What follows belongs to an exercise in optimizing a design on an open flow for small area; a production flow would make more cautious choices. RTL that was checked went through simulation tests only; none was proved equivalent to the original. Not every run is shown, and edits may drop behaviour that the tests do not exercise. The RTL of runs 2 and 3 was laid out without a check of its function.

<file path="design/flow/config.mk">
export PLATFORM = sky130hd
export DESIGN_NAME = lock
export DESIGN_NICKNAME = lock
export VERILOG_FILES = /design/flow/design.v
export SDC_FILE = /design/flow/constraint.sdc
export NUM_CORES = 4
export LEC_CHECK = 0
export CAP_MARGIN = 20
export CORE_MARGIN = 2
export CORE_UTILIZATION = 40
export SLEW_MARGIN = 20
</file>
<file path="design/flow/constraint.sdc">
create_clock -name core_clock -period 15.0 [get_ports {clk}]
set_input_delay 3.0000 -clock core_clock [delete_from_list [all_inputs] [get_ports {clk}]]
set_output_delay 3.0000 -clock core_clock [all_outputs]
set_load 0.01 [all_outputs]
</file>
<file path="design/flow/design.v">
`timescale 1ns / 1ps
module clk_divider(
    input clk_ht,
    input rst,
    input reset,
    input en,
    output reg clk_di);
    reg [27:0] counter;
    localparam CLK = 28'd2000;
    parameter DIV = 28'd1;
    always @(posedge clk_ht)
    begin
        if (rst == 1'b1 || reset == 1'b1) begin
            clk_di <= 1'b0;
            counter <= 28'd0;
        end
        else if (en == 1'b1) begin
            counter <= counter + 28'd1;
            if(counter >= CLK/DIV - 1)
            begin
                counter <= 28'd0;
            end
            clk_di <= (counter == 28'd0) ? 1'b1 : 1'b0;
        end
        else begin
            clk_di <= 1'b0;
        end
    end
endmodule
`timescale 1ns / 1ps
module button_push(
    input clk_in, rst, button_in,
    output reg button_out
);
reg [27:0] counter;
wire clk_1000hz;
clk_divider #(.DIV(28'd1000)) clk_1ms(clk_in, rst, 1'b0, 1'b1, clk_1000hz);
always @(posedge clk_in) begin
    if (rst) begin
        counter <= 28'd0;
        button_out <= 1'd0;
    end
    else if (clk_1000hz) begin
        if (button_in) begin
            counter <= counter + 28'd1;
            if (counter >= 28'd50) begin
                button_out <= 1'd1;
            end
            if (counter >= 28'd1000) begin
                button_out <= 1'd0;
            end
        end
        else begin
            counter <=28'd0;
            button_out <= 1'd0;
        end
    end
end
endmodule
module button_push_v1(
    input clk_in, rst, button_in,
    output reg button_out
);
reg [27:0] counter;
reg tog;
wire clk_1000hz;
clk_divider #(.DIV(28'd1000)) clk_1ms(clk_in, rst, 1'b0, 1'b1, clk_1000hz);
always @(posedge clk_in) begin
    if (rst) begin
        counter <= 28'd0;
        tog <= 1'b0;
        button_out <= 1'b0;
    end
    else if (clk_1000hz) begin
        if (!button_in && !tog) begin
            button_out <= 1'b1;
        end
        else if (!button_in && tog) begin
            counter <= counter + 1'b1;
            if (counter >= 'd0 && counter <= 'd20) begin
                button_out <= 1'b0;
            end
            else if (counter > 'd20) begin
                tog <= 'b0;
                counter <= 'd0;
            end
        end
        else begin
            tog <= 1'b1;
        end
    end
end
endmodule
module button_press(
    input clk_in, rst, button_in,
    output reg button_out
);
reg [27:0] counter;
wire clk_1000hz;
clk_divider #(.DIV(28'd1000)) clk_1ms(clk_in, rst, 1'b0, 1'b1, clk_1000hz);
always @(posedge clk_in) begin
    if (rst) begin
        counter <= 28'd0;
        button_out <= 1'd0;
    end
    else if (clk_1000hz) begin
        if (button_in) begin
            counter <= counter + 28'd1;
            if (counter >= 28'd3000) begin
                button_out <= 1'd1;
                if (counter > 28'd3020) begin
                    button_out <= 1'd0;
                end
            end
        end
        else begin
            counter <=28'd0;
            button_out <= 1'd0;
        end
    end
end
endmodule
`timescale 1ns / 1ps
module a_checking_pass(
    input [15:0] pw_16bit,
    input [15:0] password,
    input disable_cnt,
    input enough,
    input reset,
    input clk,
    input rst,
    output reg enb_lock,
    output reg gen_rst
);
    always @(posedge clk) begin
        if (rst || reset) begin
            enb_lock <= 1'd0;
            gen_rst <= 1'd0;
        end
        else begin
            if (enough == 1'b1 && !disable_cnt && !enb_lock && !gen_rst) begin
                gen_rst <= 1'b1;
                if(pw_16bit == password)
                    enb_lock <= 1'd1;
                else
                    enb_lock <= 1'd0;
            end
            else begin
                gen_rst <= 1'b0;
            end
        end
    end
endmodule
`timescale 1ns / 1ps
module a_error_processer(
input clk,
input rst,
input gen_rst,
input rst_in,
input rst_out,
output reg gen_stop,
output reg [2:0] error_counter
);
    always @(posedge clk) begin
        if (rst || rst_in) begin
            gen_stop <= 1'd0;
            error_counter <= 'd0;
        end
        else begin
            if (rst_out == 1'b1) begin
                gen_stop <= 1'd0;
            end
            else if (gen_rst == 1'b1) begin
                error_counter <= (error_counter + 1'b1 > 'd7)? 'd7 : (error_counter + 1'b1);
                gen_stop <= 1'd1;
            end
        end
    end
endmodule
`timescale 1ns / 1ps
module a_main(
    input clk,
    input rst,
    input [15:0] pw_16bit,
    input [15:0] password,
    input disable_cnt,
    input enough,
    input reset,
    output enb_lock,
    output gen_stop,
    output [2:0] error_counter,
    output gen_rst
    );
    a_checking_pass cp (
        .pw_16bit(pw_16bit),
        .password(password),
        .disable_cnt(disable_cnt),
        .enough(enough),
        .reset(reset),
        .clk(clk),
        .rst(rst),
        .enb_lock(enb_lock),
        .gen_rst(gen_rst)
    );
    a_error_processer ep (
        .clk(clk),
        .rst(rst),
        .gen_rst(gen_rst),
        .rst_in(enb_lock),
        .rst_out(reset),
        .gen_stop(gen_stop),
        .error_counter(error_counter)
    );
endmodule
`timescale 1ns / 1ps
module d_module_timer(
    input enb_lock,
    input disable_cnt,
    input enb_cnt,
    input ignore,
    input gen_stop,
    input [2:0] error_counter,
    input clk_in,
    input rst,
    output reg enb_set,
    output reg enb_inp,
    output reg reset,
    output reg [9:0] led_cnt,
    output reg [2:0] led_rgb,
    output reg rgb_toggle,
    output reg idle,
    output reg eval
    ,output reg evcp
    ,output reg [2:0] state
    );
    localparam IDLE = 3'b000;
    localparam WAIT = 3'b001;
    localparam OPEN = 3'b010;
    localparam CLOSE = 3'b011;
    localparam NEW = 3'b100;
    localparam EXIT = 3'b101;
    localparam WRONG = 3'b110;
    localparam WARNING = 3'b111;
    localparam OFF = 3'b000;
    localparam RED = 3'b100;
    localparam GREEN = 3'b010;
    localparam YELLOW = 3'b110;
    localparam WHITE = 3'b111;
    localparam BLUE = 3'b001;
    reg evop;
    reg evig;
    reg [4:0] cw10;
    reg [4:0] cl10;
    reg [4:0] co30;
    reg [2:0] exittime;
    reg [2:0] pre_state;
    reg flash;
    reg pulse_count;
    reg [9:0] wrong_timer_minus;
    reg enb_cnt_q;
    reg disable_cnt_q;
    wire ignore_sta;
    wire clk_1hz, clk_1hz_ns;
    button_push B2 (clk_in, rst, ignore, ignore_sta);
    always @(posedge clk_in) begin
        if (rst) begin
            enb_cnt_q <= 1'b0;
            disable_cnt_q <= 1'b0;
        end
        else begin
            enb_cnt_q <= enb_cnt;
            disable_cnt_q <= disable_cnt;
        end
    end
    always @(posedge clk_in) begin
        if (rst || idle) begin
            evop <= 'd0;
        end
        else if (enb_cnt && !enb_cnt_q) begin
            if (enb_lock == 1'b1 && enb_cnt == 1'b1 && disable_cnt == 1'b0 && evop == 1'b0 && evcp == 1'b0 && state == WAIT) evop <= 1'b1;
        end
    end
    always @(posedge clk_in) begin
        if (rst || idle) begin
            evcp <= 'd0;
        end
        else if (disable_cnt && !disable_cnt_q) begin
            if (enb_lock == 1'b1 && enb_cnt == 1'b0 && disable_cnt == 1'b1 && evop == 1'b0 && evcp == 1'b0 && state == WAIT) evcp <= 1'b1;
        end
    end
    always @(posedge clk_in) begin
        if (rst) begin
            state <= IDLE;
            pre_state <= IDLE;
            reset <= 1'b0;
            pulse_count <= 1'b0;
        end
        else begin
            if (idle == 1'b1) begin
                state <= IDLE;
                pre_state <= state;
                reset <= 1'b1;
            end
            else begin
                if (reset) begin
                    reset <=1'b0;
                end
                if (enb_lock == 1'b1) begin
                    if (!evop && !evcp ) begin
                        state <= WAIT;
                        pre_state <= state;
                    end
                    else if (!evop && evcp && !disable_cnt) begin
                        state <= EXIT;
                        pre_state <= state;
                    end
                    else if (!evop && evcp && disable_cnt) begin
                        state <= NEW;
                        pre_state <= state;
                    end
                    else if (evop && !evcp && !disable_cnt) begin
                        if (enb_cnt == 1'b0) begin
                            state <= CLOSE;
                            pre_state <= state;
                        end
                        else begin
                            state <= OPEN;
                            pre_state <= state;
                        end
                    end
                end
                else begin
                    if (gen_stop == 1'b1 && (error_counter == 'd1 || error_counter == 'd2)) begin
                        state <= WARNING;
                        pre_state <= state;
                    end
                    else if (gen_stop == 1'b1 && error_counter > 'd2) begin
                        state <= WRONG;
                        pre_state <= state;
                    end
                end
            end
            if (pulse_count) pulse_count <= 'd0;
            if (pre_state != state) begin
                pulse_count <= 1'b1;
            end
        end
    end
    clk_divider #(.DIV(28'd1)) clock_1hz (clk_in, rst, pulse_count, 1'b1, clk_1hz);
    clk_divider #(.DIV(28'd1)) clock_1hz_ns (clk_in, rst, 1'b0, evop, clk_1hz_ns);
    wire clocked_1hz = clk_1hz_ns & !eval & !evig;
    always @(posedge clk_in) begin
        if (rst || idle == 1'd1) begin
            co30 <= 'd30;
        end
        else if (clocked_1hz) begin
            if (co30 > 'd0 && evop == 'd1) begin
                co30 <= (co30 == 'd0) ? co30 : co30 - 1;
            end
        end
    end
    always @(posedge clk_in) begin
        if (rst) begin
            eval <= 1'b0;
            evig <= 1'b0;
        end
        else if (ignore_sta == 'd1 && eval == 'd1) begin
            eval <= 1'b0;
            evig <= 1'b1;
        end
        else if (co30 == 'd0 && state == OPEN && !eval && !evig) begin
            eval <= 1'b1;
        end
        else if (co30 == 'd0 && state == OPEN && !eval && evig && pre_state == CLOSE) begin
            evig <= 1'b0;
        end
        else if (state == IDLE) begin
            eval <= 1'b0;
            evig <= 1'b0;
        end
    end
    always @(posedge clk_in) begin
        if (rst) begin
            enb_set <= 1'b0;
            enb_inp <= 1'b0;
            led_cnt <= 'd0;
            led_rgb <= OFF;
            rgb_toggle <= 1'b0;
            idle <= 1'b0;
            flash <= 1'b1;
            cw10 <= 'd10;
            cl10 <= 'd10;
            exittime <= 'd2;
            wrong_timer_minus <= 'd0;
        end
        else if (clk_1hz) begin
        case(state)
            IDLE: begin
                enb_set <= 0;
                enb_inp <= 0;
                led_rgb <= OFF;
                rgb_toggle <= 1'b0;
                flash <= 1'b1;
                cw10 <= 'd10;
                cl10 <= 'd10;
                exittime <= 'd2;
                idle <= 1'd0;
                wrong_timer_minus <= 'd0;
            end
            WAIT: begin
                enb_set <= 1'b1;
                enb_inp <= 1'b1;
                led_rgb <= GREEN;
                rgb_toggle <= 1'b0;
                led_cnt <= cw10;
                cw10 <= cw10 - 1'b1;
                if (cw10 == 'd0) begin
                    idle <= 1'b1;
                end
            end
            OPEN: begin
                cl10 <= 5'd10;       
                enb_set <= 0;
                enb_inp <= 1;
                led_rgb <= BLUE;
                rgb_toggle <= 1'b0;
                led_cnt <= co30;
                if (co30 == 'd0 && eval == 1'b1) begin
                    rgb_toggle <= 1'b1;
                end
            end
            CLOSE: begin
                enb_set <= 0;
                enb_inp <= 1;
                led_rgb <= GREEN;
                rgb_toggle <= 1'b1;
                led_cnt <= cl10;
                cl10 <= cl10 - 1'b1;
                if (cl10 == 'd0) begin
                    idle <= 1'b1;
                end
            end
            NEW: begin
                enb_set <= 1;
                enb_inp <= 0;
                led_rgb <= WHITE;
                rgb_toggle <= 1'b0;
            end
            EXIT: begin
                enb_set <= 0;
                enb_inp <= 0;
                exittime <= exittime - 1'b1;
                if (exittime == 'd0) begin
                    idle <= 1'b1;
                    led_rgb <= OFF;
                end
            end
            WRONG: begin
                enb_set <= 0;
                enb_inp <= 1;
                led_rgb <= RED;
                rgb_toggle <= 1'b1;
                led_cnt <= (((error_counter - 'd3)*(error_counter - 'd3) + 1'd1)*'d60) - wrong_timer_minus;
                wrong_timer_minus <= wrong_timer_minus + 1'b1;
                if (wrong_timer_minus == (((error_counter - 'd3)*(error_counter - 'd3) + 1)*'d60)) begin
                    idle <= 1'b1;
                end
            end
            WARNING: begin
                enb_set <= 0;
                enb_inp <= 1;
                led_rgb <= RED;
                rgb_toggle <= 1'b0;
                flash <= flash - 1'b1;
                if (flash == 1'b0) begin
                    idle <= 1'b1;
                end
            end
        endcase
        end
    end
endmodule
`timescale 1ns / 1ps
module d_module_led_rgb(
    input rgb_toggle,
    input [2:0] led_rgb,
    input clk_in,
    input rst,
    input idle,
    output reg [2:0] rgb_out
    );
    localparam OFF = 3'b000;
    localparam RED = 3'b001;
    localparam GREEN = 3'b010;
    localparam YELLOW = 3'b011;
    localparam WHITE = 3'b111;
    localparam BLUE = 3'b100;
    wire clk_1hz;
    clk_divider #(.DIV(28'd4)) clock_1HZ (clk_in, rst, idle, 1'b1, clk_1hz);
    always @(posedge clk_in) begin
        if (rst) begin
            rgb_out <= OFF;
        end
        else if (clk_1hz) begin
            if (rgb_toggle == 1'b1) begin
                if (rgb_out == OFF) begin
                    rgb_out <= led_rgb;
                end
                else begin
                    rgb_out <= OFF;
                end
            end
            else begin
                rgb_out <= led_rgb;
            end
        end
    end
endmodule
`timescale 1ns / 1ps
module d_main(
    input enb_lock,
    input disable_cnt,
    input enb_cnt,
    input ignore,
    input gen_stop,
    input [2:0] error_counter,
    input clk_in,
    input rst,
    output enb_set,
    output enb_inp,
    output reset,
    output [9:0] led_cnt,
    output [2:0] rgb_out,
    output eval
    ,output evcp
    ,output [2:0] state
    );
    wire [2:0] led_rgb;
    wire rgb_toggle, idle;
    d_module_timer D1 (
    .enb_lock(enb_lock)
    ,.disable_cnt(disable_cnt)
    ,.enb_cnt(enb_cnt)
    ,.ignore(ignore)
    ,.gen_stop(gen_stop)
    ,.error_counter(error_counter)
    ,.clk_in(clk_in)
    ,.rst(rst)
    ,.enb_set(enb_set)
    ,.enb_inp(enb_inp)
    ,.reset(reset)
    ,.led_cnt(led_cnt)
    ,.led_rgb(led_rgb)
    ,.rgb_toggle(rgb_toggle)
    ,.idle(idle)
    ,.eval(eval)
    ,.evcp(evcp)
    ,.state(state)
    );
    d_module_led_rgb D2 (
    .rgb_toggle(rgb_toggle)
    ,.led_rgb(led_rgb)
    ,.clk_in(clk_in)
    ,.rst(rst)
    ,.idle(idle)
    ,.rgb_out(rgb_out)
    );
endmodule
`timescale 1ns / 1ps
module h_newlock_v2(
        input   enb_inp,
                enb_set,
                exit_button,
                enough,
        input   [15:0] value_16bit,
        input   confirm_button,
                clk_in,
                rst,
        output  reg disable_cnt,
        output  reg [15:0] password,
        output  reg success
    );
    reg[3:0] three_time_counter;
    wire button_push_confirm, button_push_exit, button_push_3s_exit;
    button_push B0(clk_in, rst, confirm_button, button_push_confirm);
    button_push_v1 B1(clk_in, rst, exit_button,button_push_exit);
    button_press B2(clk_in, rst, exit_button,button_push_3s_exit);
    reg [30:0] counter;
    reg dis_1;
    reg dis_2;
    reg dis_3;
    reg confirm_q, exit_q, exit3s_q;
    always @(posedge clk_in) begin
        if (rst) begin
            confirm_q <= 1'b0;
            exit_q <= 1'b0;
            exit3s_q <= 1'b0;
        end
        else begin
            confirm_q <= button_push_confirm;
            exit_q <= button_push_exit;
            exit3s_q <= button_push_3s_exit;
        end
    end
    always @(posedge clk_in) begin
        if (rst) begin
            success <= 1'b0;
            counter <= 'd0;
        end
        else if (disable_cnt == 1 && enough == 1 && button_push_3s_exit && success == 0) begin
            success <= 1'b1;
            counter <= 'd0;
        end
        else if (success == 1) begin
            counter <= counter + 1'b1;
            if (counter >= 'd4000) begin
                success <= 0;
                counter <= 0;
            end
        end
    end
    always @(posedge clk_in) begin
        if (rst) begin
            three_time_counter <= 4'd0;
            dis_1 <= 1'd0;
        end
        else if (button_push_confirm && !confirm_q) begin
            if (enb_set == 1'd1 && enb_inp == 1'd1) begin
                three_time_counter <= three_time_counter + 4'd1;
                if(three_time_counter >= 4'd2) begin
                    dis_1 <= ~dis_1;
                    three_time_counter <= 4'd0;
                end
            end
        end
    end
    always @(posedge clk_in) begin
        if (rst) begin
            password <= 16'd0;
            dis_2 <= 1'd0;
        end
        else if (button_push_3s_exit && !exit3s_q) begin
            if(enough) begin
                if(disable_cnt == 1'd1) begin
                    password <= value_16bit;
                    dis_2 <= ~dis_2;
                end
                else dis_2<= ~dis_2;
            end
        end
    end
    always @(posedge clk_in) begin
        if (rst) begin
            dis_3 <= 1'd0;
        end
        else if (!button_push_exit && exit_q) begin
            if(disable_cnt == 1'd1) begin
                dis_3 <= ~dis_3;
            end
        end
    end
    always @(posedge clk_in) begin
        if (rst) disable_cnt <= 1'd0;
        else if(dis_1 == 1'd1 && dis_2 == 1'd0 && dis_3 == 1'd0) disable_cnt <= 1'd1;
        else if(dis_1 == 1'd0 && dis_2 == 1'd0 && dis_3 == 1'd1) disable_cnt <= 1'd1;
        else if(dis_1 == 1'd0 && dis_2 == 1'd1 && dis_3 == 1'd0) disable_cnt <= 1'd1;
        else if(dis_1 == 1'd1 && dis_2 == 1'd1 && dis_3 == 1'd1) disable_cnt <= 1'd1;
        else  disable_cnt <= 1'd0;
    end
endmodule
`timescale 1ns / 1ps
module h_un_lock(
    input clk_in,
          rst,
          enb_lock,
          disable_cnt,
          button,
    output reg enb_cnt
    );
    wire d_button;
    reg d_button_q;
    button_push B1 (clk_in, rst, button, d_button);
    always @(posedge clk_in) begin
        if (rst) begin
            d_button_q <= 1'b0;
            enb_cnt <= 1'd0;
        end
        else begin
            d_button_q <= d_button;
            if (d_button && !d_button_q) begin
                if (enb_lock && !disable_cnt) begin
                    enb_cnt <= ~enb_cnt;
                end
            end
        end
    end
endmodule
`timescale 1ns / 1ps
module l_10_to_16bit(
    input [9:0] led_cnt,  
    output reg [15:0] led_cnt16    
);
    reg [3:0] reg0;
    reg [3:0] reg1;   
    reg [3:0] reg2;   
    reg [3:0] reg3;
    integer temp;  
    always @(*) begin
        reg0 = 'd0;
        reg1 = 'd0;   
        reg2 = 'd0;   
        reg3 = 'd0;
        temp = led_cnt;             
        if (temp >= 1000) begin
            reg0 = temp / 1000;     
            temp = temp % 1000;     
        end
        if (temp >= 100) begin      
            reg1 = temp / 100;      
            temp = temp % 100;      
        end
        if (temp >= 10) begin       
            reg2 = temp / 10;       
            temp = temp % 10;       
        end
        reg3 = temp;    
        led_cnt16 = {reg0, reg1, reg2, reg3};
    end
endmodule
`timescale 1ns / 1ps
module l_seg_display(
    input clk_in, rst, confirm, reset, enb_count,
    input [15:0] led_cnt16,
    input [3:0] value_4bit,
    output reg [15:0] led7_out,
    output reg [15:0] pw_16bit,
    output reg enough
);
    reg [27:0] blink_counter;
    reg [3:0] reg0;
    reg [3:0] reg1;
    reg [3:0] reg2;
    reg [3:0] reg3;
    reg toggle_display;
    reg [3:0] count;
    reg button_q;
    wire clk_1000hz, button;
    button_push bt(clk_in, rst, confirm, button);
    clk_divider #(.DIV(28'd1000)) clk_out2(clk_in, rst, 1'b0, 1'b1, clk_1000hz);
    always @(posedge clk_in) begin
        if (rst) begin
            led7_out <= 16'hFFFF;
            reg3 <= 4'b1111;
            blink_counter <= 28'd0;
            toggle_display <= 1'b1;
        end
        else if (clk_1000hz) begin
            if (enb_count) begin
                led7_out <= led_cnt16;
            end else begin
                reg3 <= value_4bit;
                blink_counter <= blink_counter + 1;
                if (blink_counter == 28'd1000) begin
                    toggle_display <= ~toggle_display;
                    blink_counter <= 28'd0;
                end
                if (button == 1'd1) begin
                    led7_out <= {reg0, reg1, reg2, reg3};
                    toggle_display <= 1'd1;
                end
                else if (toggle_display == 1'b0 && count <= 4'd3) begin
                    led7_out <= {reg0, reg1, reg2, 4'b1111};
                end
                else if (toggle_display == 1'b1 && count <= 4'd3)
                    led7_out <= {reg0, reg1, reg2, reg3};
            end
        end
    end
    always @(posedge clk_in) begin
        if (rst) begin
            button_q <= 1'b0;
            pw_16bit <= 16'd0;
        end
        else begin
            button_q <= button;
        end
        if (rst || reset) begin
            reg2 <= 4'b1111;
            reg1 <= 4'b1111;
            reg0 <= 4'b1111;
            count <= 0;
            enough <= 1'b0;
        end
        else if (button && !button_q && !enb_count) begin
            case (count)
                4'd0: begin
                    reg2 <= reg3;
                    reg1 <= 4'b1111;
                    reg0 <= 4'b1111;
                    count <= count + 4'd1;
                end
                4'd1: begin
                    reg2 <= reg3;
                    reg1 <= reg2;
                    reg0 <= 4'b1111;
                    count <= count + 4'd1;
                end
                4'd2: begin
                    reg2 <= reg3;
                    reg1 <= reg2;
                    reg0 <= reg1;
                    count <= count + 4'd1;
                end
                4'd3: begin
                    count <= count + 4'd1;
                    pw_16bit <= {reg0, reg1, reg2, reg3};
                    enough <= 1'b1;
                end
                default: begin end
            endcase
        end
    end
endmodule
`timescale 1ns / 1ps
module matkey(
    input clk,                 
    input rst,
    input [3:0] row,           
    output reg [3:0] col,      
    output reg [3:0] value_4bit  
    );
wire clk_1000hz;
clk_divider #(.DIV(28'd1000)) clk_1ms(clk, rst, 1'b0, 1'b1, clk_1000hz);
always @(posedge clk) begin
  if (rst) begin
    col <= 4'b0001;
    value_4bit <= 4'd0;
  end
  else if (clk_1000hz) begin
    if (col == 4'b0001) begin  
        if (row[0] == 1) value_4bit <= 4'd1;  
        else if (row[1] == 1) value_4bit <= 4'd4;  
        else if (row[2] == 1) value_4bit <= 4'd7;  
        else if (row[3] == 1) value_4bit <= 4'd13;  
        col <= 4'b0010;
    end else if (col == 4'b0010) begin  
        if (row[0] == 1) value_4bit <= 4'd2;  
        else if (row[1] == 1) value_4bit <= 4'd5;  
        else if (row[2] == 1) value_4bit <= 4'd8;  
        else if (row[3] == 1) value_4bit <= 4'd0;  
        col <= 4'b0100;
    end else if (col == 4'b0100) begin  
        if (row[0] == 1) value_4bit <= 4'd3;  
        else if (row[1] == 1) value_4bit <= 4'd6;  
        else if (row[2] == 1) value_4bit <= 4'd9;  
        else if (row[3] == 1) value_4bit <= 4'd14;  
        col <= 4'b1000;
    end else if (col == 4'b1000) begin  
        if (row[0] == 1) value_4bit <= 4'd15;  
        else if (row[1] == 1) value_4bit <= 4'd15;  
        else if (row[2] == 1) value_4bit <= 4'd15;  
        else if (row[3] == 1) value_4bit <= 4'd15;  
        col <= 4'b0001;
    end
  end
end
endmodule
`timescale 1ns / 1ps
module h_gandata(
input [2:0] state,
input eval,
input success,
output reg [127:0] lcd_h0,
output reg [127:0] lcd_h1
    );
localparam IDLE = 3'b000;
localparam WAIT = 3'b001;
localparam OPEN = 3'b010;
localparam CLOSE = 3'b011;
localparam NEW = 3'b100;
localparam EXIT = 3'b101;
localparam WRONG = 3'b110;
localparam WARNING = 3'b111;
always @(*) begin
    if (state == IDLE) begin
        lcd_h0="Enter password  ";
        lcd_h1="    to open     ";
    end
    else if (state == WAIT) begin
        lcd_h0="Correct, press #";
        lcd_h1="open or 3* new  ";
    end
    else if (state == NEW) begin
        lcd_h0="Enter new pass  ";
        lcd_h1="Save press # 3s ";
    end
    else if (state == EXIT && success == 1) begin
        lcd_h0="Successfully sav";
        lcd_h1="e new pass, EXIT";
    end
    else if (state == EXIT && success == 0) begin
        lcd_h0="Fail to save new";
        lcd_h1="pass, EXIT      ";
    end
    else if (state == OPEN && eval == 0) begin
        lcd_h0="Door opening    ";
        lcd_h1="To close press #";
    end
    else if (state == OPEN && eval == 1) begin
        lcd_h0="Open over 30s   ";
        lcd_h1="Please press #,*";
    end
    else if (state == CLOSE) begin
        lcd_h0="Door close in 10";
        lcd_h1="To open press # ";
    end
    else if (state == WARNING) begin
        lcd_h0="Wrong pass!     ";
        lcd_h1="Try again       ";
    end
    else if (state == WRONG) begin
        lcd_h0="Wrong pass!     ";
        lcd_h1="Wait after:     ";
    end
    else begin
        lcd_h0="                ";
        lcd_h1="      ^.^       ";
    end
end
endmodule
`timescale 1ns / 1ps
module h_khoitao_ht(
input clk,
input rst,
input tick,
input [127:0] lcd_h0,
input [127:0] lcd_h1,
output rs,
output e,
output [7:0] data
    );
     parameter [3:0] 
        LCD_INIT = 4'b0000,
        LCD_ADDR_L0 = 4'b0001,
        LCD_DATA_L0 = 4'b0010,
        LCD_ADDR_L1 = 4'b0011,
        LCD_DATA_L1 = 4'b0100,
        LCD_IDLE = 4'b1001,
        LCD_PRE = 4'b1010;
     wire[7:0] lcd_h0b[0:15];
     wire[7:0] lcd_h1b[0:15];
     reg [3:0] state;
     reg [15:0] slx;
     reg [3:0] ptr;
     reg rsr;
     reg er;
     reg [7:0] datar;
     wire [7:0] cmd [0:5];
     assign e = er;
     assign rs = rsr;
     assign data= datar;
     assign cmd[0]=8'h30;  
     assign cmd[1]=8'h38;  
     assign cmd[2]=8'h0C;  
     assign cmd[3]=8'h01;  
     assign cmd[4]=8'h06;  
     assign cmd[5]=8'h0F;  
     generate
     genvar i;
     for(i=1;i<17;i=i+1)
     begin:for_name
        assign lcd_h0b[16-i] = lcd_h0[i*8-1: i*8-8];
        assign lcd_h1b[16-i] = lcd_h1[i*8-1: i*8-8];
    end
    endgenerate
    always@(posedge clk) begin
    if (rst) begin
      state <= LCD_INIT;
      slx <= 15'd0;
      ptr <= 4'd0;
      rsr <= 1'b0;
      er <= 1'b0;
      datar <= 8'd0;
    end
    else if (tick) begin
    case(state)
      LCD_PRE:
      begin  
        slx <= slx + 15'd1;
        if(slx == 15'd2000) begin
        slx <= 15'd0;
        state <= LCD_INIT;
        end
      end
      LCD_INIT:
        begin  
        slx <= slx + 15'd1;
        case (slx)
        15'd16: begin
            rsr <= 1'b0;  
            datar <= cmd[0];  
        end
        15'd20: er <= 1'b1;  
        15'd40: er <= 1'b0;  
        15'd46: begin
            rsr <= 1'b0;
            datar <= cmd[0];  
        end
        15'd50: er <= 1'b1;  
        15'd70: er <= 1'b0;  
        15'd96: begin
            rsr <= 1'b0;
            datar <= cmd[1];  
        end
        15'd100: er <= 1'b1;
        15'd120: er <= 1'b0;
        15'd140: begin
            rsr <= 1'b0;
            datar <= cmd[2];  
        end
        15'd145: er <= 1'b1;
        15'd165: er <= 1'b0;
        15'd185: begin
            rsr <= 1'b0;
            datar <= cmd[3];  
        end
        15'd190: er <= 1'b1;
        15'd195: er <= 1'b0;
        15'd510: begin
            rsr <= 1'b0;
            datar <= cmd[4];  
        end
        15'd515: er <= 1'b1;
        15'd535: er <= 1'b0;
        15'd600: begin
            slx <= 15'd0;
            state <= LCD_ADDR_L0;  
          end
          endcase
          end
        LCD_ADDR_L0:
        begin
            slx <= slx+15'd1;
            datar <= 8'h80;  
            rsr <= 1'b0;
            if(slx==15'd10) er <= 1'b1;  
            else if(slx==15'd11) er <= 1'b0;  
            else if(slx==15'd12) begin
                slx <= 15'd0;
                ptr <= 4'd0;
                state <= LCD_DATA_L0;
            end
        end
        LCD_DATA_L0:
        begin
            slx <= slx+15'd1;
            datar <= lcd_h0b[ptr];
            rsr <= 1'b1;
            if(slx==15'd10) er <= 1'b1;  
            else if(slx==15'd11) er <= 1'b0;  
            else if(slx==15'd12) begin
                slx <= 15'd0;
                if(ptr==4'd15) state <= LCD_ADDR_L1;
                else ptr <= ptr+4'd1;
                end
        end
        LCD_ADDR_L1:
        begin
            slx <= slx+15'd1;
            datar <= 8'hc0;  
            rsr <= 1'b0;
            if(slx==15'd10) er <= 1'b1;  
            else if(slx==15'd11) er <= 1'b0;  
            else if(slx==15'd12) begin
                slx <= 15'd0;
                ptr <= 4'd0;
                state <= LCD_DATA_L1;
            end
        end
        LCD_DATA_L1:
        begin
            slx <= slx+15'd1;
            datar <= lcd_h1b[ptr];
            rsr <= 1'b1;
            if(slx==15'd10) er <= 1'b1;  
            else if(slx==15'd11) er <= 1'b0;  
            else if(slx==15'd12) begin
                slx <= 15'd0;
                if(ptr==4'd15) state <= LCD_IDLE;
                else ptr <= ptr+4'd1;
                end
        end
        LCD_IDLE:
        begin
        slx <= slx+15'd1;
        if(slx == 15'd5) begin
            slx <= 15'd0;
            state <= LCD_ADDR_L0;
            end
        end  
        endcase
    end
    end
endmodule
`timescale 1ns / 1ps
module h_lcd(
input [2:0] state,
input eval,
input success,
input clk_in,
input rst,
output rs,
output e,
output [7:0] data
    );
wire [127:0] lcd_h0;
wire [127:0] lcd_h1;
wire clk;
clk_divider #(.DIV(28'd1000)) clk_1ms(clk_in, rst, 1'b0, 1'b1, clk);
h_gandata IC1 (
        .state(state),
        .eval(eval),
        .success(success),
        .lcd_h0(lcd_h0),
        .lcd_h1(lcd_h1)
        );
h_khoitao_ht IC2(
        .clk(clk_in),
        .rst(rst),
        .tick(clk),
        .lcd_h0(lcd_h0),
        .lcd_h1(lcd_h1),
        .rs(rs),
        .e(e),
        .data(data)
        );
endmodule
`timescale 1ns / 1ps
module mergeALL(
    input btn0,
    input btn1,
    input [3:0] row,
    output [3:0] col,
    input clk,
    input rst,
    output [15:0] led7_out,
    output [2:0] rgb,
    output lock_status,
    output eval,
    output success,
    output [2:0] state
    );
    wire [2:0] error_counter;
    wire [15:0] led_cnt16;
    wire [9:0] led_cnt;
    wire reset;
    wire [15:0] value_16bit;
    wire [15:0] password;
    wire enough;
    wire [3:0] value_4bit;
    wire clear, enb_lock, enb_inp, enb_set, gen_rst, gen_stop, disable_cnt, evcp;
    assign clear = btn1 & !enb_lock & !enb_inp;
     l_seg_display L0(.clk_in (clk)
                    ,.rst(rst)
                    ,.confirm(btn0)
                    ,.reset(gen_rst | reset | clear)
                    ,.enb_count(enb_inp)
                    ,.led_cnt16(led_cnt16)
                    ,.value_4bit(value_4bit)
                    ,.led7_out(led7_out)
                    ,.pw_16bit(value_16bit)
                    ,.enough(enough)
                    );
    a_main M1(
                .clk(clk)
                ,.rst(rst)
                ,.pw_16bit(value_16bit)
                ,.password(password)
                ,.disable_cnt(disable_cnt)
                ,.enough(enough)
                ,.reset(reset)
                ,.enb_lock(enb_lock)
                ,.gen_stop(gen_stop)
                ,.error_counter(error_counter)
                ,.gen_rst(gen_rst)
                );
    d_main M2 (
                .enb_lock(enb_lock)
                ,.disable_cnt(disable_cnt)
                ,.enb_cnt(lock_status)
                ,.ignore(btn0)
                ,.gen_stop(gen_stop)
                ,.error_counter(error_counter)
                ,.clk_in(clk)
                ,.rst(rst)
                ,.enb_set(enb_set)
                ,.enb_inp(enb_inp)
                ,.reset(reset)
                ,.led_cnt(led_cnt)
                ,.rgb_out(rgb)
                ,.eval(eval)
                ,.evcp(evcp)
                ,.state(state)
                );
    l_10_to_16bit L1(.led_cnt(led_cnt)
                    ,.led_cnt16(led_cnt16)
                    );
    h_newlock_v2 H0(.enb_inp(enb_inp)
                    ,.enb_set(enb_set)
                    ,.exit_button(btn1)
                    ,.enough(enough)
                    ,.value_16bit(value_16bit)
                    ,.confirm_button(btn0)
                    ,.clk_in(clk)
                    ,.rst(rst)
                    ,.disable_cnt(disable_cnt)
                    ,.password(password)
                    ,.success(success)
                    );
    h_un_lock H1(.clk_in(clk)
                    ,.rst(rst)
                    ,.enb_lock(enb_lock)
                    ,.disable_cnt(evcp)
                    ,.button(btn1)
                    ,.enb_cnt(lock_status)
                    );
    matkey mat_key (
        .clk(clk),
        .rst(rst),
        .row(row),
        .col(col),
        .value_4bit(value_4bit)
    );
endmodule
`timescale 1ns / 1ps
module lock(
    input clk,
    input rst,
    input btn0,
    input btn1,
    input [3:0] row,
    output [3:0] col,
    output rs,
    output e,
    output [7:0] data,
    output [15:0] led7_out,
    output [2:0] rgb,
    output lock_status,
    output eval
    );
    wire [2:0] state;
    wire success;
    mergeALL M0 (
    .btn0(btn0),
    .btn1(btn1),
    .row(row),
    .col(col),
    .clk(clk),
    .rst(rst),
    .led7_out(led7_out),
     .rgb(rgb),
     .lock_status(lock_status),
     .eval(eval),
     .success(success)
     ,.state(state)
     );
    h_lcd LCD0 (
    .state(state),
    .eval(eval),
    .success(success),
    .clk_in(clk),
    .rst(rst),
    .rs(rs),
    .e(e),
    .data(data));
endmodule
</file>
<file path="design/flow/run.sh">
#!/bin/bash
# synth_recipe.tcl (not shown) runs the flow's synth.tcl, then flattens the netlist and writes it again
# the make line also repeats each setting of config.mk as NAME=value (left out here)
make -C /OpenROAD-flow-scripts/flow DESIGN_CONFIG=/design/flow/config.mk WORK_HOME=/design/flow/orfs CLKGATE_MAP_FILE= SYNTH_SCRIPT=/design/flow/synth_recipe.tcl finish
</file>
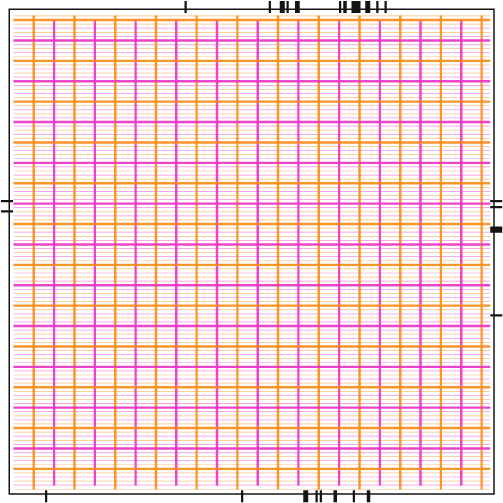
(run_1/floorplan.png)
(1.5 px per um) Pins as bars on the die edge.
Magenta marks VDD. Orange marks VSS.
23 straps on met4. 23 straps on met5. 43 signal pins sit on the boundary. The core has 116 rows. 117 met1 rails follow the rows.
die height: 322 um

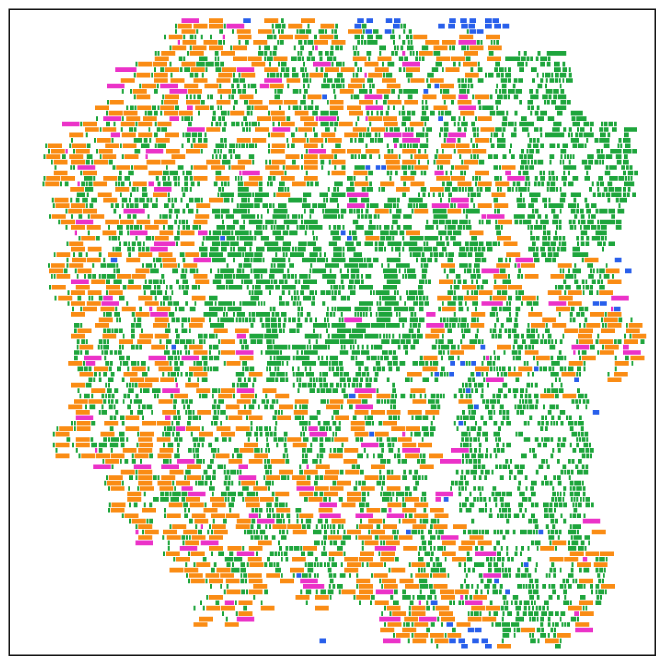
(run_1/class_map.png)
(2 px per um)
Green marks remaining logic cells, cells 4021, share of their area 57%. Magenta marks clock drivers and dummy loads, cells 152, share of their area 6.6%. Orange marks sequential cells, cells 778, share of their area 35%. Blue marks remaining buffers and delay cells, cells 73, share of their area 1.5%.
Final Instance Area: 0.0460 mm^2
Final Util: 45.9%
core footprint: 0.100 mm^2
num rows: 116

==> impl_metrics.csv, run 1 <==
group,metric,value,unit
logic_synthesis,synth_xor_area_share,6.90,%
global_route,grt_max_degree,89,
floorplanning,io_pins,43,
job,maxCapViolCount,0,
detailed_routing,firstDrtPassIters,6,
finish,top_register,"M0.H0.counter",
outcome,status,"no timing/DRC/antenna violations",
logic_synthesis,synth_top_area_share,38.5,%
global_route,grt_pass1_wl,159,mm
logic_synthesis,synth_top_area_cell,"dfxtp_1",
logic_synthesis,yosys-top-cells-area,"dfxtp_1, ha_1, nor2_1, fa_1, nand2_1",
setup_path,worstPathRequired,15550,ps
sta,max-slew-margin-rel,25.8,%
global_route,grt_antenna_before_repair,1,
clock_network,cts_sinks,778,
logic_synthesis,yosys_warnings,17,
global_route,grt_pass1_vias,31300,
logic_synthesis,muxShareOfSynthArea,1.11,%
clock_network,cts_tree,"done",
logic_synthesis,synth_compound_area_share,15.4,%
logic_synthesis,seq_area_frac_synth,38.5,%
placement,io_buffers,42,
logic_synthesis,ys.flop_type,"dfxtp_1",
sta,holdWs,459,ps
sta,setup_violations,0,
logic_synthesis,synth_fa_ha_area_share,11.0,%
finish,layout-drive-gt1-share,5.29,%
detailed_routing,vias,33100,
setup_path,startpoint_type,"flip-flop",
logic_synthesis,synth.most_common_cell,"dfxtp_1",
logic_synthesis,synth.distinct_cells,122,
sta,hold_viol,0,
floorplanning,die_w,322,um
finish,syn2layout_area_growth,13.6,%
min_path,hp-class,"reg2reg",
setup_path,crit_arrival,12350,ps
finish,regArea,0.0156,mm^2
detailed_routing,drt_iter0_markers,2598,
sta,layout_min_cycle_time,11800,ps
setup_path,cp-end-kind,"flip-flop",
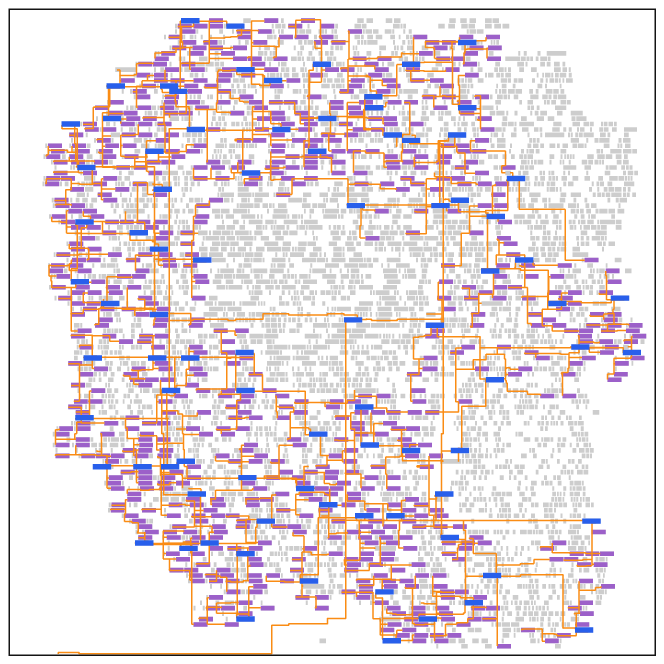
(run_1/clock_wires.png)
(2 px per um)
Blue marks clock-net drivers, count 85. Orange marks clock wires, length 9920 um. Purple marks flip-flops, count 778.
Position of the flops: spread over the die. There are 86 routed clock nets.
clk latency of the worst-skew pair: 660 ps
Max Clock Skew: 37.3 ps

run 1: cell type report:
type / count / area share [%]
multi-input cells: 3723 / 52.2
flip-flops and latches: 778 / 33.9
clock buffers: 118 / 5.24
well taps: 1357 / 3.69
inverters: 298 / 2.43
repair buffers: 73 / 1.42
clock inverters: 34 / 1.16
run 1: path summary, 6_finish.rpt:
kind / start / to / depth (start not counted)
max: M0.M1.ep.error_counter[0]$_SDFFE_PP0P_ / M0.M2.D1.idle$_SDFFE_PP0P_ / 40
min: M0.H0.counter[23]$_SDFFE_PP0P_ / M0.H0.counter[23]$_SDFFE_PP0P_ / 1
max reg2reg: M0.M1.ep.error_counter[0]$_SDFFE_PP0P_ / M0.M2.D1.idle$_SDFFE_PP0P_ / 40
min reg2reg: M0.H0.counter[23]$_SDFFE_PP0P_ / M0.H0.counter[23]$_SDFFE_PP0P_ / 1
run 1: placed cells by master (no fill, tap or decap), types with 44 or more instances in the layout:
cell type | netlist | routed
and3_1 | 74 | 74
nor2_1 | 564 | 564
conb_1 | 1 | 265
o21ai_0 | 224 | 224
a211oi_1 | 46 | 46
fa_1 | 99 | 99
nand4_1 | 89 | 89
inv_1 | 294 | 294
or3_1 | 44 | 44
nand2_1 | 432 | 432
nand3_1 | 150 | 150
dfxtp_1 | 778 | 775
a21oi_1 | 259 | 259
nor4_1 | 130 | 130
nor3_1 | 96 | 96
xnor2_1 | 142 | 142
clkbuf_16 | 0 | 85
xor2_1 | 177 | 177
nor2b_1 | 45 | 45
and2_1 | 67 | 67
ha_1 | 196 | 196
run 1: critical path, delay by kind of cell (launching register included):
kind / cells / cell delay [ps]
AO/OA/AOI/OAI: 7 / 2290
flip-flops: 1 / 720
buffers and inverters: 8 / 1240
adder cells (fa/ha/maj): 11 / 4730
AND/OR/NAND/NOR: 14 / 2680
run 1: stage by stage:
stage	instances	area (um^2)	utilization, %
floorplan	5006	41500	-
global placement	6228	43000	42.9
detailed placement	6229	43100	42.9
CTS	6381	46000	45.9
global route	6381	46000	45.9
finish	6381	46000	45.9
run 1: layer usage:
layer | GRT usage [%] | part of all wire (%) | vias up
met5 | 0 | 0.014 | -
met4 | 6.38 | 3.0 | 2
met3 | 3.00 | 5.5 | 222
met2 | 29.3 | 44 | 817
met1 | 24.6 | 47 | 15400
li1 | - | - | 16700
run 1: kinds of logic after synthesis:
| family | count (synthesis) |
|---|---|
| AOI/OAI and AO/OA | 951 |
| other | 1 |
| xor gates and xnor gates | 319 |
| DFF | 778 |
| buffers and inverters | 505 |
| adders and majority gates | 296 |
| muxes | 43 |
| and+or+nand+nor | 1849 |
==> run_1/congestion_map.png <==
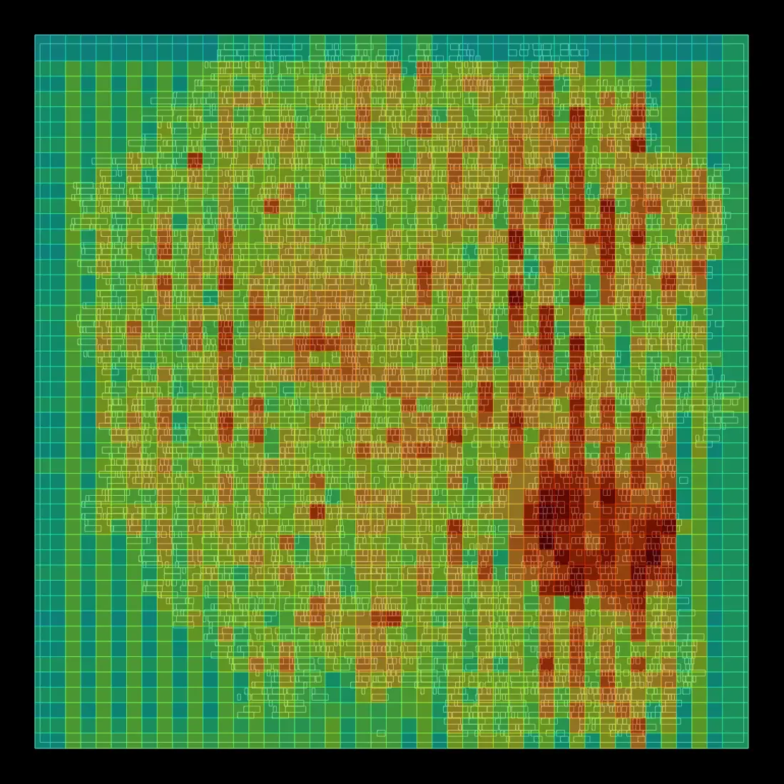

==> run 2: a larger rewrite; changed files in full <==
==> design/flow/design.v <==
`timescale 1ns / 1ps
module lock(
    input clk,
    input rst,
    input btn0,
    input btn1,
    input [3:0] row,
    output [3:0] col,
    output rs,
    output e,
    output [7:0] data,
    output [15:0] led7_out,
    output [2:0] rgb,
    output lock_status,
    output eval
    );
    function [27:0] inc;
        input [27:0] x;
        integer i;
        reg c;
        begin
            c = 1'b1;
            for (i = 0; i < 28; i = i + 1) begin
                inc[i] = x[i] ^ c;
                c = c & x[i];
            end
        end
    endfunction
    function [27:0] dec;
        input [27:0] x;
        integer i;
        reg b;
        begin
            b = 1'b1;
            for (i = 0; i < 28; i = i + 1) begin
                dec[i] = x[i] ^ b;
                b = b & ~x[i];
            end
        end
    endfunction
    function [9:0] sub10;
        input [9:0] a;
        input [9:0] b;
        integer i;
        reg c;
        begin
            c = 1'b1;
            for (i = 0; i < 10; i = i + 1) begin
                sub10[i] = a[i] ^ ~b[i] ^ c;
                c = (a[i] & ~b[i]) | (a[i] & c) | (~b[i] & c);
            end
        end
    endfunction
    function ge;
        input [27:0] x;
        input [27:0] k;
        integer i;
        reg r;
        begin
            r = 1'b1;
            for (i = 0; i < 28; i = i + 1)
                r = k[i] ? (x[i] & r) : (x[i] | r);
            ge = r;
        end
    endfunction
    reg tick;
    always @(posedge clk)
        if (rst) tick <= 1'b0;
        else     tick <= ~tick;
    reg [27:0] c0, c1;
    always @(posedge clk) begin
        if (rst) begin
            c0 <= 28'd0;
            c1 <= 28'd0;
        end
        else if (tick) begin
            c0 <= btn0 ? inc(c0) : 28'd0;
            c1 <= btn1 ? inc(c1) : 28'd0;
        end
    end
    wire c0_hi0 = (c0[27:12] == 16'd0);
    wire c1_hi0 = (c1[27:12] == 16'd0);
    wire b0      = c0_hi0 && ge(c0[11:0], 51) && !ge(c0[11:0], 1001);
    wire b0_rise = c0_hi0 && c0[11:0] == 12'd51 && !tick;
    wire b1_rise = c1_hi0 && c1[11:0] == 12'd51 && !tick;
    wire b1l      = c1_hi0 && ge(c1[11:0], 3001) && !ge(c1[11:0], 3022);
    wire b1l_rise = c1_hi0 && c1[11:0] == 12'd3001 && !tick;
    reg       v1_tog, v1_out, v1_q;
    reg [4:0] v1_cnt;
    always @(posedge clk) begin
        if (rst) begin
            v1_cnt <= 5'd0;
            v1_tog <= 1'b0;
            v1_out <= 1'b0;
        end
        else if (tick) begin
            if (!btn1 && !v1_tog)
                v1_out <= 1'b1;
            else if (!btn1 && v1_tog) begin
                if (!ge(v1_cnt, 21)) begin
                    v1_cnt <= inc(v1_cnt);
                    v1_out <= 1'b0;
                end
                else begin
                    v1_tog <= 1'b0;
                    v1_cnt <= 5'd0;
                end
            end
            else
                v1_tog <= 1'b1;
        end
    end
    always @(posedge clk)
        if (rst) v1_q <= 1'b0;
        else     v1_q <= v1_out;
    wire v1_fall = !v1_out && v1_q;
    reg [1:0] cidx;
    reg [3:0] value_4bit;
    assign col = {cidx == 2'd3, cidx == 2'd2, cidx == 2'd1, cidx == 2'd0};
    always @(posedge clk) begin
        if (rst) begin
            cidx <= 2'd0;
            value_4bit <= 4'd0;
        end
        else if (tick) begin
            cidx <= inc(cidx);
            if (row != 4'd0) begin
                case (cidx)
                    2'd0: value_4bit <= row[0] ? 4'd1 : row[1] ? 4'd4 : row[2] ? 4'd7 : 4'd13;
                    2'd1: value_4bit <= row[0] ? 4'd2 : row[1] ? 4'd5 : row[2] ? 4'd8 : 4'd0;
                    2'd2: value_4bit <= row[0] ? 4'd3 : row[1] ? 4'd6 : row[2] ? 4'd9 : 4'd14;
                    default: value_4bit <= 4'd15;
                endcase
            end
        end
    end
    reg        enb_lock, gen_rst, gen_stop;
    reg [2:0]  error_counter;
    reg        enb_set, enb_inp, t_reset, idle;
    reg [2:0]  state, pre_state;
    reg        disable_cnt, dis_p;
    reg        success;
    reg [15:0] password;
    reg        enb_cnt;
    reg        eval_r;
    reg        evop, evcp;
    reg [9:0]  led_cnt;
    assign lock_status = enb_cnt;
    assign eval = eval_r;
    reg [15:0] led7_r;
    reg [3:0]  reg0, reg1, reg2, reg3;
    reg [9:0]  blink_counter;
    reg        toggle_display;
    reg [2:0]  count;
    reg        enough;
    reg [3:0]  pw_lo;
    wire [15:0] pw_16bit = {reg0, reg1, reg2, pw_lo};
    wire [15:0] led_cnt16;
    assign led7_out = led7_r;
    wire clear = btn1 & !enb_lock & !enb_inp;
    wire seg_reset = gen_rst | t_reset | clear;
    always @(posedge clk) begin
        if (rst) begin
            led7_r <= 16'hFFFF;
            reg3 <= 4'b1111;
            blink_counter <= 10'd0;
            toggle_display <= 1'b1;
        end
        else if (tick) begin
            if (enb_inp) begin
                led7_r <= led_cnt16;
            end else begin
                reg3 <= value_4bit;
                blink_counter <= inc(blink_counter);
                if (blink_counter == 10'd1000) begin
                    toggle_display <= ~toggle_display;
                    blink_counter <= 10'd0;
                end
                if (b0) begin
                    led7_r <= {reg0, reg1, reg2, reg3};
                    toggle_display <= 1'd1;
                end
                else if (!count[2])
                    led7_r <= {reg0, reg1, reg2, toggle_display ? reg3 : 4'b1111};
            end
        end
    end
    always @(posedge clk) begin
        if (rst)
            pw_lo <= 4'd0;
        else if (!seg_reset && b0_rise && !enb_inp && count == 3'd3)
            pw_lo <= reg3;
        if (rst || seg_reset) begin
            reg2 <= 4'b1111;
            reg1 <= 4'b1111;
            reg0 <= 4'b1111;
            count <= 3'd0;
            enough <= 1'b0;
        end
        else if (b0_rise && !enb_inp) begin
            case (count)
                3'd0: begin
                    reg2 <= reg3;
                    count <= 3'd1;
                end
                3'd1: begin
                    reg2 <= reg3;
                    reg1 <= reg2;
                    count <= 3'd2;
                end
                3'd2: begin
                    reg2 <= reg3;
                    reg1 <= reg2;
                    reg0 <= reg1;
                    count <= 3'd3;
                end
                3'd3: begin
                    count <= 3'd4;
                    enough <= 1'b1;
                end
                default: begin end
            endcase
        end
    end
    lock_bcd10 bcd (.bin(led_cnt), .bcd(led_cnt16));
    always @(posedge clk) begin
        if (rst || t_reset) begin
            enb_lock <= 1'd0;
            gen_rst <= 1'd0;
        end
        else if (enough && !disable_cnt && !enb_lock && !gen_rst) begin
            gen_rst <= 1'b1;
            enb_lock <= (pw_16bit == password);
        end
        else
            gen_rst <= 1'b0;
    end
    always @(posedge clk) begin
        if (rst || enb_lock) begin
            gen_stop <= 1'd0;
            error_counter <= 3'd0;
        end
        else if (t_reset)
            gen_stop <= 1'd0;
        else if (gen_rst) begin
            if (error_counter != 3'd7) error_counter <= inc(error_counter);
            gen_stop <= 1'd1;
        end
    end
    reg [11:0] succ_cnt;
    reg [1:0]  three_time_counter;
    always @(posedge clk) begin
        if (rst) begin
            success <= 1'b0;
            succ_cnt <= 12'd0;
        end
        else if (disable_cnt && enough && b1l && !success) begin
            success <= 1'b1;
            succ_cnt <= 12'd0;
        end
        else if (success) begin
            if (succ_cnt == 12'd4000) begin
                success <= 1'b0;
                succ_cnt <= 12'd0;
            end
            else
                succ_cnt <= inc(succ_cnt);
        end
    end
    wire ev1 = b0_rise && enb_set && enb_inp && three_time_counter == 2'd2;
    always @(posedge clk) begin
        if (rst)
            three_time_counter <= 2'd0;
        else if (b0_rise && enb_set && enb_inp)
            three_time_counter <= {three_time_counter[0], ~three_time_counter[1] & ~three_time_counter[0]};
    end
    wire ev2 = b1l_rise && enough;
    always @(posedge clk) begin
        if (rst)
            password <= 16'd0;
        else if (ev2 && disable_cnt)
            password <= pw_16bit;
    end
    wire ev3 = v1_fall && disable_cnt;
    always @(posedge clk) begin
        if (rst) begin
            dis_p <= 1'b0;
            disable_cnt <= 1'b0;
        end
        else begin
            dis_p <= dis_p ^ ev1 ^ ev2 ^ ev3;
            disable_cnt <= dis_p;
        end
    end
    always @(posedge clk) begin
        if (rst)
            enb_cnt <= 1'd0;
        else if (b1_rise && enb_lock && !evcp)
            enb_cnt <= ~enb_cnt;
    end
    localparam IDLE = 3'b000;
    localparam WAIT = 3'b001;
    localparam OPEN = 3'b010;
    localparam CLOSE = 3'b011;
    localparam NEW = 3'b100;
    localparam EXIT = 3'b101;
    localparam WRONG = 3'b110;
    localparam WARNING = 3'b111;
    localparam OFF = 3'b000;
    localparam RED = 3'b100;
    localparam GREEN = 3'b010;
    localparam WHITE = 3'b111;
    localparam BLUE = 3'b001;
    reg        evig;
    reg [4:0]  cw10, cl10, co30;
    reg [2:0]  exittime;
    reg        flash;
    reg        pulse_count;
    reg [9:0]  wrong_timer_minus;
    reg        enb_cnt_q, disable_cnt_q;
    reg [2:0]  led_rgb;
    reg        rgb_toggle;
    always @(posedge clk) begin
        if (rst) begin
            enb_cnt_q <= 1'b0;
            disable_cnt_q <= 1'b0;
        end
        else begin
            enb_cnt_q <= enb_cnt;
            disable_cnt_q <= disable_cnt;
        end
    end
    always @(posedge clk) begin
        if (rst || idle)
            evop <= 1'b0;
        else if (enb_cnt && !enb_cnt_q && enb_lock && !disable_cnt && !evop && !evcp && state == WAIT)
            evop <= 1'b1;
    end
    always @(posedge clk) begin
        if (rst || idle)
            evcp <= 1'b0;
        else if (disable_cnt && !disable_cnt_q && enb_lock && !enb_cnt && !evop && !evcp && state == WAIT)
            evcp <= 1'b1;
    end
    always @(posedge clk) begin
        if (rst) begin
            state <= IDLE;
            pre_state <= IDLE;
            t_reset <= 1'b0;
            pulse_count <= 1'b0;
        end
        else begin
            if (idle) begin
                state <= IDLE;
                pre_state <= state;
                t_reset <= 1'b1;
            end
            else begin
                if (t_reset)
                    t_reset <= 1'b0;
                if (enb_lock) begin
                    if (!evop && !evcp) begin
                        state <= WAIT;
                        pre_state <= state;
                    end
                    else if (!evop && evcp && !disable_cnt) begin
                        state <= EXIT;
                        pre_state <= state;
                    end
                    else if (!evop && evcp && disable_cnt) begin
                        state <= NEW;
                        pre_state <= state;
                    end
                    else if (evop && !evcp && !disable_cnt) begin
                        state <= enb_cnt ? OPEN : CLOSE;
                        pre_state <= state;
                    end
                end
                else if (gen_stop) begin
                    if (error_counter == 3'd1 || error_counter == 3'd2) begin
                        state <= WARNING;
                        pre_state <= state;
                    end
                    else if (error_counter[2] || error_counter[1:0] == 2'd3) begin
                        state <= WRONG;
                        pre_state <= state;
                    end
                end
            end
            pulse_count <= (pre_state != state);
        end
    end
    reg [10:0] hz_cnt;
    reg        clk_1hz;
    always @(posedge clk) begin
        if (rst || pulse_count) begin
            clk_1hz <= 1'b0;
            hz_cnt <= 11'd0;
        end
        else begin
            hz_cnt <= (hz_cnt == 11'd1999) ? 11'd0 : inc(hz_cnt);
            clk_1hz <= (hz_cnt == 11'd0);
        end
    end
    reg [10:0] ns_cnt;
    reg        clk_1hz_ns;
    always @(posedge clk) begin
        if (rst) begin
            clk_1hz_ns <= 1'b0;
            ns_cnt <= 11'd0;
        end
        else if (evop) begin
            ns_cnt <= (ns_cnt == 11'd1999) ? 11'd0 : inc(ns_cnt);
            clk_1hz_ns <= (ns_cnt == 11'd0);
        end
        else
            clk_1hz_ns <= 1'b0;
    end
    always @(posedge clk) begin
        if (rst || idle)
            co30 <= 5'd30;
        else if (clk_1hz_ns && !eval_r && !evig && co30 != 5'd0 && evop)
            co30 <= dec(co30);
    end
    always @(posedge clk) begin
        if (rst) begin
            eval_r <= 1'b0;
            evig <= 1'b0;
        end
        else if (b0 && eval_r) begin
            eval_r <= 1'b0;
            evig <= 1'b1;
        end
        else if (co30 == 5'd0 && state == OPEN && !eval_r && !evig)
            eval_r <= 1'b1;
        else if (co30 == 5'd0 && state == OPEN && !eval_r && evig && pre_state == CLOSE)
            evig <= 1'b0;
        else if (state == IDLE) begin
            eval_r <= 1'b0;
            evig <= 1'b0;
        end
    end
    reg [9:0] wrong_limit;
    always @(*) begin
        case (error_counter)
            3'd0: wrong_limit = 10'd600;
            3'd1: wrong_limit = 10'd300;
            3'd2: wrong_limit = 10'd120;
            3'd3: wrong_limit = 10'd60;
            3'd4: wrong_limit = 10'd120;
            3'd5: wrong_limit = 10'd300;
            3'd6: wrong_limit = 10'd600;
            default: wrong_limit = 10'd1020;
        endcase
    end
    always @(posedge clk) begin
        if (rst) begin
            enb_set <= 1'b0;
            enb_inp <= 1'b0;
            led_cnt <= 10'd0;
            led_rgb <= OFF;
            rgb_toggle <= 1'b0;
            idle <= 1'b0;
            flash <= 1'b1;
            cw10 <= 5'd10;
            cl10 <= 5'd10;
            exittime <= 3'd2;
            wrong_timer_minus <= 10'd0;
        end
        else if (clk_1hz) begin
        case (state)
            IDLE: begin
                enb_set <= 1'b0;
                enb_inp <= 1'b0;
                led_rgb <= OFF;
                rgb_toggle <= 1'b0;
                flash <= 1'b1;
                cw10 <= 5'd10;
                cl10 <= 5'd10;
                exittime <= 3'd2;
                idle <= 1'd0;
                wrong_timer_minus <= 10'd0;
            end
            WAIT: begin
                enb_set <= 1'b1;
                enb_inp <= 1'b1;
                led_rgb <= GREEN;
                rgb_toggle <= 1'b0;
                led_cnt <= {5'd0, cw10};
                cw10 <= dec(cw10);
                if (cw10 == 5'd0)
                    idle <= 1'b1;
            end
            OPEN: begin
                cl10 <= 5'd10;
                enb_set <= 1'b0;
                enb_inp <= 1'b1;
                led_rgb <= BLUE;
                rgb_toggle <= (co30 == 5'd0 && eval_r);
                led_cnt <= {5'd0, co30};
            end
            CLOSE: begin
                enb_set <= 1'b0;
                enb_inp <= 1'b1;
                led_rgb <= GREEN;
                rgb_toggle <= 1'b1;
                led_cnt <= {5'd0, cl10};
                cl10 <= dec(cl10);
                if (cl10 == 5'd0)
                    idle <= 1'b1;
            end
            NEW: begin
                enb_set <= 1'b1;
                enb_inp <= 1'b0;
                led_rgb <= WHITE;
                rgb_toggle <= 1'b0;
            end
            EXIT: begin
                enb_set <= 1'b0;
                enb_inp <= 1'b0;
                exittime <= dec(exittime);
                if (exittime == 3'd0) begin
                    idle <= 1'b1;
                    led_rgb <= OFF;
                end
            end
            WRONG: begin
                enb_set <= 1'b0;
                enb_inp <= 1'b1;
                led_rgb <= RED;
                rgb_toggle <= 1'b1;
                led_cnt <= sub10(wrong_limit, wrong_timer_minus);
                wrong_timer_minus <= inc(wrong_timer_minus);
                if (wrong_timer_minus == wrong_limit)
                    idle <= 1'b1;
            end
            WARNING: begin
                enb_set <= 1'b0;
                enb_inp <= 1'b1;
                led_rgb <= RED;
                rgb_toggle <= 1'b0;
                flash <= ~flash;
                if (flash == 1'b0)
                    idle <= 1'b1;
            end
        endcase
        end
    end
    reg [8:0] rgb_cnt;
    reg       rgb_tick;
    reg [2:0] rgb_out;
    assign rgb = rgb_out;
    always @(posedge clk) begin
        if (rst || idle) begin
            rgb_tick <= 1'b0;
            rgb_cnt <= 9'd0;
        end
        else begin
            rgb_cnt <= (rgb_cnt == 9'd499) ? 9'd0 : inc(rgb_cnt);
            rgb_tick <= (rgb_cnt == 9'd0);
        end
    end
    always @(posedge clk) begin
        if (rst)
            rgb_out <= OFF;
        else if (rgb_tick) begin
            if (rgb_toggle)
                rgb_out <= (rgb_out == OFF) ? led_rgb : OFF;
            else
                rgb_out <= led_rgb;
        end
    end
    localparam LCD_INIT    = 3'd0,
               LCD_ADDR_L0 = 3'd1,
               LCD_DATA_L0 = 3'd2,
               LCD_ADDR_L1 = 3'd3,
               LCD_DATA_L1 = 3'd4,
               LCD_IDLE    = 3'd5;
    reg [2:0] lstate;
    reg [9:0] slx;
    reg [3:0] ptr;
    reg       rsr, er;
    reg [7:0] datar;
    assign rs = rsr;
    assign e = er;
    assign data = datar;
    wire [7:0] lcd_char;
    lock_lcd_text txt (.state(state), .eval(eval_r), .success(success),
                       .line(lstate == LCD_DATA_L1), .ptr(ptr), .char(lcd_char));
    always @(posedge clk) begin
        if (rst) begin
            lstate <= LCD_INIT;
            slx <= 10'd0;
            ptr <= 4'd0;
            rsr <= 1'b0;
            er <= 1'b0;
            datar <= 8'd0;
        end
        else if (tick) begin
            slx <= inc(slx);
            case (lstate)
                LCD_INIT: begin
                    case (slx)
                        10'd16, 10'd46: begin rsr <= 1'b0; datar <= 8'h30; end
                        10'd96:  begin rsr <= 1'b0; datar <= 8'h38; end
                        10'd140: begin rsr <= 1'b0; datar <= 8'h0C; end
                        10'd185: begin rsr <= 1'b0; datar <= 8'h01; end
                        10'd510: begin rsr <= 1'b0; datar <= 8'h06; end
                        10'd20, 10'd50, 10'd100, 10'd145, 10'd190, 10'd515: er <= 1'b1;
                        10'd40, 10'd70, 10'd120, 10'd165, 10'd195, 10'd535: er <= 1'b0;
                        10'd600: begin slx <= 10'd0; lstate <= LCD_ADDR_L0; end
                        default: begin end
                    endcase
                end
                LCD_ADDR_L0, LCD_ADDR_L1, LCD_DATA_L0, LCD_DATA_L1: begin
                    rsr <= (lstate == LCD_DATA_L0 || lstate == LCD_DATA_L1);
                    datar <= (lstate == LCD_ADDR_L0) ? 8'h80 :
                             (lstate == LCD_ADDR_L1) ? 8'hC0 : lcd_char;
                    if (slx == 10'd10) er <= 1'b1;
                    else if (slx == 10'd11) er <= 1'b0;
                    else if (slx == 10'd12) begin
                        slx <= 10'd0;
                        case (lstate)
                            LCD_ADDR_L0: begin ptr <= 4'd0; lstate <= LCD_DATA_L0; end
                            LCD_DATA_L0: if (ptr == 4'd15) lstate <= LCD_ADDR_L1; else ptr <= inc(ptr);
                            LCD_ADDR_L1: begin ptr <= 4'd0; lstate <= LCD_DATA_L1; end
                            default:     if (ptr == 4'd15) lstate <= LCD_IDLE; else ptr <= inc(ptr);
                        endcase
                    end
                end
                default: begin  
                    if (slx == 10'd5) begin
                        slx <= 10'd0;
                        lstate <= LCD_ADDR_L0;
                    end
                end
            endcase
        end
    end
endmodule
module lock_bcd10(
    input [9:0] bin,
    output [15:0] bcd
    );
    function [3:0] add3;
        input [3:0] d;
        case (d)
            4'd5: add3 = 4'd8;
            4'd6: add3 = 4'd9;
            4'd7: add3 = 4'd10;
            4'd8: add3 = 4'd11;
            4'd9: add3 = 4'd12;
            default: add3 = d;
        endcase
    endfunction
    reg [23:0] s;
    integer i;
    always @(*) begin
        s = {14'd0, bin};
        for (i = 0; i < 10; i = i + 1) begin
            s[13:10] = add3(s[13:10]);
            s[17:14] = add3(s[17:14]);
            s[21:18] = add3(s[21:18]);
            s = s << 1;
        end
    end
    assign bcd = {2'b00, s[23:10]};
endmodule
module lock_lcd_text(
    input [2:0] state,
    input eval,
    input success,
    input line,
    input [3:0] ptr,
    output [7:0] char
    );
    reg [127:0] h0, h1;
    always @(*) begin
        case (state)
            3'b000: begin h0 = "Enter password  "; h1 = "    to open     "; end
            3'b001: begin h0 = "Correct, press #"; h1 = "open or 3* new  "; end
            3'b100: begin h0 = "Enter new pass  "; h1 = "Save press # 3s "; end
            3'b101: if (success) begin h0 = "Successfully sav"; h1 = "e new pass, EXIT"; end
                    else         begin h0 = "Fail to save new"; h1 = "pass, EXIT      "; end
            3'b010: if (!eval) begin h0 = "Door opening    "; h1 = "To close press #"; end
                    else       begin h0 = "Open over 30s   "; h1 = "Please press #,*"; end
            3'b011: begin h0 = "Door close in 10"; h1 = "To open press # "; end
            3'b111: begin h0 = "Wrong pass!     "; h1 = "Try again       "; end
            default: begin h0 = "Wrong pass!     "; h1 = "Wait after:     "; end
        endcase
    end
    wire [127:0] h = line ? h1 : h0;
    assign char = h[(15 - ptr) * 8 +: 8];
endmodule
==> design/flow/config.mk <==
export PLATFORM = sky130hd
export DESIGN_NAME = lock
export DESIGN_NICKNAME = lock
export VERILOG_FILES = /design/flow/design.v
export SDC_FILE = /design/flow/constraint.sdc
export NUM_CORES = 4
export LEC_CHECK = 0
export ABC_AREA = 1
export CAP_MARGIN = 20
export CORE_MARGIN = 2
export CORE_UTILIZATION = 70
export CTS_BUF_LIST = sky130_fd_sc_hd__clkbuf_2
export SLEW_MARGIN = 20
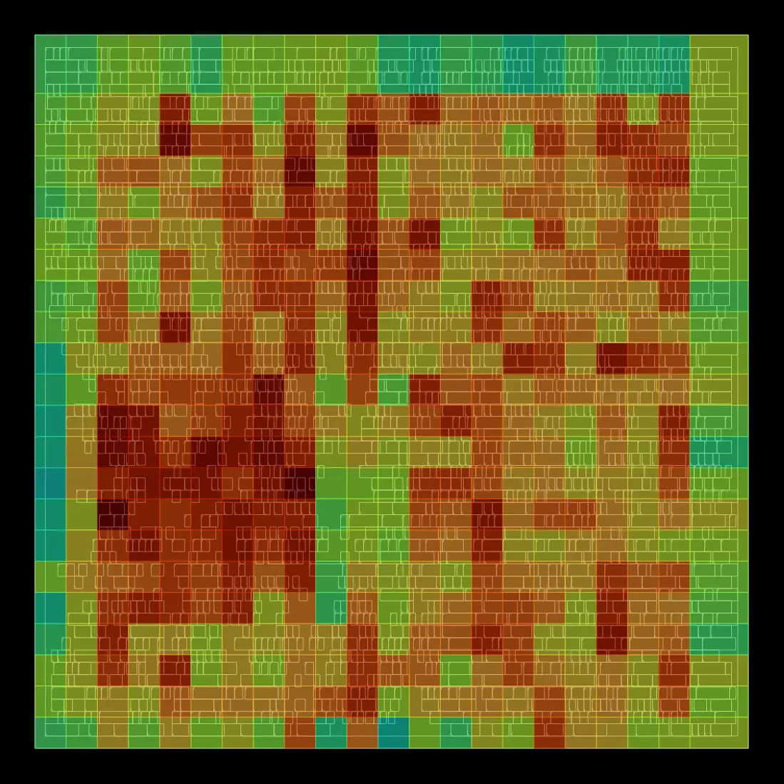
(run_2/congestion_map.png)
GRT busiest layer: met2
met3 usage: 6.95%
GRT Resource Usage Total: 36.6%
grt met2 use: 61.3%
met1 global-route usage: 45.5%

==> run 2 against run 1 <==
  * Setup slack improved by 6100 ps
  * Via count fell by 50%
  * Synthesized cell count fell by 52%
  * Area after synthesis fell by 59%
  * Clock skew rose by 74 ps
  * Sequential cell count fell by 492
  * Global-route usage rose by 18 points
  * Clock-buffer cell count fell by 19
==> impl_metrics.csv, run 2 <==
group,metric,value,unit
outcome,status,"no timing/DRC/antenna violations",
setup_path,cp-startpoint,"c1[0]$_SDFFE_PP0P_",
finish,layout-drive-gt1-share,7.72,%
clock_network,post_cts_buffers,0,
logic_synthesis,synthArstFlopShare,0,%
logic_synthesis,seq_area_frac_synth,34.6,%
global_route,grt_antenna_before_repair,1,
floorplanning,core_area,0.0233,mm^2
setup_path,startpoint_type,"flip-flop",
clock_network,cts_sinks,286,
logic_synthesis,synth.distinct_cells,53,
finish,syn2layout_area_growth,7.63,%
sta,clock_skew,112,ps
sta,fin_crit_sh,37.7,%
finish,finish.utilization,76.4,%
setup_path,worstPathRequired,15780,ps
logic_synthesis,synth.most_common_cell,"nand2_1",
floorplanning,io_pins,43,
sta,setup_violations,0,
logic_synthesis,postSynthAreaPerCell,7.33,um^2
setup_path,critical_path.slowest_cell,"dfxtp_1",
setup_path,crit_fanout,5,
placement,hpwl,32.4,mm
global_route,grt_overflow,0,
global_route,grt_pass1_wl,74.2,mm
sta,hold_viol,0,
clock_network,clk_pin_slew,110,ps
sta,max-slew-margin-rel,30.0,%
finish,final_cell_mix,"nand2_1, dfxtp_1, inv_1",
placement,io_buffers,42,
setup_path,rr_startpoint,"c1[0]$_SDFFE_PP0P_",
logic_synthesis,synthTopCellsByCount,"nand2_1, dfxtp_1, inv_1, nor2_1, o21ai_0",
finish,layout_commonest_cell,"nand2_1",
floorplanning,die_w,158,um
global_route,grt_pass1_vias,15500,
finish,multiInputGateArea,0.00942,mm^2
job,maxCapViolCount,0,
sta,layout_min_cycle_time,5650,ps
logic_synthesis,yosys_warnings,3,
logic_synthesis,yosys-top-cells-area,"dfxtp_1, ha_1, nand2_1, inv_1, nor2_1",
floorplanning,fp-row-count,56,
clock_network,cts-resized-gates,0,
logic_synthesis,synth_top_area_share,34.6,%
setup_path,cp-end-kind,"flip-flop",
detailed_routing,vias,16500,
detailed_routing,firstDrtPassIters,9,
placement,place_congestion,1.05,
logic_synthesis,synth_edf_count,0,
clock_network,clockRootBuffer,"clkbuf_2",
floorplanning,die_y,158,um
finish,reg_top3,"c0 x28, c1 x28",
min_path,hp-start,"dis_p$_SDFF_PP0_",
logic_synthesis,ys.flop_type,"dfxtp_1",
sta,holdWs,453,ps
detailed_routing,drt_iter0_markers,1888,
finish,nets,2477,
finish,regArea,0.00573,mm^2
clock_network,clk_latency,880,ps
min_path,hp-class,"reg2reg",
logic_synthesis,ys_ff_latch,286,
clock_network,cts_tree,"done",
setup_path,crit_arrival,6430,ps
global_route,grt_max_degree,95,
logic_synthesis,synth_top_area_cell,"dfxtp_1",
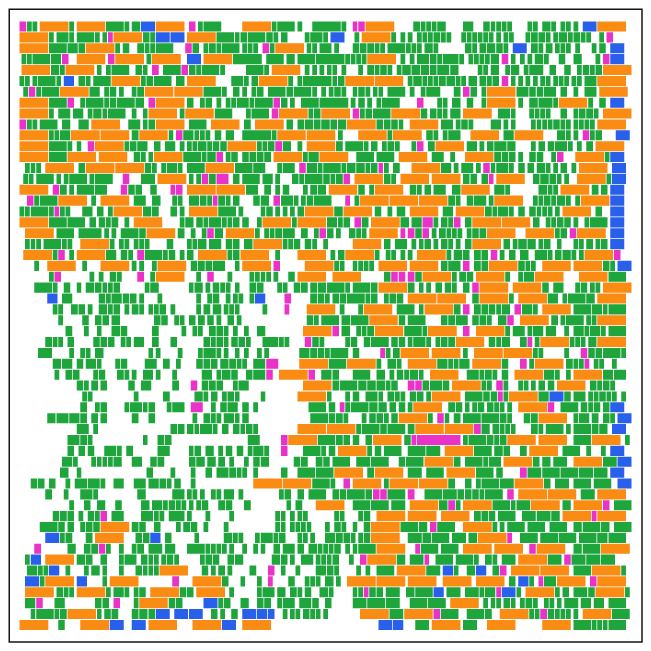
(run_2/class_map.png)
(4 px per um)
Orange marks sequential cells, cells 286, share of their area 33%. Magenta marks clock drivers and dummy loads, cells 131, share of their area 3.8%. Blue marks remaining buffers and delay cells, cells 55, share of their area 2.9%. Green marks remaining logic cells, cells 1887, share of their area 60%.

## run 2: cell count changes after synthesis, moves of 66 or more
cell and change:
dfxtp_1 -492, nor2_1 -340, xor2_1 -166, xnor2_1 -128
nor4_1 -107, a21oi_1 -104, clkbuf_1 -95, fa_1 -93
nand2_1 -86, and3_1 -71, and2_1 -66
## run 2: final timing paths
| check | to | slack [ps] | depth (start not counted) |
|---|---|---|---|
| max | c1[26]$_SDFFE_PP0P_ | 9350 | 27 |
| min reg2reg | disable_cnt$_SDFF_PP0_ | 450 | 2 |
| max reg2reg | c1[26]$_SDFFE_PP0P_ | 9350 | 27 |
| min | disable_cnt$_SDFF_PP0_ | 450 | 2 |
## run 2: kinds of logic (layout without fill, tap and decap cells)
logic type | Yosys count | in the layout | share of synthesized area, %
AOI/OAI and AO/OA | 526 | 526 | 19.5
xor gates and xnor gates | 25 | 25 | 1.32
adders and majority gates | 165 | 165 | 12.7
buffers and inverters | 379 | 479 | 8.68
DFF | 286 | 286 | 34.6
other | 0 | 1 | 0
and+or+nand+nor | 878 | 878 | 23.2
## run 2: layout make-up
cell class,instances,area share [%]
Tap cell,319,2.24
Clock buffer,99,2.78
Timing Repair Buffer,55,2.88
Multi-Input combinational cell,1594,52.8
Clock inverter,32,0.948
Antenna cell,1,0.0140
Sequential cell,286,32.1
Inverter,293,6.17
## run 2: metrics by stage
step / cell area [um^2] / std cells
2_1_floorplan: 16600 / 2259
3_3_place_gp: 17100 / 2547
3_5_place_dp: 17200 / 2547
4_1_cts: 17800 / 2678
5_1_grt: 17800 / 2679
6_report: 17800 / 2679
## run 2: routing by layer
| metal | global-route usage (%) | wire, um |
|---|---|---|
| met1 | 45.5 | 18400 |
| met2 | 61.3 | 21500 |
| met3 | 6.95 | 3910 |
| met4 | 17.1 | 1970 |
| met5 | 0 | 0 |
## run 2: critical path: cells and delay by family, from the launching register on
family                     cells  cell delay, ps
DFF                            1             370
adders and majority gates     26            4950
AOI/OAI and AO/OA              1             240
==> run_2/clock_wires.png <==
(4 px per um)
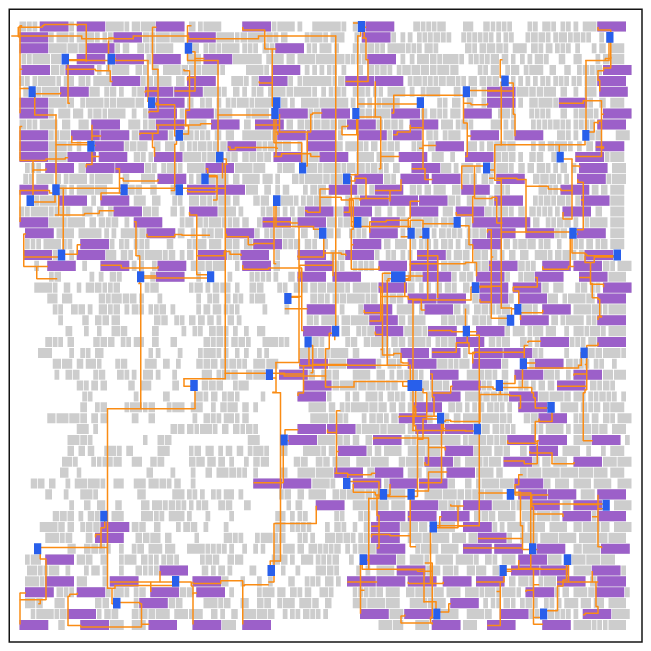

## Run 3: what changed since run 2
--- a/design/flow/config.mk
+++ b/design/flow/config.mk
@@ -10,4 +10,5 @@
 export CORE_MARGIN = 2
 export CORE_UTILIZATION = 70
-export CTS_BUF_LIST = sky130_fd_sc_hd__clkbuf_2
+export CTS_BUF_LIST = sky130_fd_sc_hd__clkbuf_4
+export CTS_CLUSTER_SIZE = 20
 export SLEW_MARGIN = 20
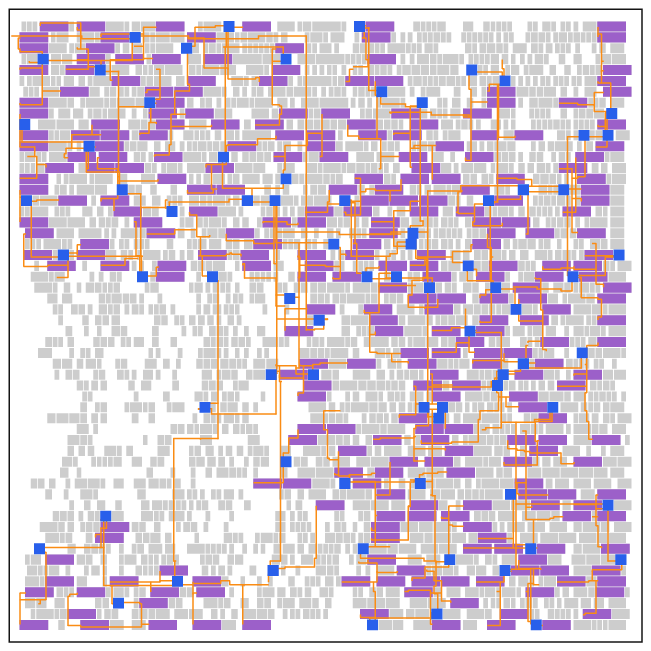
(run_3/clock_wires.png)
(4 px per um)
Orange marks clock wires, length 4000 um. Purple marks flip-flops, count 286. Blue marks clock-net drivers, count 74.
There are 75 routed clock nets. Position of the flops: spread over the die.
clk latency of the worst-skew pair: 730 ps
Max Clock Skew: 61.7 ps

==> run 3 against run 2 <==
  * Critical path type unchanged
  * Clock-buffer cell count is 5 higher
  * Register-to-register slack better by 30 ps
  * Sequential cell count stayed put
==> impl_metrics.csv, run 3 <==
group,metric,value,unit
clock_network,cts_hold_buf,0,
setup_path,cp-startpoint,"c1[0]$_SDFFE_PP0P_",
floorplanning,fp-row-count,56,
setup_path,rr_startpoint,"c1[0]$_SDFFE_PP0P_",
logic_synthesis,yosys_warnings,3,
global_route,grtUsageTotal,37.0,%
clock_network,cts-resized-gates,0,
placement,place_congestion,1.05,
sta,worst_slew_pin_slew,1090,ps
global_route,grt_antenna_before_repair,1,
sta,setup_violations,0,
clock_network,cts.path.max_buffers,3,
clock_network,cts-htree-levels,3,
floorplanning,die_w,158,um
detailed_routing,drc,0,
sta,hold_viol,0,
floorplanning,io_pins,43,
logic_synthesis,postSynthAreaPerCell,7.33,um^2
global_route,grt_max_degree,95,
detailed_routing,firstDrtPassIters,7,
global_route,grt_overflow,0,
logic_synthesis,synthArstFlopShare,0,%
floorplanning,core_area,0.0233,mm^2
logic_synthesis,syn_area,0.0166,mm^2
setup_path,worstPathRequired,15590,ps
setup_path,cpPeakStageDelay,350,ps
logic_synthesis,yosys-top-cells-area,"dfxtp_1, ha_1, nand2_1, inv_1, nor2_1",
sta,layout_min_cycle_time,5620,ps
sta,fin_tns_setup,0,ps
logic_synthesis,synthTopCellsByCount,"nand2_1, dfxtp_1, inv_1, nor2_1, o21ai_0",
logic_synthesis,synth_top_area_share,34.6,%
detailed_routing,drt_iter0_markers,1954,
setup_path,crit_fanout,5,
setup_path,critical_path.slowest_cell,"dfxtp_1",
logic_synthesis,synthCells,2259,
detailed_routing,routed_via_density,6.19,
sta,final-max-slew-violation-count,0,
setup_path,reg2reg_depth,27,
finish,regArea,0.00573,mm^2
job,maxCapViolCount,0,
min_path,holdPathStages,2,
sta,rsz0062_at_grt,"false",
clock_network,clk_pin_slew,70,ps
setup_path,startpoint_type,"flip-flop",
finish,nets,2477,
finish,post-route-cell-area,0.0181,mm^2
logic_synthesis,seq_area_frac_synth,34.6,%
finish,syn2layout_area_growth,9.13,%
placement,hpwl,32.4,mm
finish,multiInputGateArea,0.00942,mm^2
finish,layout-drive-gt1-share,7.88,%
placement,dpl_cell_area,0.0172,mm^2
setup_path,path_class,"reg2reg",
sta,fin_crit_sh,37.5,%
sta,max_freq,178,MHz
global_route,grt_pass1_wl,75.1,mm
finish,layout_commonest_cell,"nand2_1",
finish,final_cell_mix,"nand2_1, dfxtp_1, inv_1",
setup_path,crit_path_frequent_cell,"ha_1",
placement,dp_slack,9410,ps
finish,reg_top3,"c0 x28, c1 x28",
global_route,grt_pass1_vias,15800,
logic_synthesis,synth.most_common_cell,"nand2_1",
sta,setup_slack,9380,ps
floorplanning,dieArea,0.0249,mm^2
clock_network,cts_buffers,74,
min_path,hp-class,"reg2reg",
detailed_routing,wire_per_inst,17.3,um
floorplanning,start_util,71.0,%
logic_synthesis,ys.flop_type,"dfxtp_1",
sta,max-slew-margin-rel,27.2,%
logic_synthesis,synth_edf_count,0,
detailed_routing,ant_nets,0,
logic_synthesis,ys_ff_latch,286,
outcome,status,"no timing/DRC/antenna violations",
floorplanning,die_y,158,um
setup_path,regToRegEndpoint,"c1[26]$_SDFFE_PP0P_",
clock_network,cts_sinks,286,
clock_network,cts_tree,"done",
min_path,hp-start,"dis_p$_SDFF_PP0_",
clock_network,post_cts_buffers,0,
placement,io_buffers,42,
setup_path,cp-end-kind,"flip-flop",
logic_synthesis,synth_top_area_cell,"dfxtp_1",
clock_network,clockRootBuffer,"clkbuf_4",
min_path,min_to,"disable_cnt$_SDFF_PP0_",
setup_path,crit_arrival,6210,ps
logic_synthesis,synth.distinct_cells,53,
setup_path,rrSetupSlack,9380,ps
finish,fillerInstances,1710,
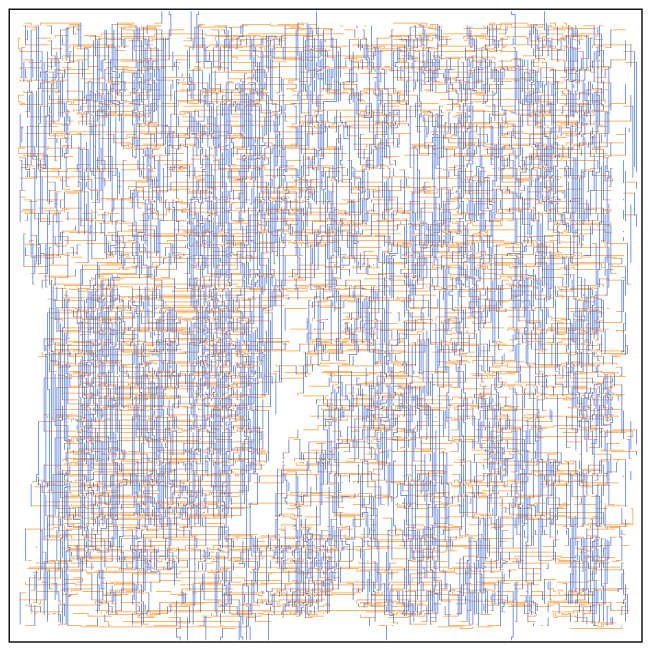
(run_3/layers.png)
(4 px per um) Only two layers are drawn.
Blue marks M2, wire length 21.7 mm. Orange marks M1, wire length 18400 um.
DRT Wirelength: 46.3 mm
vias: 16600

## run 3: cell counts after synthesis
Identical to the previous run, type by type.
## run 3: how the worst max path moves through the flow
stage | to | slack [ps] | cells after the start
finish | c1[26]$_SDFFE_PP0P_ | 9380 | 27
global route | c1[27]$_SDFFE_PP0P_ | 9130 | 29
CTS | c1[26]$_SDFFE_PP0P_ | 9360 | 27
detailed placement | c1[26]$_SDFFE_PP0P_ | 9410 | 27
global placement | c1[26]$_SDFFE_PP0P_ | 9620 | 27
floorplan | c1[26]$_SDFFE_PP0P_ | 9750 | 27
## run 3: worst max-delay path, delay by kind of cell, from the launching register on
family / cells / cell delay, ps
AOI/OAI and AO/OA: 1 / 240
adders and majority gates: 26 / 4920
DFF: 1 / 350
## run 3: kinds of logic (layout without fill, tap and decap cells)
logic type / Yosys count / count (layout) / share of synthesized area [%]
and+or+nand+nor: 878 / 878 / 23.2
AOI/OAI and AO/OA: 526 / 526 / 19.5
buffers and inverters: 379 / 480 / 8.68
DFF: 286 / 286 / 34.6
adders and majority gates: 165 / 165 / 12.7
xor gates and xnor gates: 25 / 25 / 1.32
other: 0 / 1 / 0
## run 3: through the flow
step	utilization [%]	hold slack [ps]	instances
5_1_grt	77.5	434	2680
3_3_place_gp	73.5	412	2547
3_5_place_dp	73.5	438	2547
4_1_cts	77.4	415	2679
2_1_floorplan	-	403	2259
6_report	77.5	418	2680
## run 3: layout make-up
type                       instances  area share, %
multi-input combinational       1594           52.1
inverter                         293           6.09
clock inverter                    28          0.727
tap                              319           2.21
timing repair buffer              55           2.84
antenna                            1         0.0138
clock buffer                     104           4.32
sequential                       286           31.7
## run 3: layer usage
metal	GRT usage [%]	wire length, um	up-vias
li1	-	-	7895
met1	45.8	18400	7630
met2	61.8	21700	849
met3	6.84	3930	205
met4	18.7	2230	0
met5	0	0	-
==> run_3/critical_path.png <==
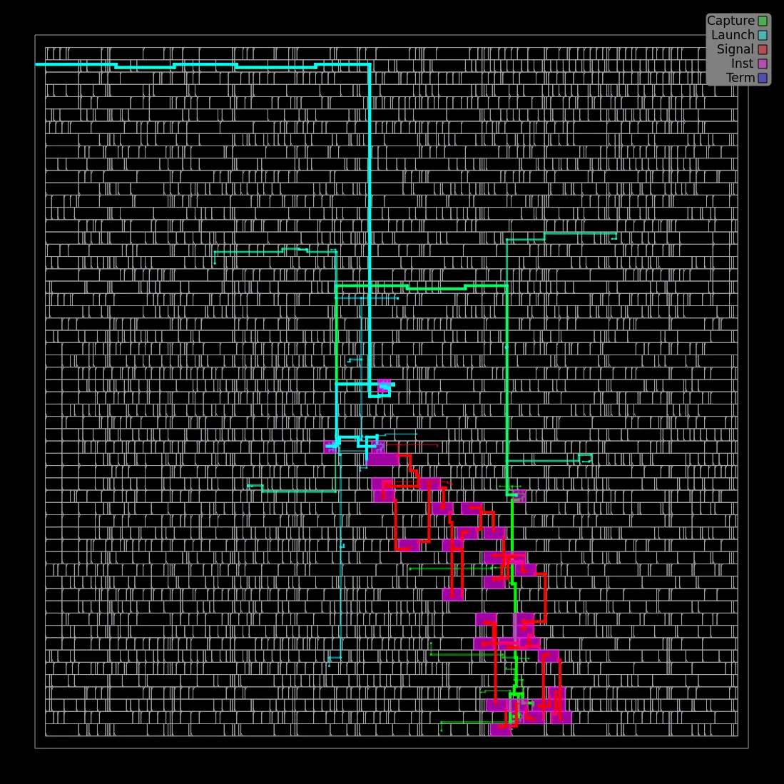

## Run 4: what changed since run 3
--- a/design/flow/design.v
+++ b/design/flow/design.v
@@ -15,53 +15,4 @@
     output eval
     );
-    function [27:0] inc;
-        input [27:0] x;
-        integer i;
-        reg c;
-        begin
-            c = 1'b1;
-            for (i = 0; i < 28; i = i + 1) begin
-                inc[i] = x[i] ^ c;
-                c = c & x[i];
-            end
-        end
-    endfunction
-    function [27:0] dec;
-        input [27:0] x;
-        integer i;
-        reg b;
-        begin
-            b = 1'b1;
-            for (i = 0; i < 28; i = i + 1) begin
-                dec[i] = x[i] ^ b;
-                b = b & ~x[i];
-            end
-        end
-    endfunction
-    function [9:0] sub10;
-        input [9:0] a;
-        input [9:0] b;
-        integer i;
-        reg c;
-        begin
-            c = 1'b1;
-            for (i = 0; i < 10; i = i + 1) begin
-                sub10[i] = a[i] ^ ~b[i] ^ c;
-                c = (a[i] & ~b[i]) | (a[i] & c) | (~b[i] & c);
-            end
-        end
-    endfunction
-    function ge;
-        input [27:0] x;
-        input [27:0] k;
-        integer i;
-        reg r;
-        begin
-            r = 1'b1;
-            for (i = 0; i < 28; i = i + 1)
-                r = k[i] ? (x[i] & r) : (x[i] | r);
-            ge = r;
-        end
-    endfunction
     reg tick;
     always @(posedge clk)
@@ -75,14 +26,14 @@
         end
         else if (tick) begin
-            c0 <= btn0 ? inc(c0) : 28'd0;
-            c1 <= btn1 ? inc(c1) : 28'd0;
+            c0 <= btn0 ? c0 + 28'd1 : 28'd0;
+            c1 <= btn1 ? c1 + 28'd1 : 28'd0;
         end
     end
     wire c0_hi0 = (c0[27:12] == 16'd0);
     wire c1_hi0 = (c1[27:12] == 16'd0);
-    wire b0      = c0_hi0 && ge(c0[11:0], 51) && !ge(c0[11:0], 1001);
+    wire b0      = c0_hi0 && c0[11:0] >= 12'd51 && c0[11:0] <= 12'd1000;
     wire b0_rise = c0_hi0 && c0[11:0] == 12'd51 && !tick;
     wire b1_rise = c1_hi0 && c1[11:0] == 12'd51 && !tick;
-    wire b1l      = c1_hi0 && ge(c1[11:0], 3001) && !ge(c1[11:0], 3022);
+    wire b1l      = c1_hi0 && c1[11:0] >= 12'd3001 && c1[11:0] <= 12'd3021;
     wire b1l_rise = c1_hi0 && c1[11:0] == 12'd3001 && !tick;
     reg       v1_tog, v1_out, v1_q;
@@ -98,6 +49,6 @@
                 v1_out <= 1'b1;
             else if (!btn1 && v1_tog) begin
-                if (!ge(v1_cnt, 21)) begin
-                    v1_cnt <= inc(v1_cnt);
+                if (v1_cnt <= 5'd20) begin
+                    v1_cnt <= v1_cnt + 5'd1;
                     v1_out <= 1'b0;
                 end
@@ -124,5 +75,5 @@
         end
         else if (tick) begin
-            cidx <= inc(cidx);
+            cidx <= cidx + 2'd1;
             if (row != 4'd0) begin
                 case (cidx)
@@ -172,5 +123,5 @@
             end else begin
                 reg3 <= value_4bit;
-                blink_counter <= inc(blink_counter);
+                blink_counter <= blink_counter + 10'd1;
                 if (blink_counter == 10'd1000) begin
                     toggle_display <= ~toggle_display;
@@ -181,5 +132,5 @@
                     toggle_display <= 1'd1;
                 end
-                else if (!count[2])
+                else if (count <= 3'd3)
                     led7_r <= {reg0, reg1, reg2, toggle_display ? reg3 : 4'b1111};
             end
@@ -244,5 +195,5 @@
             gen_stop <= 1'd0;
         else if (gen_rst) begin
-            if (error_counter != 3'd7) error_counter <= inc(error_counter);
+            if (error_counter != 3'd7) error_counter <= error_counter + 3'd1;
             gen_stop <= 1'd1;
         end
@@ -265,5 +216,5 @@
             end
             else
-                succ_cnt <= inc(succ_cnt);
+                succ_cnt <= succ_cnt + 12'd1;
         end
     end
@@ -273,5 +224,5 @@
             three_time_counter <= 2'd0;
         else if (b0_rise && enb_set && enb_inp)
-            three_time_counter <= {three_time_counter[0], ~three_time_counter[1] & ~three_time_counter[0]};
+            three_time_counter <= (three_time_counter == 2'd2) ? 2'd0 : three_time_counter + 2'd1;
     end
     wire ev2 = b1l_rise && enough;
@@ -382,5 +333,5 @@
                         pre_state <= state;
                     end
-                    else if (error_counter[2] || error_counter[1:0] == 2'd3) begin
+                    else if (error_counter > 3'd2) begin
                         state <= WRONG;
                         pre_state <= state;
@@ -399,5 +350,5 @@
         end
         else begin
-            hz_cnt <= (hz_cnt == 11'd1999) ? 11'd0 : inc(hz_cnt);
+            hz_cnt <= (hz_cnt == 11'd1999) ? 11'd0 : hz_cnt + 11'd1;
             clk_1hz <= (hz_cnt == 11'd0);
         end
@@ -411,5 +362,5 @@
         end
         else if (evop) begin
-            ns_cnt <= (ns_cnt == 11'd1999) ? 11'd0 : inc(ns_cnt);
+            ns_cnt <= (ns_cnt == 11'd1999) ? 11'd0 : ns_cnt + 11'd1;
             clk_1hz_ns <= (ns_cnt == 11'd0);
         end
@@ -421,5 +372,5 @@
             co30 <= 5'd30;
         else if (clk_1hz_ns && !eval_r && !evig && co30 != 5'd0 && evop)
-            co30 <= dec(co30);
+            co30 <= co30 - 5'd1;
     end
     always @(posedge clk) begin
@@ -488,5 +439,5 @@
                 rgb_toggle <= 1'b0;
                 led_cnt <= {5'd0, cw10};
-                cw10 <= dec(cw10);
+                cw10 <= cw10 - 5'd1;
                 if (cw10 == 5'd0)
                     idle <= 1'b1;
@@ -506,5 +457,5 @@
                 rgb_toggle <= 1'b1;
                 led_cnt <= {5'd0, cl10};
-                cl10 <= dec(cl10);
+                cl10 <= cl10 - 5'd1;
                 if (cl10 == 5'd0)
                     idle <= 1'b1;
@@ -519,5 +470,5 @@
                 enb_set <= 1'b0;
                 enb_inp <= 1'b0;
-                exittime <= dec(exittime);
+                exittime <= exittime - 3'd1;
                 if (exittime == 3'd0) begin
                     idle <= 1'b1;
@@ -530,6 +481,6 @@
                 led_rgb <= RED;
                 rgb_toggle <= 1'b1;
-                led_cnt <= sub10(wrong_limit, wrong_timer_minus);
-                wrong_timer_minus <= inc(wrong_timer_minus);
+                led_cnt <= wrong_limit - wrong_timer_minus;
+                wrong_timer_minus <= wrong_timer_minus + 10'd1;
                 if (wrong_timer_minus == wrong_limit)
                     idle <= 1'b1;
@@ -557,5 +508,5 @@
         end
         else begin
-            rgb_cnt <= (rgb_cnt == 9'd499) ? 9'd0 : inc(rgb_cnt);
+            rgb_cnt <= (rgb_cnt == 9'd499) ? 9'd0 : rgb_cnt + 9'd1;
             rgb_tick <= (rgb_cnt == 9'd0);
         end
@@ -598,5 +549,5 @@
         end
         else if (tick) begin
-            slx <= inc(slx);
+            slx <= slx + 10'd1;
             case (lstate)
                 LCD_INIT: begin
@@ -623,7 +574,7 @@
                         case (lstate)
                             LCD_ADDR_L0: begin ptr <= 4'd0; lstate <= LCD_DATA_L0; end
-                            LCD_DATA_L0: if (ptr == 4'd15) lstate <= LCD_ADDR_L1; else ptr <= inc(ptr);
+                            LCD_DATA_L0: if (ptr == 4'd15) lstate <= LCD_ADDR_L1; else ptr <= ptr + 4'd1;
                             LCD_ADDR_L1: begin ptr <= 4'd0; lstate <= LCD_DATA_L1; end
-                            default:     if (ptr == 4'd15) lstate <= LCD_IDLE; else ptr <= inc(ptr);
+                            default:     if (ptr == 4'd15) lstate <= LCD_IDLE; else ptr <= ptr + 4'd1;
                         endcase
                     end
@@ -643,27 +594,26 @@
     output [15:0] bcd
     );
-    function [3:0] add3;
-        input [3:0] d;
-        case (d)
-            4'd5: add3 = 4'd8;
-            4'd6: add3 = 4'd9;
-            4'd7: add3 = 4'd10;
-            4'd8: add3 = 4'd11;
-            4'd9: add3 = 4'd12;
-            default: add3 = d;
-        endcase
-    endfunction
-    reg [23:0] s;
-    integer i;
+    reg [3:0] d0, d1, d2, d3;
+    integer temp;
     always @(*) begin
-        s = {14'd0, bin};
-        for (i = 0; i < 10; i = i + 1) begin
-            s[13:10] = add3(s[13:10]);
-            s[17:14] = add3(s[17:14]);
-            s[21:18] = add3(s[21:18]);
-            s = s << 1;
+        d0 = 4'd0;
+        d1 = 4'd0;
+        d2 = 4'd0;
+        temp = bin;
+        if (temp >= 1000) begin
+            d0 = temp / 1000;
+            temp = temp % 1000;
+        end
+        if (temp >= 100) begin
+            d1 = temp / 100;
+            temp = temp % 100;
+        end
+        if (temp >= 10) begin
+            d2 = temp / 10;
+            temp = temp % 10;
         end
+        d3 = temp;
     end
-    assign bcd = {2'b00, s[23:10]};
+    assign bcd = {d0, d1, d2, d3};
 endmodule
 module lock_lcd_text(
--- a/design/flow/config.mk
+++ b/design/flow/config.mk
@@ -9,6 +9,4 @@
 export CAP_MARGIN = 20
 export CORE_MARGIN = 2
-export CORE_UTILIZATION = 70
-export CTS_BUF_LIST = sky130_fd_sc_hd__clkbuf_4
-export CTS_CLUSTER_SIZE = 20
+export CORE_UTILIZATION = 60
 export SLEW_MARGIN = 20
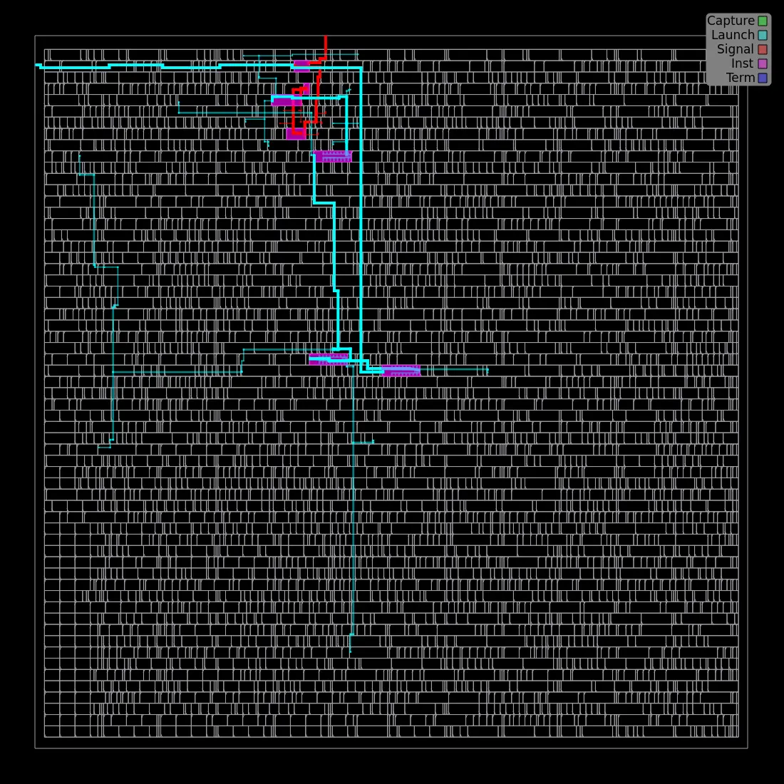
(run_4/critical_path.png)
post-route insts no fill: 2967
Fin Setup TNS: 0 ps

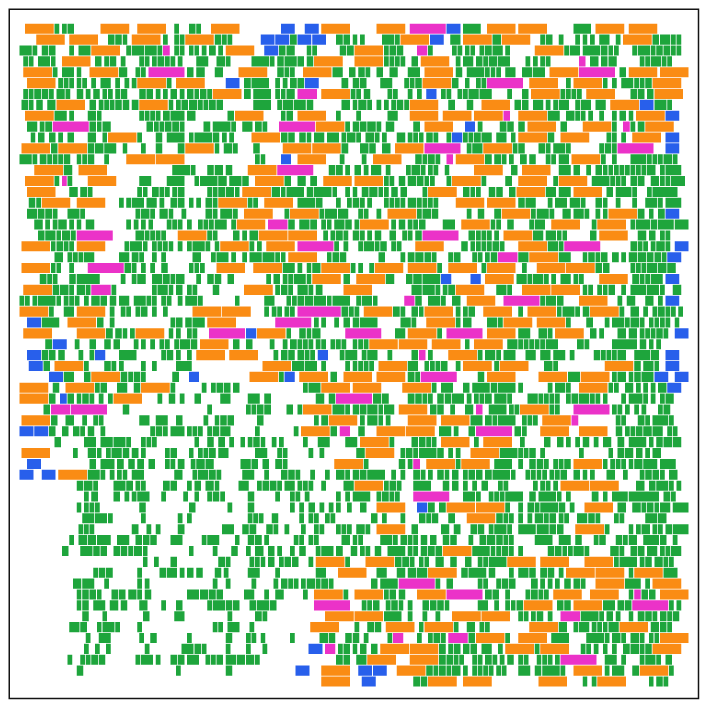
(run_4/class_map.png)
(4 px per um)
Orange marks sequential cells, cells 286, share of their area 31%. Magenta marks clock drivers and dummy loads, cells 54, share of their area 5.3%. Green marks remaining logic cells, cells 2195, share of their area 60%. Blue marks remaining buffers and delay cells, cells 54, share of their area 2.8%.
Final Instance Area: 0.0187 mm^2
Final Util: 67.2%
num rows: 61
Seq area share: 30.7%

==> run 4 against run 3 <==
  * Highest routed layer unchanged
  * Sequential share of layout area down 1.0 points
  * Setup slack better by 810 ps
  * Synthesized cell count up 12%
  * Cell count up 11%
  * Critical path type is now reg2out
  * Global-route usage down 5.4 points
  * Critical path depth down 24
  * Critical endpoint is now col[2]
  * Worst hold slack better by 11 ps
  * First-iteration DRC count down 11%
  * Register-to-register slack better by 1000 ps
==> impl_metrics.csv, run 4 <==
group,metric,value,unit
clock_network,clk_pin_slew,60,ps
clock_network,cts-resized-gates,0,
logic_synthesis,yosys_warnings,3,
global_route,grt_antenna_before_repair,0,
setup_path,worstPathRequired,12000,ps
logic_synthesis,synth_xor_area_share,2.43,%
placement,hpwl,35.2,mm
logic_synthesis,ys_ff_latch,286,
setup_path,critical_path.slowest_cell,"clkdlybuf4s50_1",
clock_network,clockRootBuffer,"clkbuf_16",
detailed_routing,firstDrtPassIters,6,
logic_synthesis,syn_area,0.0169,mm^2
placement,io_buffers,42,
finish,layout-drive-gt1-share,5.60,%
floorplanning,start_util,60.9,%
detailed_routing,wl,47.8,mm
floorplanning,core_area,0.0278,mm^2
detailed_routing,drt_iter0_markers,1746,
sta,fin_crit_sh,32.0,%
sta,rsz0062_at_grt,"false",
setup_path,crit_fanout,5,
sta,clock_skew,35.6,ps
floorplanning,die_y,172,um
logic_synthesis,synthCells,2539,
global_route,grtUsageTotal,31.6,%
clock_network,post_cts_buffers,0,
finish,final_cell_mix,"nand2_1, inv_1, nor2_1",
outcome,status,"no timing/DRC/antenna violations",
logic_synthesis,synth_top_area_share,33.8,%
setup_path,cpLargestDelayFamily,"buffers and inverters",
floorplanning,dieArea,0.0296,mm^2
sta,hold_viol,0,
finish,diodes,0,
sta,setup_slack,10190,ps
sta,layout_min_cycle_time,4810,ps
floorplanning,io_pins,43,
finish,layout_commonest_cell,"nand2_1",
global_route,grt_overflow,0,
placement,place_congestion,1.02,
min_path,hp-class,"reg2reg",
logic_synthesis,synth_top_family_by_area,"simple AND/OR/NAND/NOR gates",
logic_synthesis,seq_area_frac_synth,33.8,%
clock_network,cts_tree,"done",
clock_network,cts_sinks,286,
floorplanning,die_w,172,um
sta,worst_slew_pin_slew,820,ps
logic_synthesis,postSynthAreaPerCell,6.67,um^2
logic_synthesis,synthTopCellsByCount,"nand2_1, inv_1, nor2_1, dfxtp_1, o21ai_0",
finish,nets,2625,
logic_synthesis,muxShareOfSynthArea,0,%
clock_network,clk_latency,580,ps
placement,dp_slack,9690,ps
setup_path,path_buf_inv,2,
-- run 4: cell count changes after synthesis, sizes merged, moves of 15 or more --
cell    delta
inv      +102
xor2      +22
a32o      -35
nor3b     +15
clkbuf    -22
o21ai     +15
nand2     +88
nor3      +41
nand3     -46
a21oi     +31
nor2     +119
nand4     +15
ha       -109
-- run 4: final timing paths --
kind / start / endpoint / slack, ps / depth (start not counted)
max: cidx[0]$_SDFFE_PP0P_ / col[2] / 10190 / 3
min: exittime[0]$_SDFFE_PP0P_ / exittime[0]$_SDFFE_PP0P_ / 430 / 1
max reg2reg: led_cnt[5]$_SDFFE_PP0P_ / led7_r[1]$_SDFFE_PP1P_ / 10380 / 36
min reg2reg: exittime[0]$_SDFFE_PP0P_ / exittime[0]$_SDFFE_PP0P_ / 430 / 1
-- run 4: per-stage QoR --
step	std cells	instance area (um^2)
detailed placement	2913	17700
floorplan	2539	16900
global placement	2913	17700
global route	2967	18700
finish	2967	18700
CTS	2967	18700
-- run 4: logic make-up (layout without fill, tap and decap cells) --
group,count (synthesis),in the layout
AND/OR/NAND/NOR,1119,1119
buffers and inverters,462,512
XOR/XNOR,47,47
AO/OA/AOI/OAI,575,575
adder cells (fa/ha/maj),50,50
flip-flops,286,286
-- run 4: cell type report --
cell class	instances	area, um^2
clock buffers	38	851
clock inverters	16	118
fillers	2474	9110
inverters	404	1520
multi-input cells	1791	9490
flip-flops and latches	286	5730
well taps	378	473
repair buffers	54	505
-- run 4: routing by layer --
| metal | GRT usage [%] | vias up | wire, um |
|---|---|---|---|
| met1 | 40.8 | 8089 | 20800 |
| met5 | 0 | - | 0 |
| met4 | 12.1 | 0 | 1830 |
| met3 | 4.44 | 151 | 3240 |
| met2 | 53.7 | 681 | 21900 |
| li1 | - | 8583 | - |
-- run 4: worst reg2reg max path, delay by kind of cell, from the launching register on --
family / cells / cell delay, ps
AO/OA/AOI/OAI: 2 / 480
adder cells (fa/ha/maj): 1 / 260
buffers and inverters: 2 / 130
flip-flops: 1 / 360
AND/OR/NAND/NOR: 31 / 3320
==> run_4/congestion_map.png <==
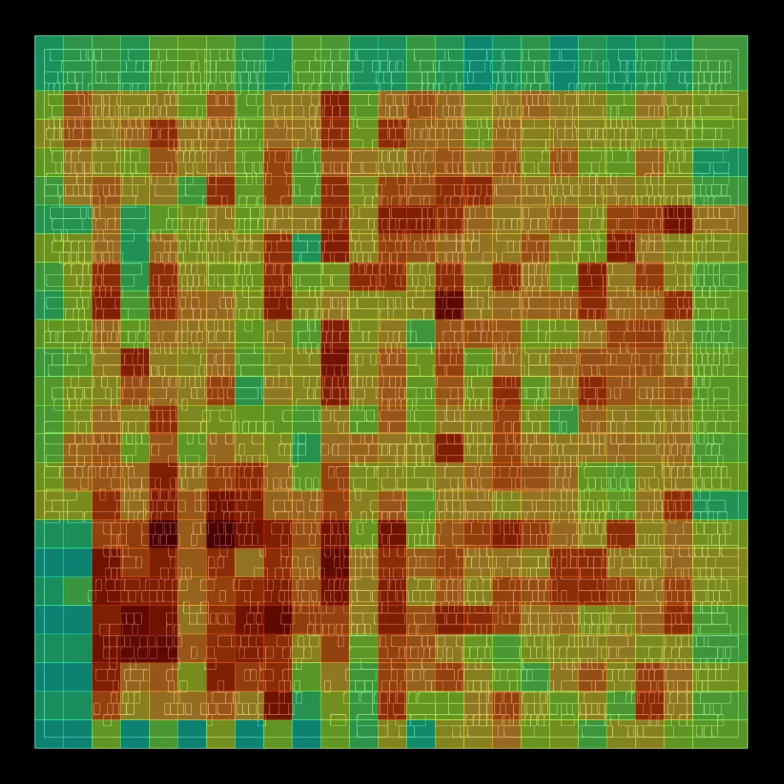

## Run 5: large edit since run 4, in outline
design/flow/design.v: 644 -> 713 lines; modules unchanged: 1
  lock: edited, 590 -> 658 lines
  lock_bcd10: edited, 27 -> 28 lines
==> module lock_bcd10 as of run 5 <==
module lock_bcd10(
    input [9:0] bin,
    output [15:0] bcd
    );
    function [3:0] add3;
        input [3:0] d;
        case (d)
            4'd5: add3 = 4'd8;
            4'd6: add3 = 4'd9;
            4'd7: add3 = 4'd10;
            4'd8: add3 = 4'd11;
            4'd9: add3 = 4'd12;
            default: add3 = d;
        endcase
    endfunction
    reg [23:0] s;
    integer i;
    always @(*) begin
        s = {14'd0, bin};
        for (i = 0; i < 10; i = i + 1) begin
            s[13:10] = add3(s[13:10]);
            s[17:14] = add3(s[17:14]);
            s[21:18] = add3(s[21:18]);
            s = s << 1;
        end
    end
    assign bcd = {2'b00, s[23:10]};
endmodule
==> design/flow/flow/run.sh (new file) <==
#!/bin/bash
# Layout flow: the standard synthesis, then its combinational logic
# re-mapped by Yosys/ABC with a stronger area script (registers, their
# names and cell types untouched), then the standard layout from floorplan
# to finish.
set -euo pipefail
W=$(pwd)
R=$W/orfs/results/$FLOW_PLATFORM/lock/base
YOSYS=$FLOW_HOME/../tools/install/yosys/bin/yosys
[ -x "$YOSYS" ] || YOSYS=yosys
LIB=$FLOW_HOME/platforms/$FLOW_PLATFORM/lib/sky130_fd_sc_hd__tt_025C_1v80.lib

# 1. standard synthesis
bash standard.sh synth > $W/1_standard_synth.log 2>&1

# 2. re-map the combinational logic
cp $R/1_2_yosys.v $W/1_2_yosys_standard.v
sed -e "s#@LIB@#$LIB#g" -e "s#@IN@#$W/1_2_yosys_standard.v#g" \
    -e "s#@OUT@#$W/1_2_yosys_remapped.v#g" -e "s#@ABC@#$W/flow/remap.abc#g" \
    $W/flow/remap.ys > $W/remap.ys
"$YOSYS" -s $W/remap.ys > $W/2_remap_yosys.log 2>&1
cp $W/1_2_yosys_remapped.v $R/1_2_yosys.v
rm -f $R/1_synth.odb $R/1_synth.sdc

# 3. standard layout from the re-mapped netlist
# clock tree: small buffers, no dummy loads
# port buffers: the smallest buffer
export BUFFER_PORTS_ARGS="-inputs -outputs -buffer_cell sky130_fd_sc_hd__buf_1"
export CTS_ARGS="-sink_clustering_enable -repair_clock_nets -dont_use_dummy_load -buf_list sky130_fd_sc_hd__clkbuf_4"
bash standard.sh > $W/3_standard_layout.log 2>&1
test -f $W/out/final.def
==> design/flow/flow/remap.abc (new file) <==
strash; &get -n; &deepsyn -T 300; &put; dch; map -a
==> design/flow/flow/remap.ys (new file) <==
# Re-map the combinational cells of the standard synthesis netlist.
# Flip-flops and tie cells stay as they are (same instances, names, types).
read_liberty -ignore_miss_func @LIB@
read_verilog @IN@
hierarchy -top lock
setattr -mod -set keep_hierarchy 1 sky130_fd_sc_hd__dfxtp_1 sky130_fd_sc_hd__conb_1
flatten
rename -hide w:*.*
opt_clean
tee -o stat_before.txt stat -liberty @LIB@
abc -script @ABC@ -liberty @LIB@ -dont_use sky130_fd_sc_hd__probe_p_8 -dont_use sky130_fd_sc_hd__probec_p_8 -dont_use sky130_fd_sc_hd__lpflow_bleeder_1 -dont_use sky130_fd_sc_hd__lpflow_clkbufkapwr_1 -dont_use sky130_fd_sc_hd__lpflow_clkbufkapwr_16 -dont_use sky130_fd_sc_hd__lpflow_clkbufkapwr_2 -dont_use sky130_fd_sc_hd__lpflow_clkbufkapwr_4 -dont_use sky130_fd_sc_hd__lpflow_clkbufkapwr_8 -dont_use sky130_fd_sc_hd__lpflow_clkinvkapwr_1 -dont_use sky130_fd_sc_hd__lpflow_clkinvkapwr_16 -dont_use sky130_fd_sc_hd__lpflow_clkinvkapwr_2 -dont_use sky130_fd_sc_hd__lpflow_clkinvkapwr_4 -dont_use sky130_fd_sc_hd__lpflow_clkinvkapwr_8 -dont_use sky130_fd_sc_hd__lpflow_decapkapwr_12 -dont_use sky130_fd_sc_hd__lpflow_decapkapwr_3 -dont_use sky130_fd_sc_hd__lpflow_decapkapwr_4 -dont_use sky130_fd_sc_hd__lpflow_decapkapwr_6 -dont_use sky130_fd_sc_hd__lpflow_decapkapwr_8 -dont_use sky130_fd_sc_hd__lpflow_inputiso0n_1 -dont_use sky130_fd_sc_hd__lpflow_inputiso0p_1 -dont_use sky130_fd_sc_hd__lpflow_inputiso1n_1 -dont_use sky130_fd_sc_hd__lpflow_inputiso1p_1 -dont_use sky130_fd_sc_hd__lpflow_inputisolatch_1 -dont_use sky130_fd_sc_hd__lpflow_isobufsrc_1 -dont_use sky130_fd_sc_hd__lpflow_isobufsrc_16 -dont_use sky130_fd_sc_hd__lpflow_isobufsrc_2 -dont_use sky130_fd_sc_hd__lpflow_isobufsrc_4 -dont_use sky130_fd_sc_hd__lpflow_isobufsrc_8 -dont_use sky130_fd_sc_hd__lpflow_isobufsrckapwr_16 -dont_use sky130_fd_sc_hd__lpflow_lsbuf_lh_hl_isowell_tap_1 -dont_use sky130_fd_sc_hd__lpflow_lsbuf_lh_hl_isowell_tap_2 -dont_use sky130_fd_sc_hd__lpflow_lsbuf_lh_hl_isowell_tap_4 -dont_use sky130_fd_sc_hd__lpflow_lsbuf_lh_isowell_4 -dont_use sky130_fd_sc_hd__lpflow_lsbuf_lh_isowell_tap_1 -dont_use sky130_fd_sc_hd__lpflow_lsbuf_lh_isowell_tap_2 -dont_use sky130_fd_sc_hd__lpflow_lsbuf_lh_isowell_tap_4 
opt_clean -purge
hilomap -singleton -hicell sky130_fd_sc_hd__conb_1 HI -locell sky130_fd_sc_hd__conb_1 LO
splitnets
opt_clean -purge
insbuf -buf sky130_fd_sc_hd__buf_1 A X
tee -o stat_after.txt stat -liberty @LIB@
select -module lock
write_verilog -noattr -noexpr -nohex -nodec -selected @OUT@
==> design/flow/standard.sh (new file) <==
#!/bin/bash
# synth_recipe.tcl (not shown) runs the flow's synth.tcl, then flattens the netlist and writes it again
# the make line also repeats each setting of config.mk as NAME=value (left out here)
make -C /OpenROAD-flow-scripts/flow DESIGN_CONFIG=/design/flow/config.mk WORK_HOME=/design/flow/orfs CLKGATE_MAP_FILE= SYNTH_SCRIPT=/design/flow/synth_recipe.tcl "${@:-finish}"
--- a/design/flow/config.mk
+++ b/design/flow/config.mk
@@ -9,4 +9,4 @@
 export CAP_MARGIN = 20
 export CORE_MARGIN = 2
-export CORE_UTILIZATION = 60
+export CORE_UTILIZATION = 70
 export SLEW_MARGIN = 20
removed: design/flow/run.sh
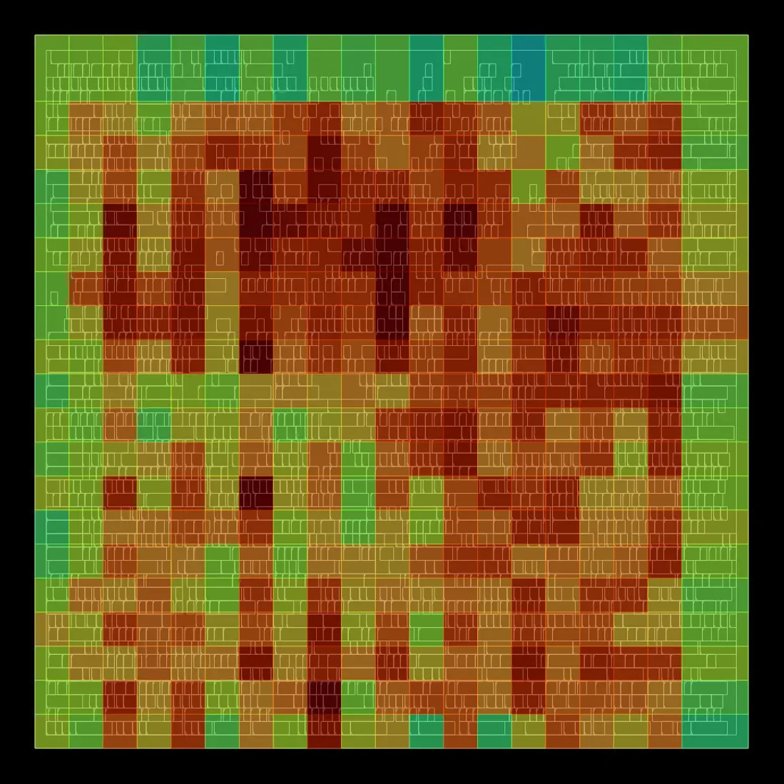
(run_5/congestion_map.png)
met3 usage: 11.5%
GRT Resource Usage Total: 41.4%
met1 global-route usage: 50.5%
grt met2 use: 67.1%
Final Util: 77.0%

==> run 5 against run 4 <==
  * Final area fell by 20%
  * Still clean
  * Setup slack got worse by 520 ps
  * Routed wire length fell by 8.5%
  * Core utilization rose by 9.8 points
  * Cell count fell by 17%
==> impl_metrics.csv, run 5 <==
group,metric,value,unit
placement,hpwl,31.6,mm
setup_path,path_class,"reg2reg",
setup_path,crit_fanout,16,
finish,post-route-cell-area,0.0149,mm^2
clock_network,cts_tree,"done",
job,maxCapViolCount,0,
placement,dpl_cell_area,0.0144,mm^2
clock_network,cts_hold_buf,0,
sta,clock_skew,102,ps
global_route,grt_pass1_vias,14600,
finish,final_cell_mix,"nor2_1, clkinv_1, dfxtp_1",
global_route,grt_overflow,0,
sta,layout_min_cycle_time,5320,ps
setup_path,critical_path.slowest_cell,"clkinv_1",
sta,fin_tns_setup,0,ps
setup_path,startpoint_type,"flip-flop",
floorplanning,io_pins,43,
min_path,holdPathStages,2,
detailed_routing,ant_nets,0,
logic_synthesis,postSynthAreaPerCell,6.63,um^2
sta,setup_violations,0,
floorplanning,die_w,145,um
setup_path,crit_arrival,5860,ps
global_route,grt_pass1_wl,69.0,mm
sta,hold_viol,0,
detailed_routing,wl,43.7,mm
sta,max-slew-margin-rel,38.8,%
detailed_routing,wire_per_inst,17.6,um
setup_path,cpPeakStageDelay,630,ps
outcome,status,"no timing/DRC/antenna violations",
setup_path,worstPathRequired,15540,ps
setup_path,reg2reg_depth,28,
sta,max_freq,188,MHz
clock_network,clk_latency,700,ps
clock_network,cts-resized-gates,0,
setup_path,regToRegEndpoint,"c1[27]$_SDFFE_PP0P_",
logic_synthesis,syn_area,0.0138,mm^2
sta,fin_crit_sh,35.5,%
finish,layout_commonest_cell,"nor2_1",
floorplanning,die_y,145,um
min_path,hp-class,"reg2reg",
clock_network,cts-htree-levels,3,
sta,worst_slew_pin_slew,915,ps
placement,place_congestion,1.14,
setup_path,crit_path_frequent_cell,"nor2_1",
floorplanning,dieArea,0.0209,mm^2
clock_network,clockRootBuffer,"clkbuf_4",
clock_network,post_cts_buffers,0,
clock_network,clk_pin_slew,60,ps
sta,rsz0062_at_grt,"false",
floorplanning,start_util,71.3,%
min_path,min_to,"hz_cnt[8]$_SDFF_PP0_",
finish,reg_top3,"c0 x28, c1 x28",
clock_network,cts.path.max_buffers,3,
finish,nets,2221,
setup_path,cp-end-kind,"flip-flop",
detailed_routing,drt_iter0_markers,1752,
setup_path,rrSetupSlack,9680,ps
floorplanning,fp-row-count,51,
clock_network,cts_buffers,71,
min_path,hp-start,"hz_cnt[7]$_SDFF_PP0_",
setup_path,rr_startpoint,"tick$_SDFF_PP0_",
detailed_routing,drc,0,
clock_network,cts_sinks,276,
finish,syn2layout_area_growth,8.07,%
placement,io_buffers,42,
global_route,grt_max_degree,45,
detailed_routing,routed_via_density,6.28,
detailed_routing,vias,15600,
sta,final-max-slew-violation-count,0,
logic_synthesis,yosys_warnings,3,
logic_synthesis,synthCells,2087,
finish,layout-drive-gt1-share,4.39,%
detailed_routing,firstDrtPassIters,8,
global_route,grt_antenna_before_repair,1,
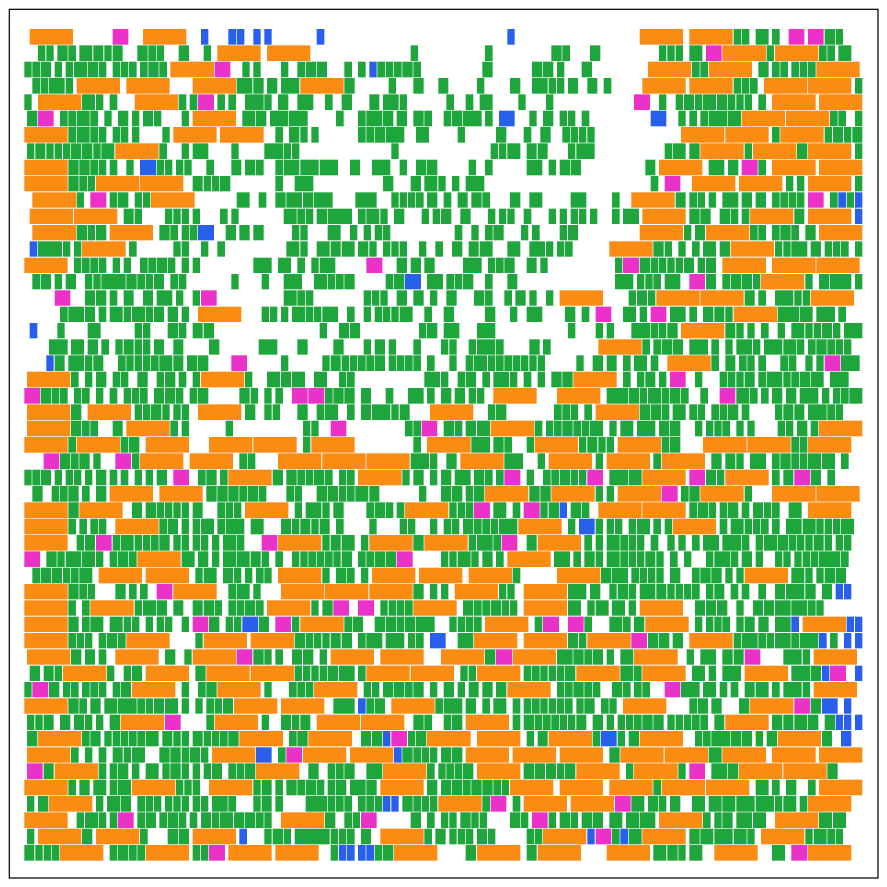
(run_5/class_map.png)
(6 px per um)
Green marks remaining logic cells, cells 1811, share of their area 57%. Blue marks remaining buffers and delay cells, cells 53, share of their area 1.7%. Orange marks sequential cells, cells 276, share of their area 38%. Magenta marks clock-net drivers, cells 71, share of their area 3.6%.
core footprint: 0.0194 mm^2
Seq area share: 37.0%

run 5: critical path, delay by kind of cell (launching register included):
family	cells	cell delay, ps
DFF	1	610
buffers and inverters	8	1390
and+or+nand+nor	20	3170
run 5: per-layer routing:
metal	track usage [%]	up-vias	part of all wire (%)
li1	-	7293	-
met1	50.5	6984	39
met2	67.1	1041	45
met3	11.5	242	12
met4	20.8	0	5.0
met5	0	-	0
run 5: area by class of cell:
type,instances,area (um^2)
diodes,1,2.50
clock buffers,71,533
fillers,1500,4450
inverters,380,1430
multi-input cells,1431,6890
flip-flops and latches,276,5530
repair buffers,53,241
well taps,265,332
run 5: worst max path at each step:
stage	depth (start not counted)	start	end	slack [ps]
floorplan	11	rst	reg1[0]$_SDFFE_PP1P_	9750
global placement	14	rst	c0[24]$_SDFFE_PP0P_	9380
detailed placement	14	rst	c0[24]$_SDFFE_PP0P_	9240
CTS	28	tick$_SDFF_PP0_	c1[27]$_SDFFE_PP0P_	9710
global route	28	tick$_SDFF_PP0_	c1[27]$_SDFFE_PP0P_	9000
finish	28	tick$_SDFF_PP0_	c1[27]$_SDFFE_PP0P_	9680
run 5: metrics by stage:
stage               hold slack (ps)  std cells  utilization (%)  setup slack, ps
finish                          398       2477             77.0             9680
global route                    390       2477             77.0             9000
CTS                             408       2476             77.0             9710
detailed placement              414       2405             74.2             9240
global placement                403       2405             74.2             9380
floorplan                       397       2087                -             9750

==> layout pictures side by side <==
Path with the least slack.
image #1
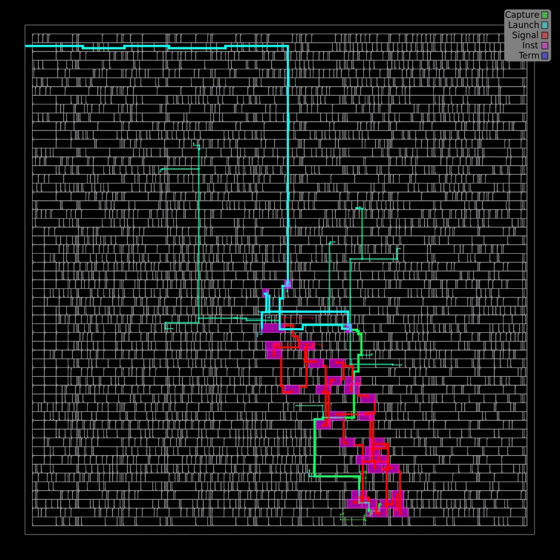
image #2
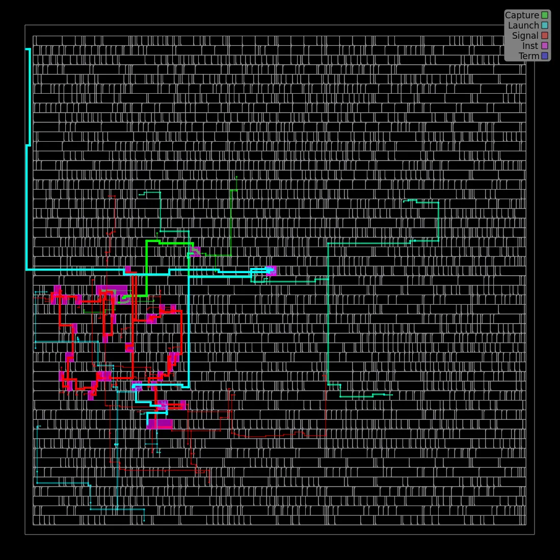
image #3
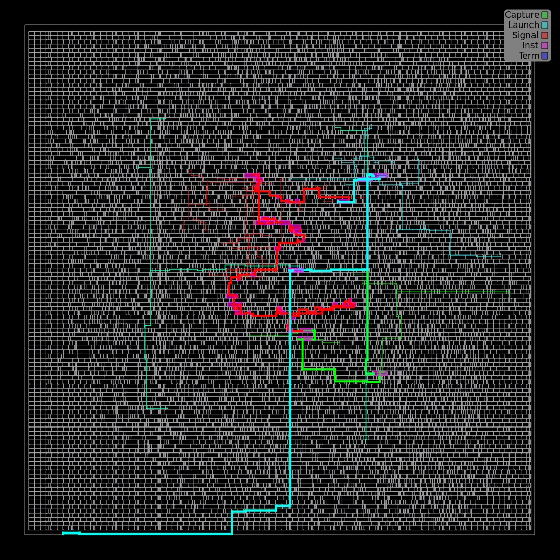
- image #3 = run 1
- image #2 = run 5
- image #1 = run 2
The one with the lowest utilization is image #3.


==> notes/layouts.md <==
Pictures saved along the way, in no particular order.

Supply network.
(3 px per um) Pins as bars on the die edge.
(a)
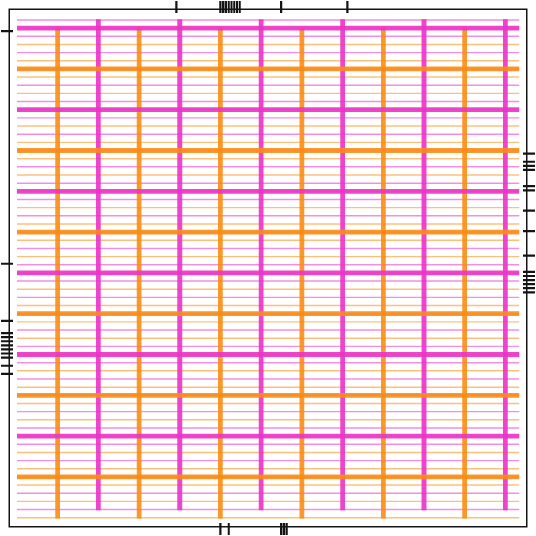
(b)
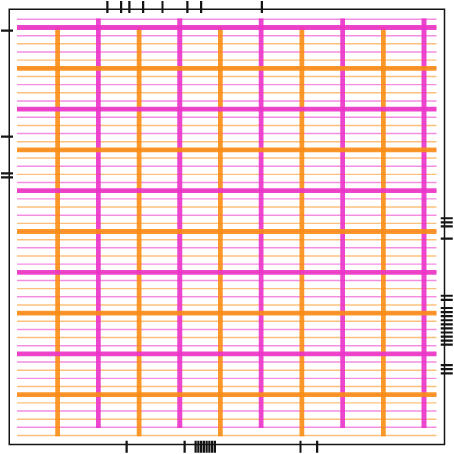
(c)
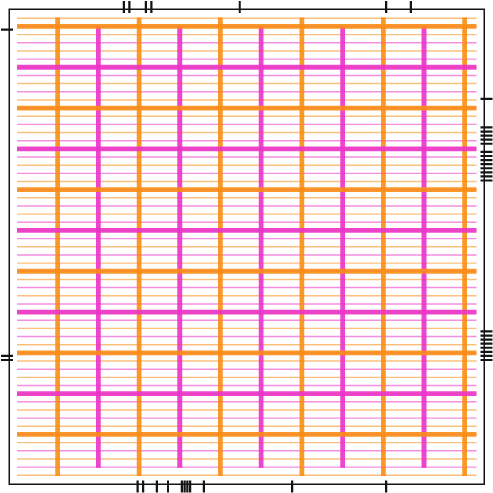
(b): run 5
(a): run 4
(c): run 2

static timing again, ports no longer ideal:
How much do the figures lean on ideal ports? The routed layouts below were timed once more, with nothing changed but the port constraints.
Step 1 assumes that a clkbuf_16 drives the clock port and a buf_2 every other input.
Step 2 also shifts input and output timing later by t, the mid clock arrival at the registers, as if the neighbouring blocks saw the same clock.
a / b / c = ideal / step 1 / step 2; a / b = the first two.
run | shift t [ns] | slack for setup (ns) | worst hold slack (ns) | clock arrival spread, ns
run 1 | 0.710 | 3.203 / 3.203 / 3.203 | 0.459 / 0.459 / 0.459 | 0.041 / 0.041
run 2 | 0.879 | 9.352 / 9.352 / 9.352 | 0.453 / 0.453 / 0.453 | 0.127 / 0.127
run 3 | 0.752 | 9.380 / 9.380 / 9.380 | 0.418 / 0.418 / 0.418 | 0.069 / 0.069
run 4 | 0.608 | 10.194 / 10.144 / 9.633 | 0.429 / 0.429 / 0.429 | 0.036 / 0.036
run 5 | 0.693 | 9.679 / 9.679 / 9.147 | 0.398 / 0.398 / 0.398 | 0.107 / 0.107
After both steps every run listed still meets setup and hold. The setup slack of run 4, which loses most, moves by -0.050 ns with the drivers and by -0.561 ns with both steps.
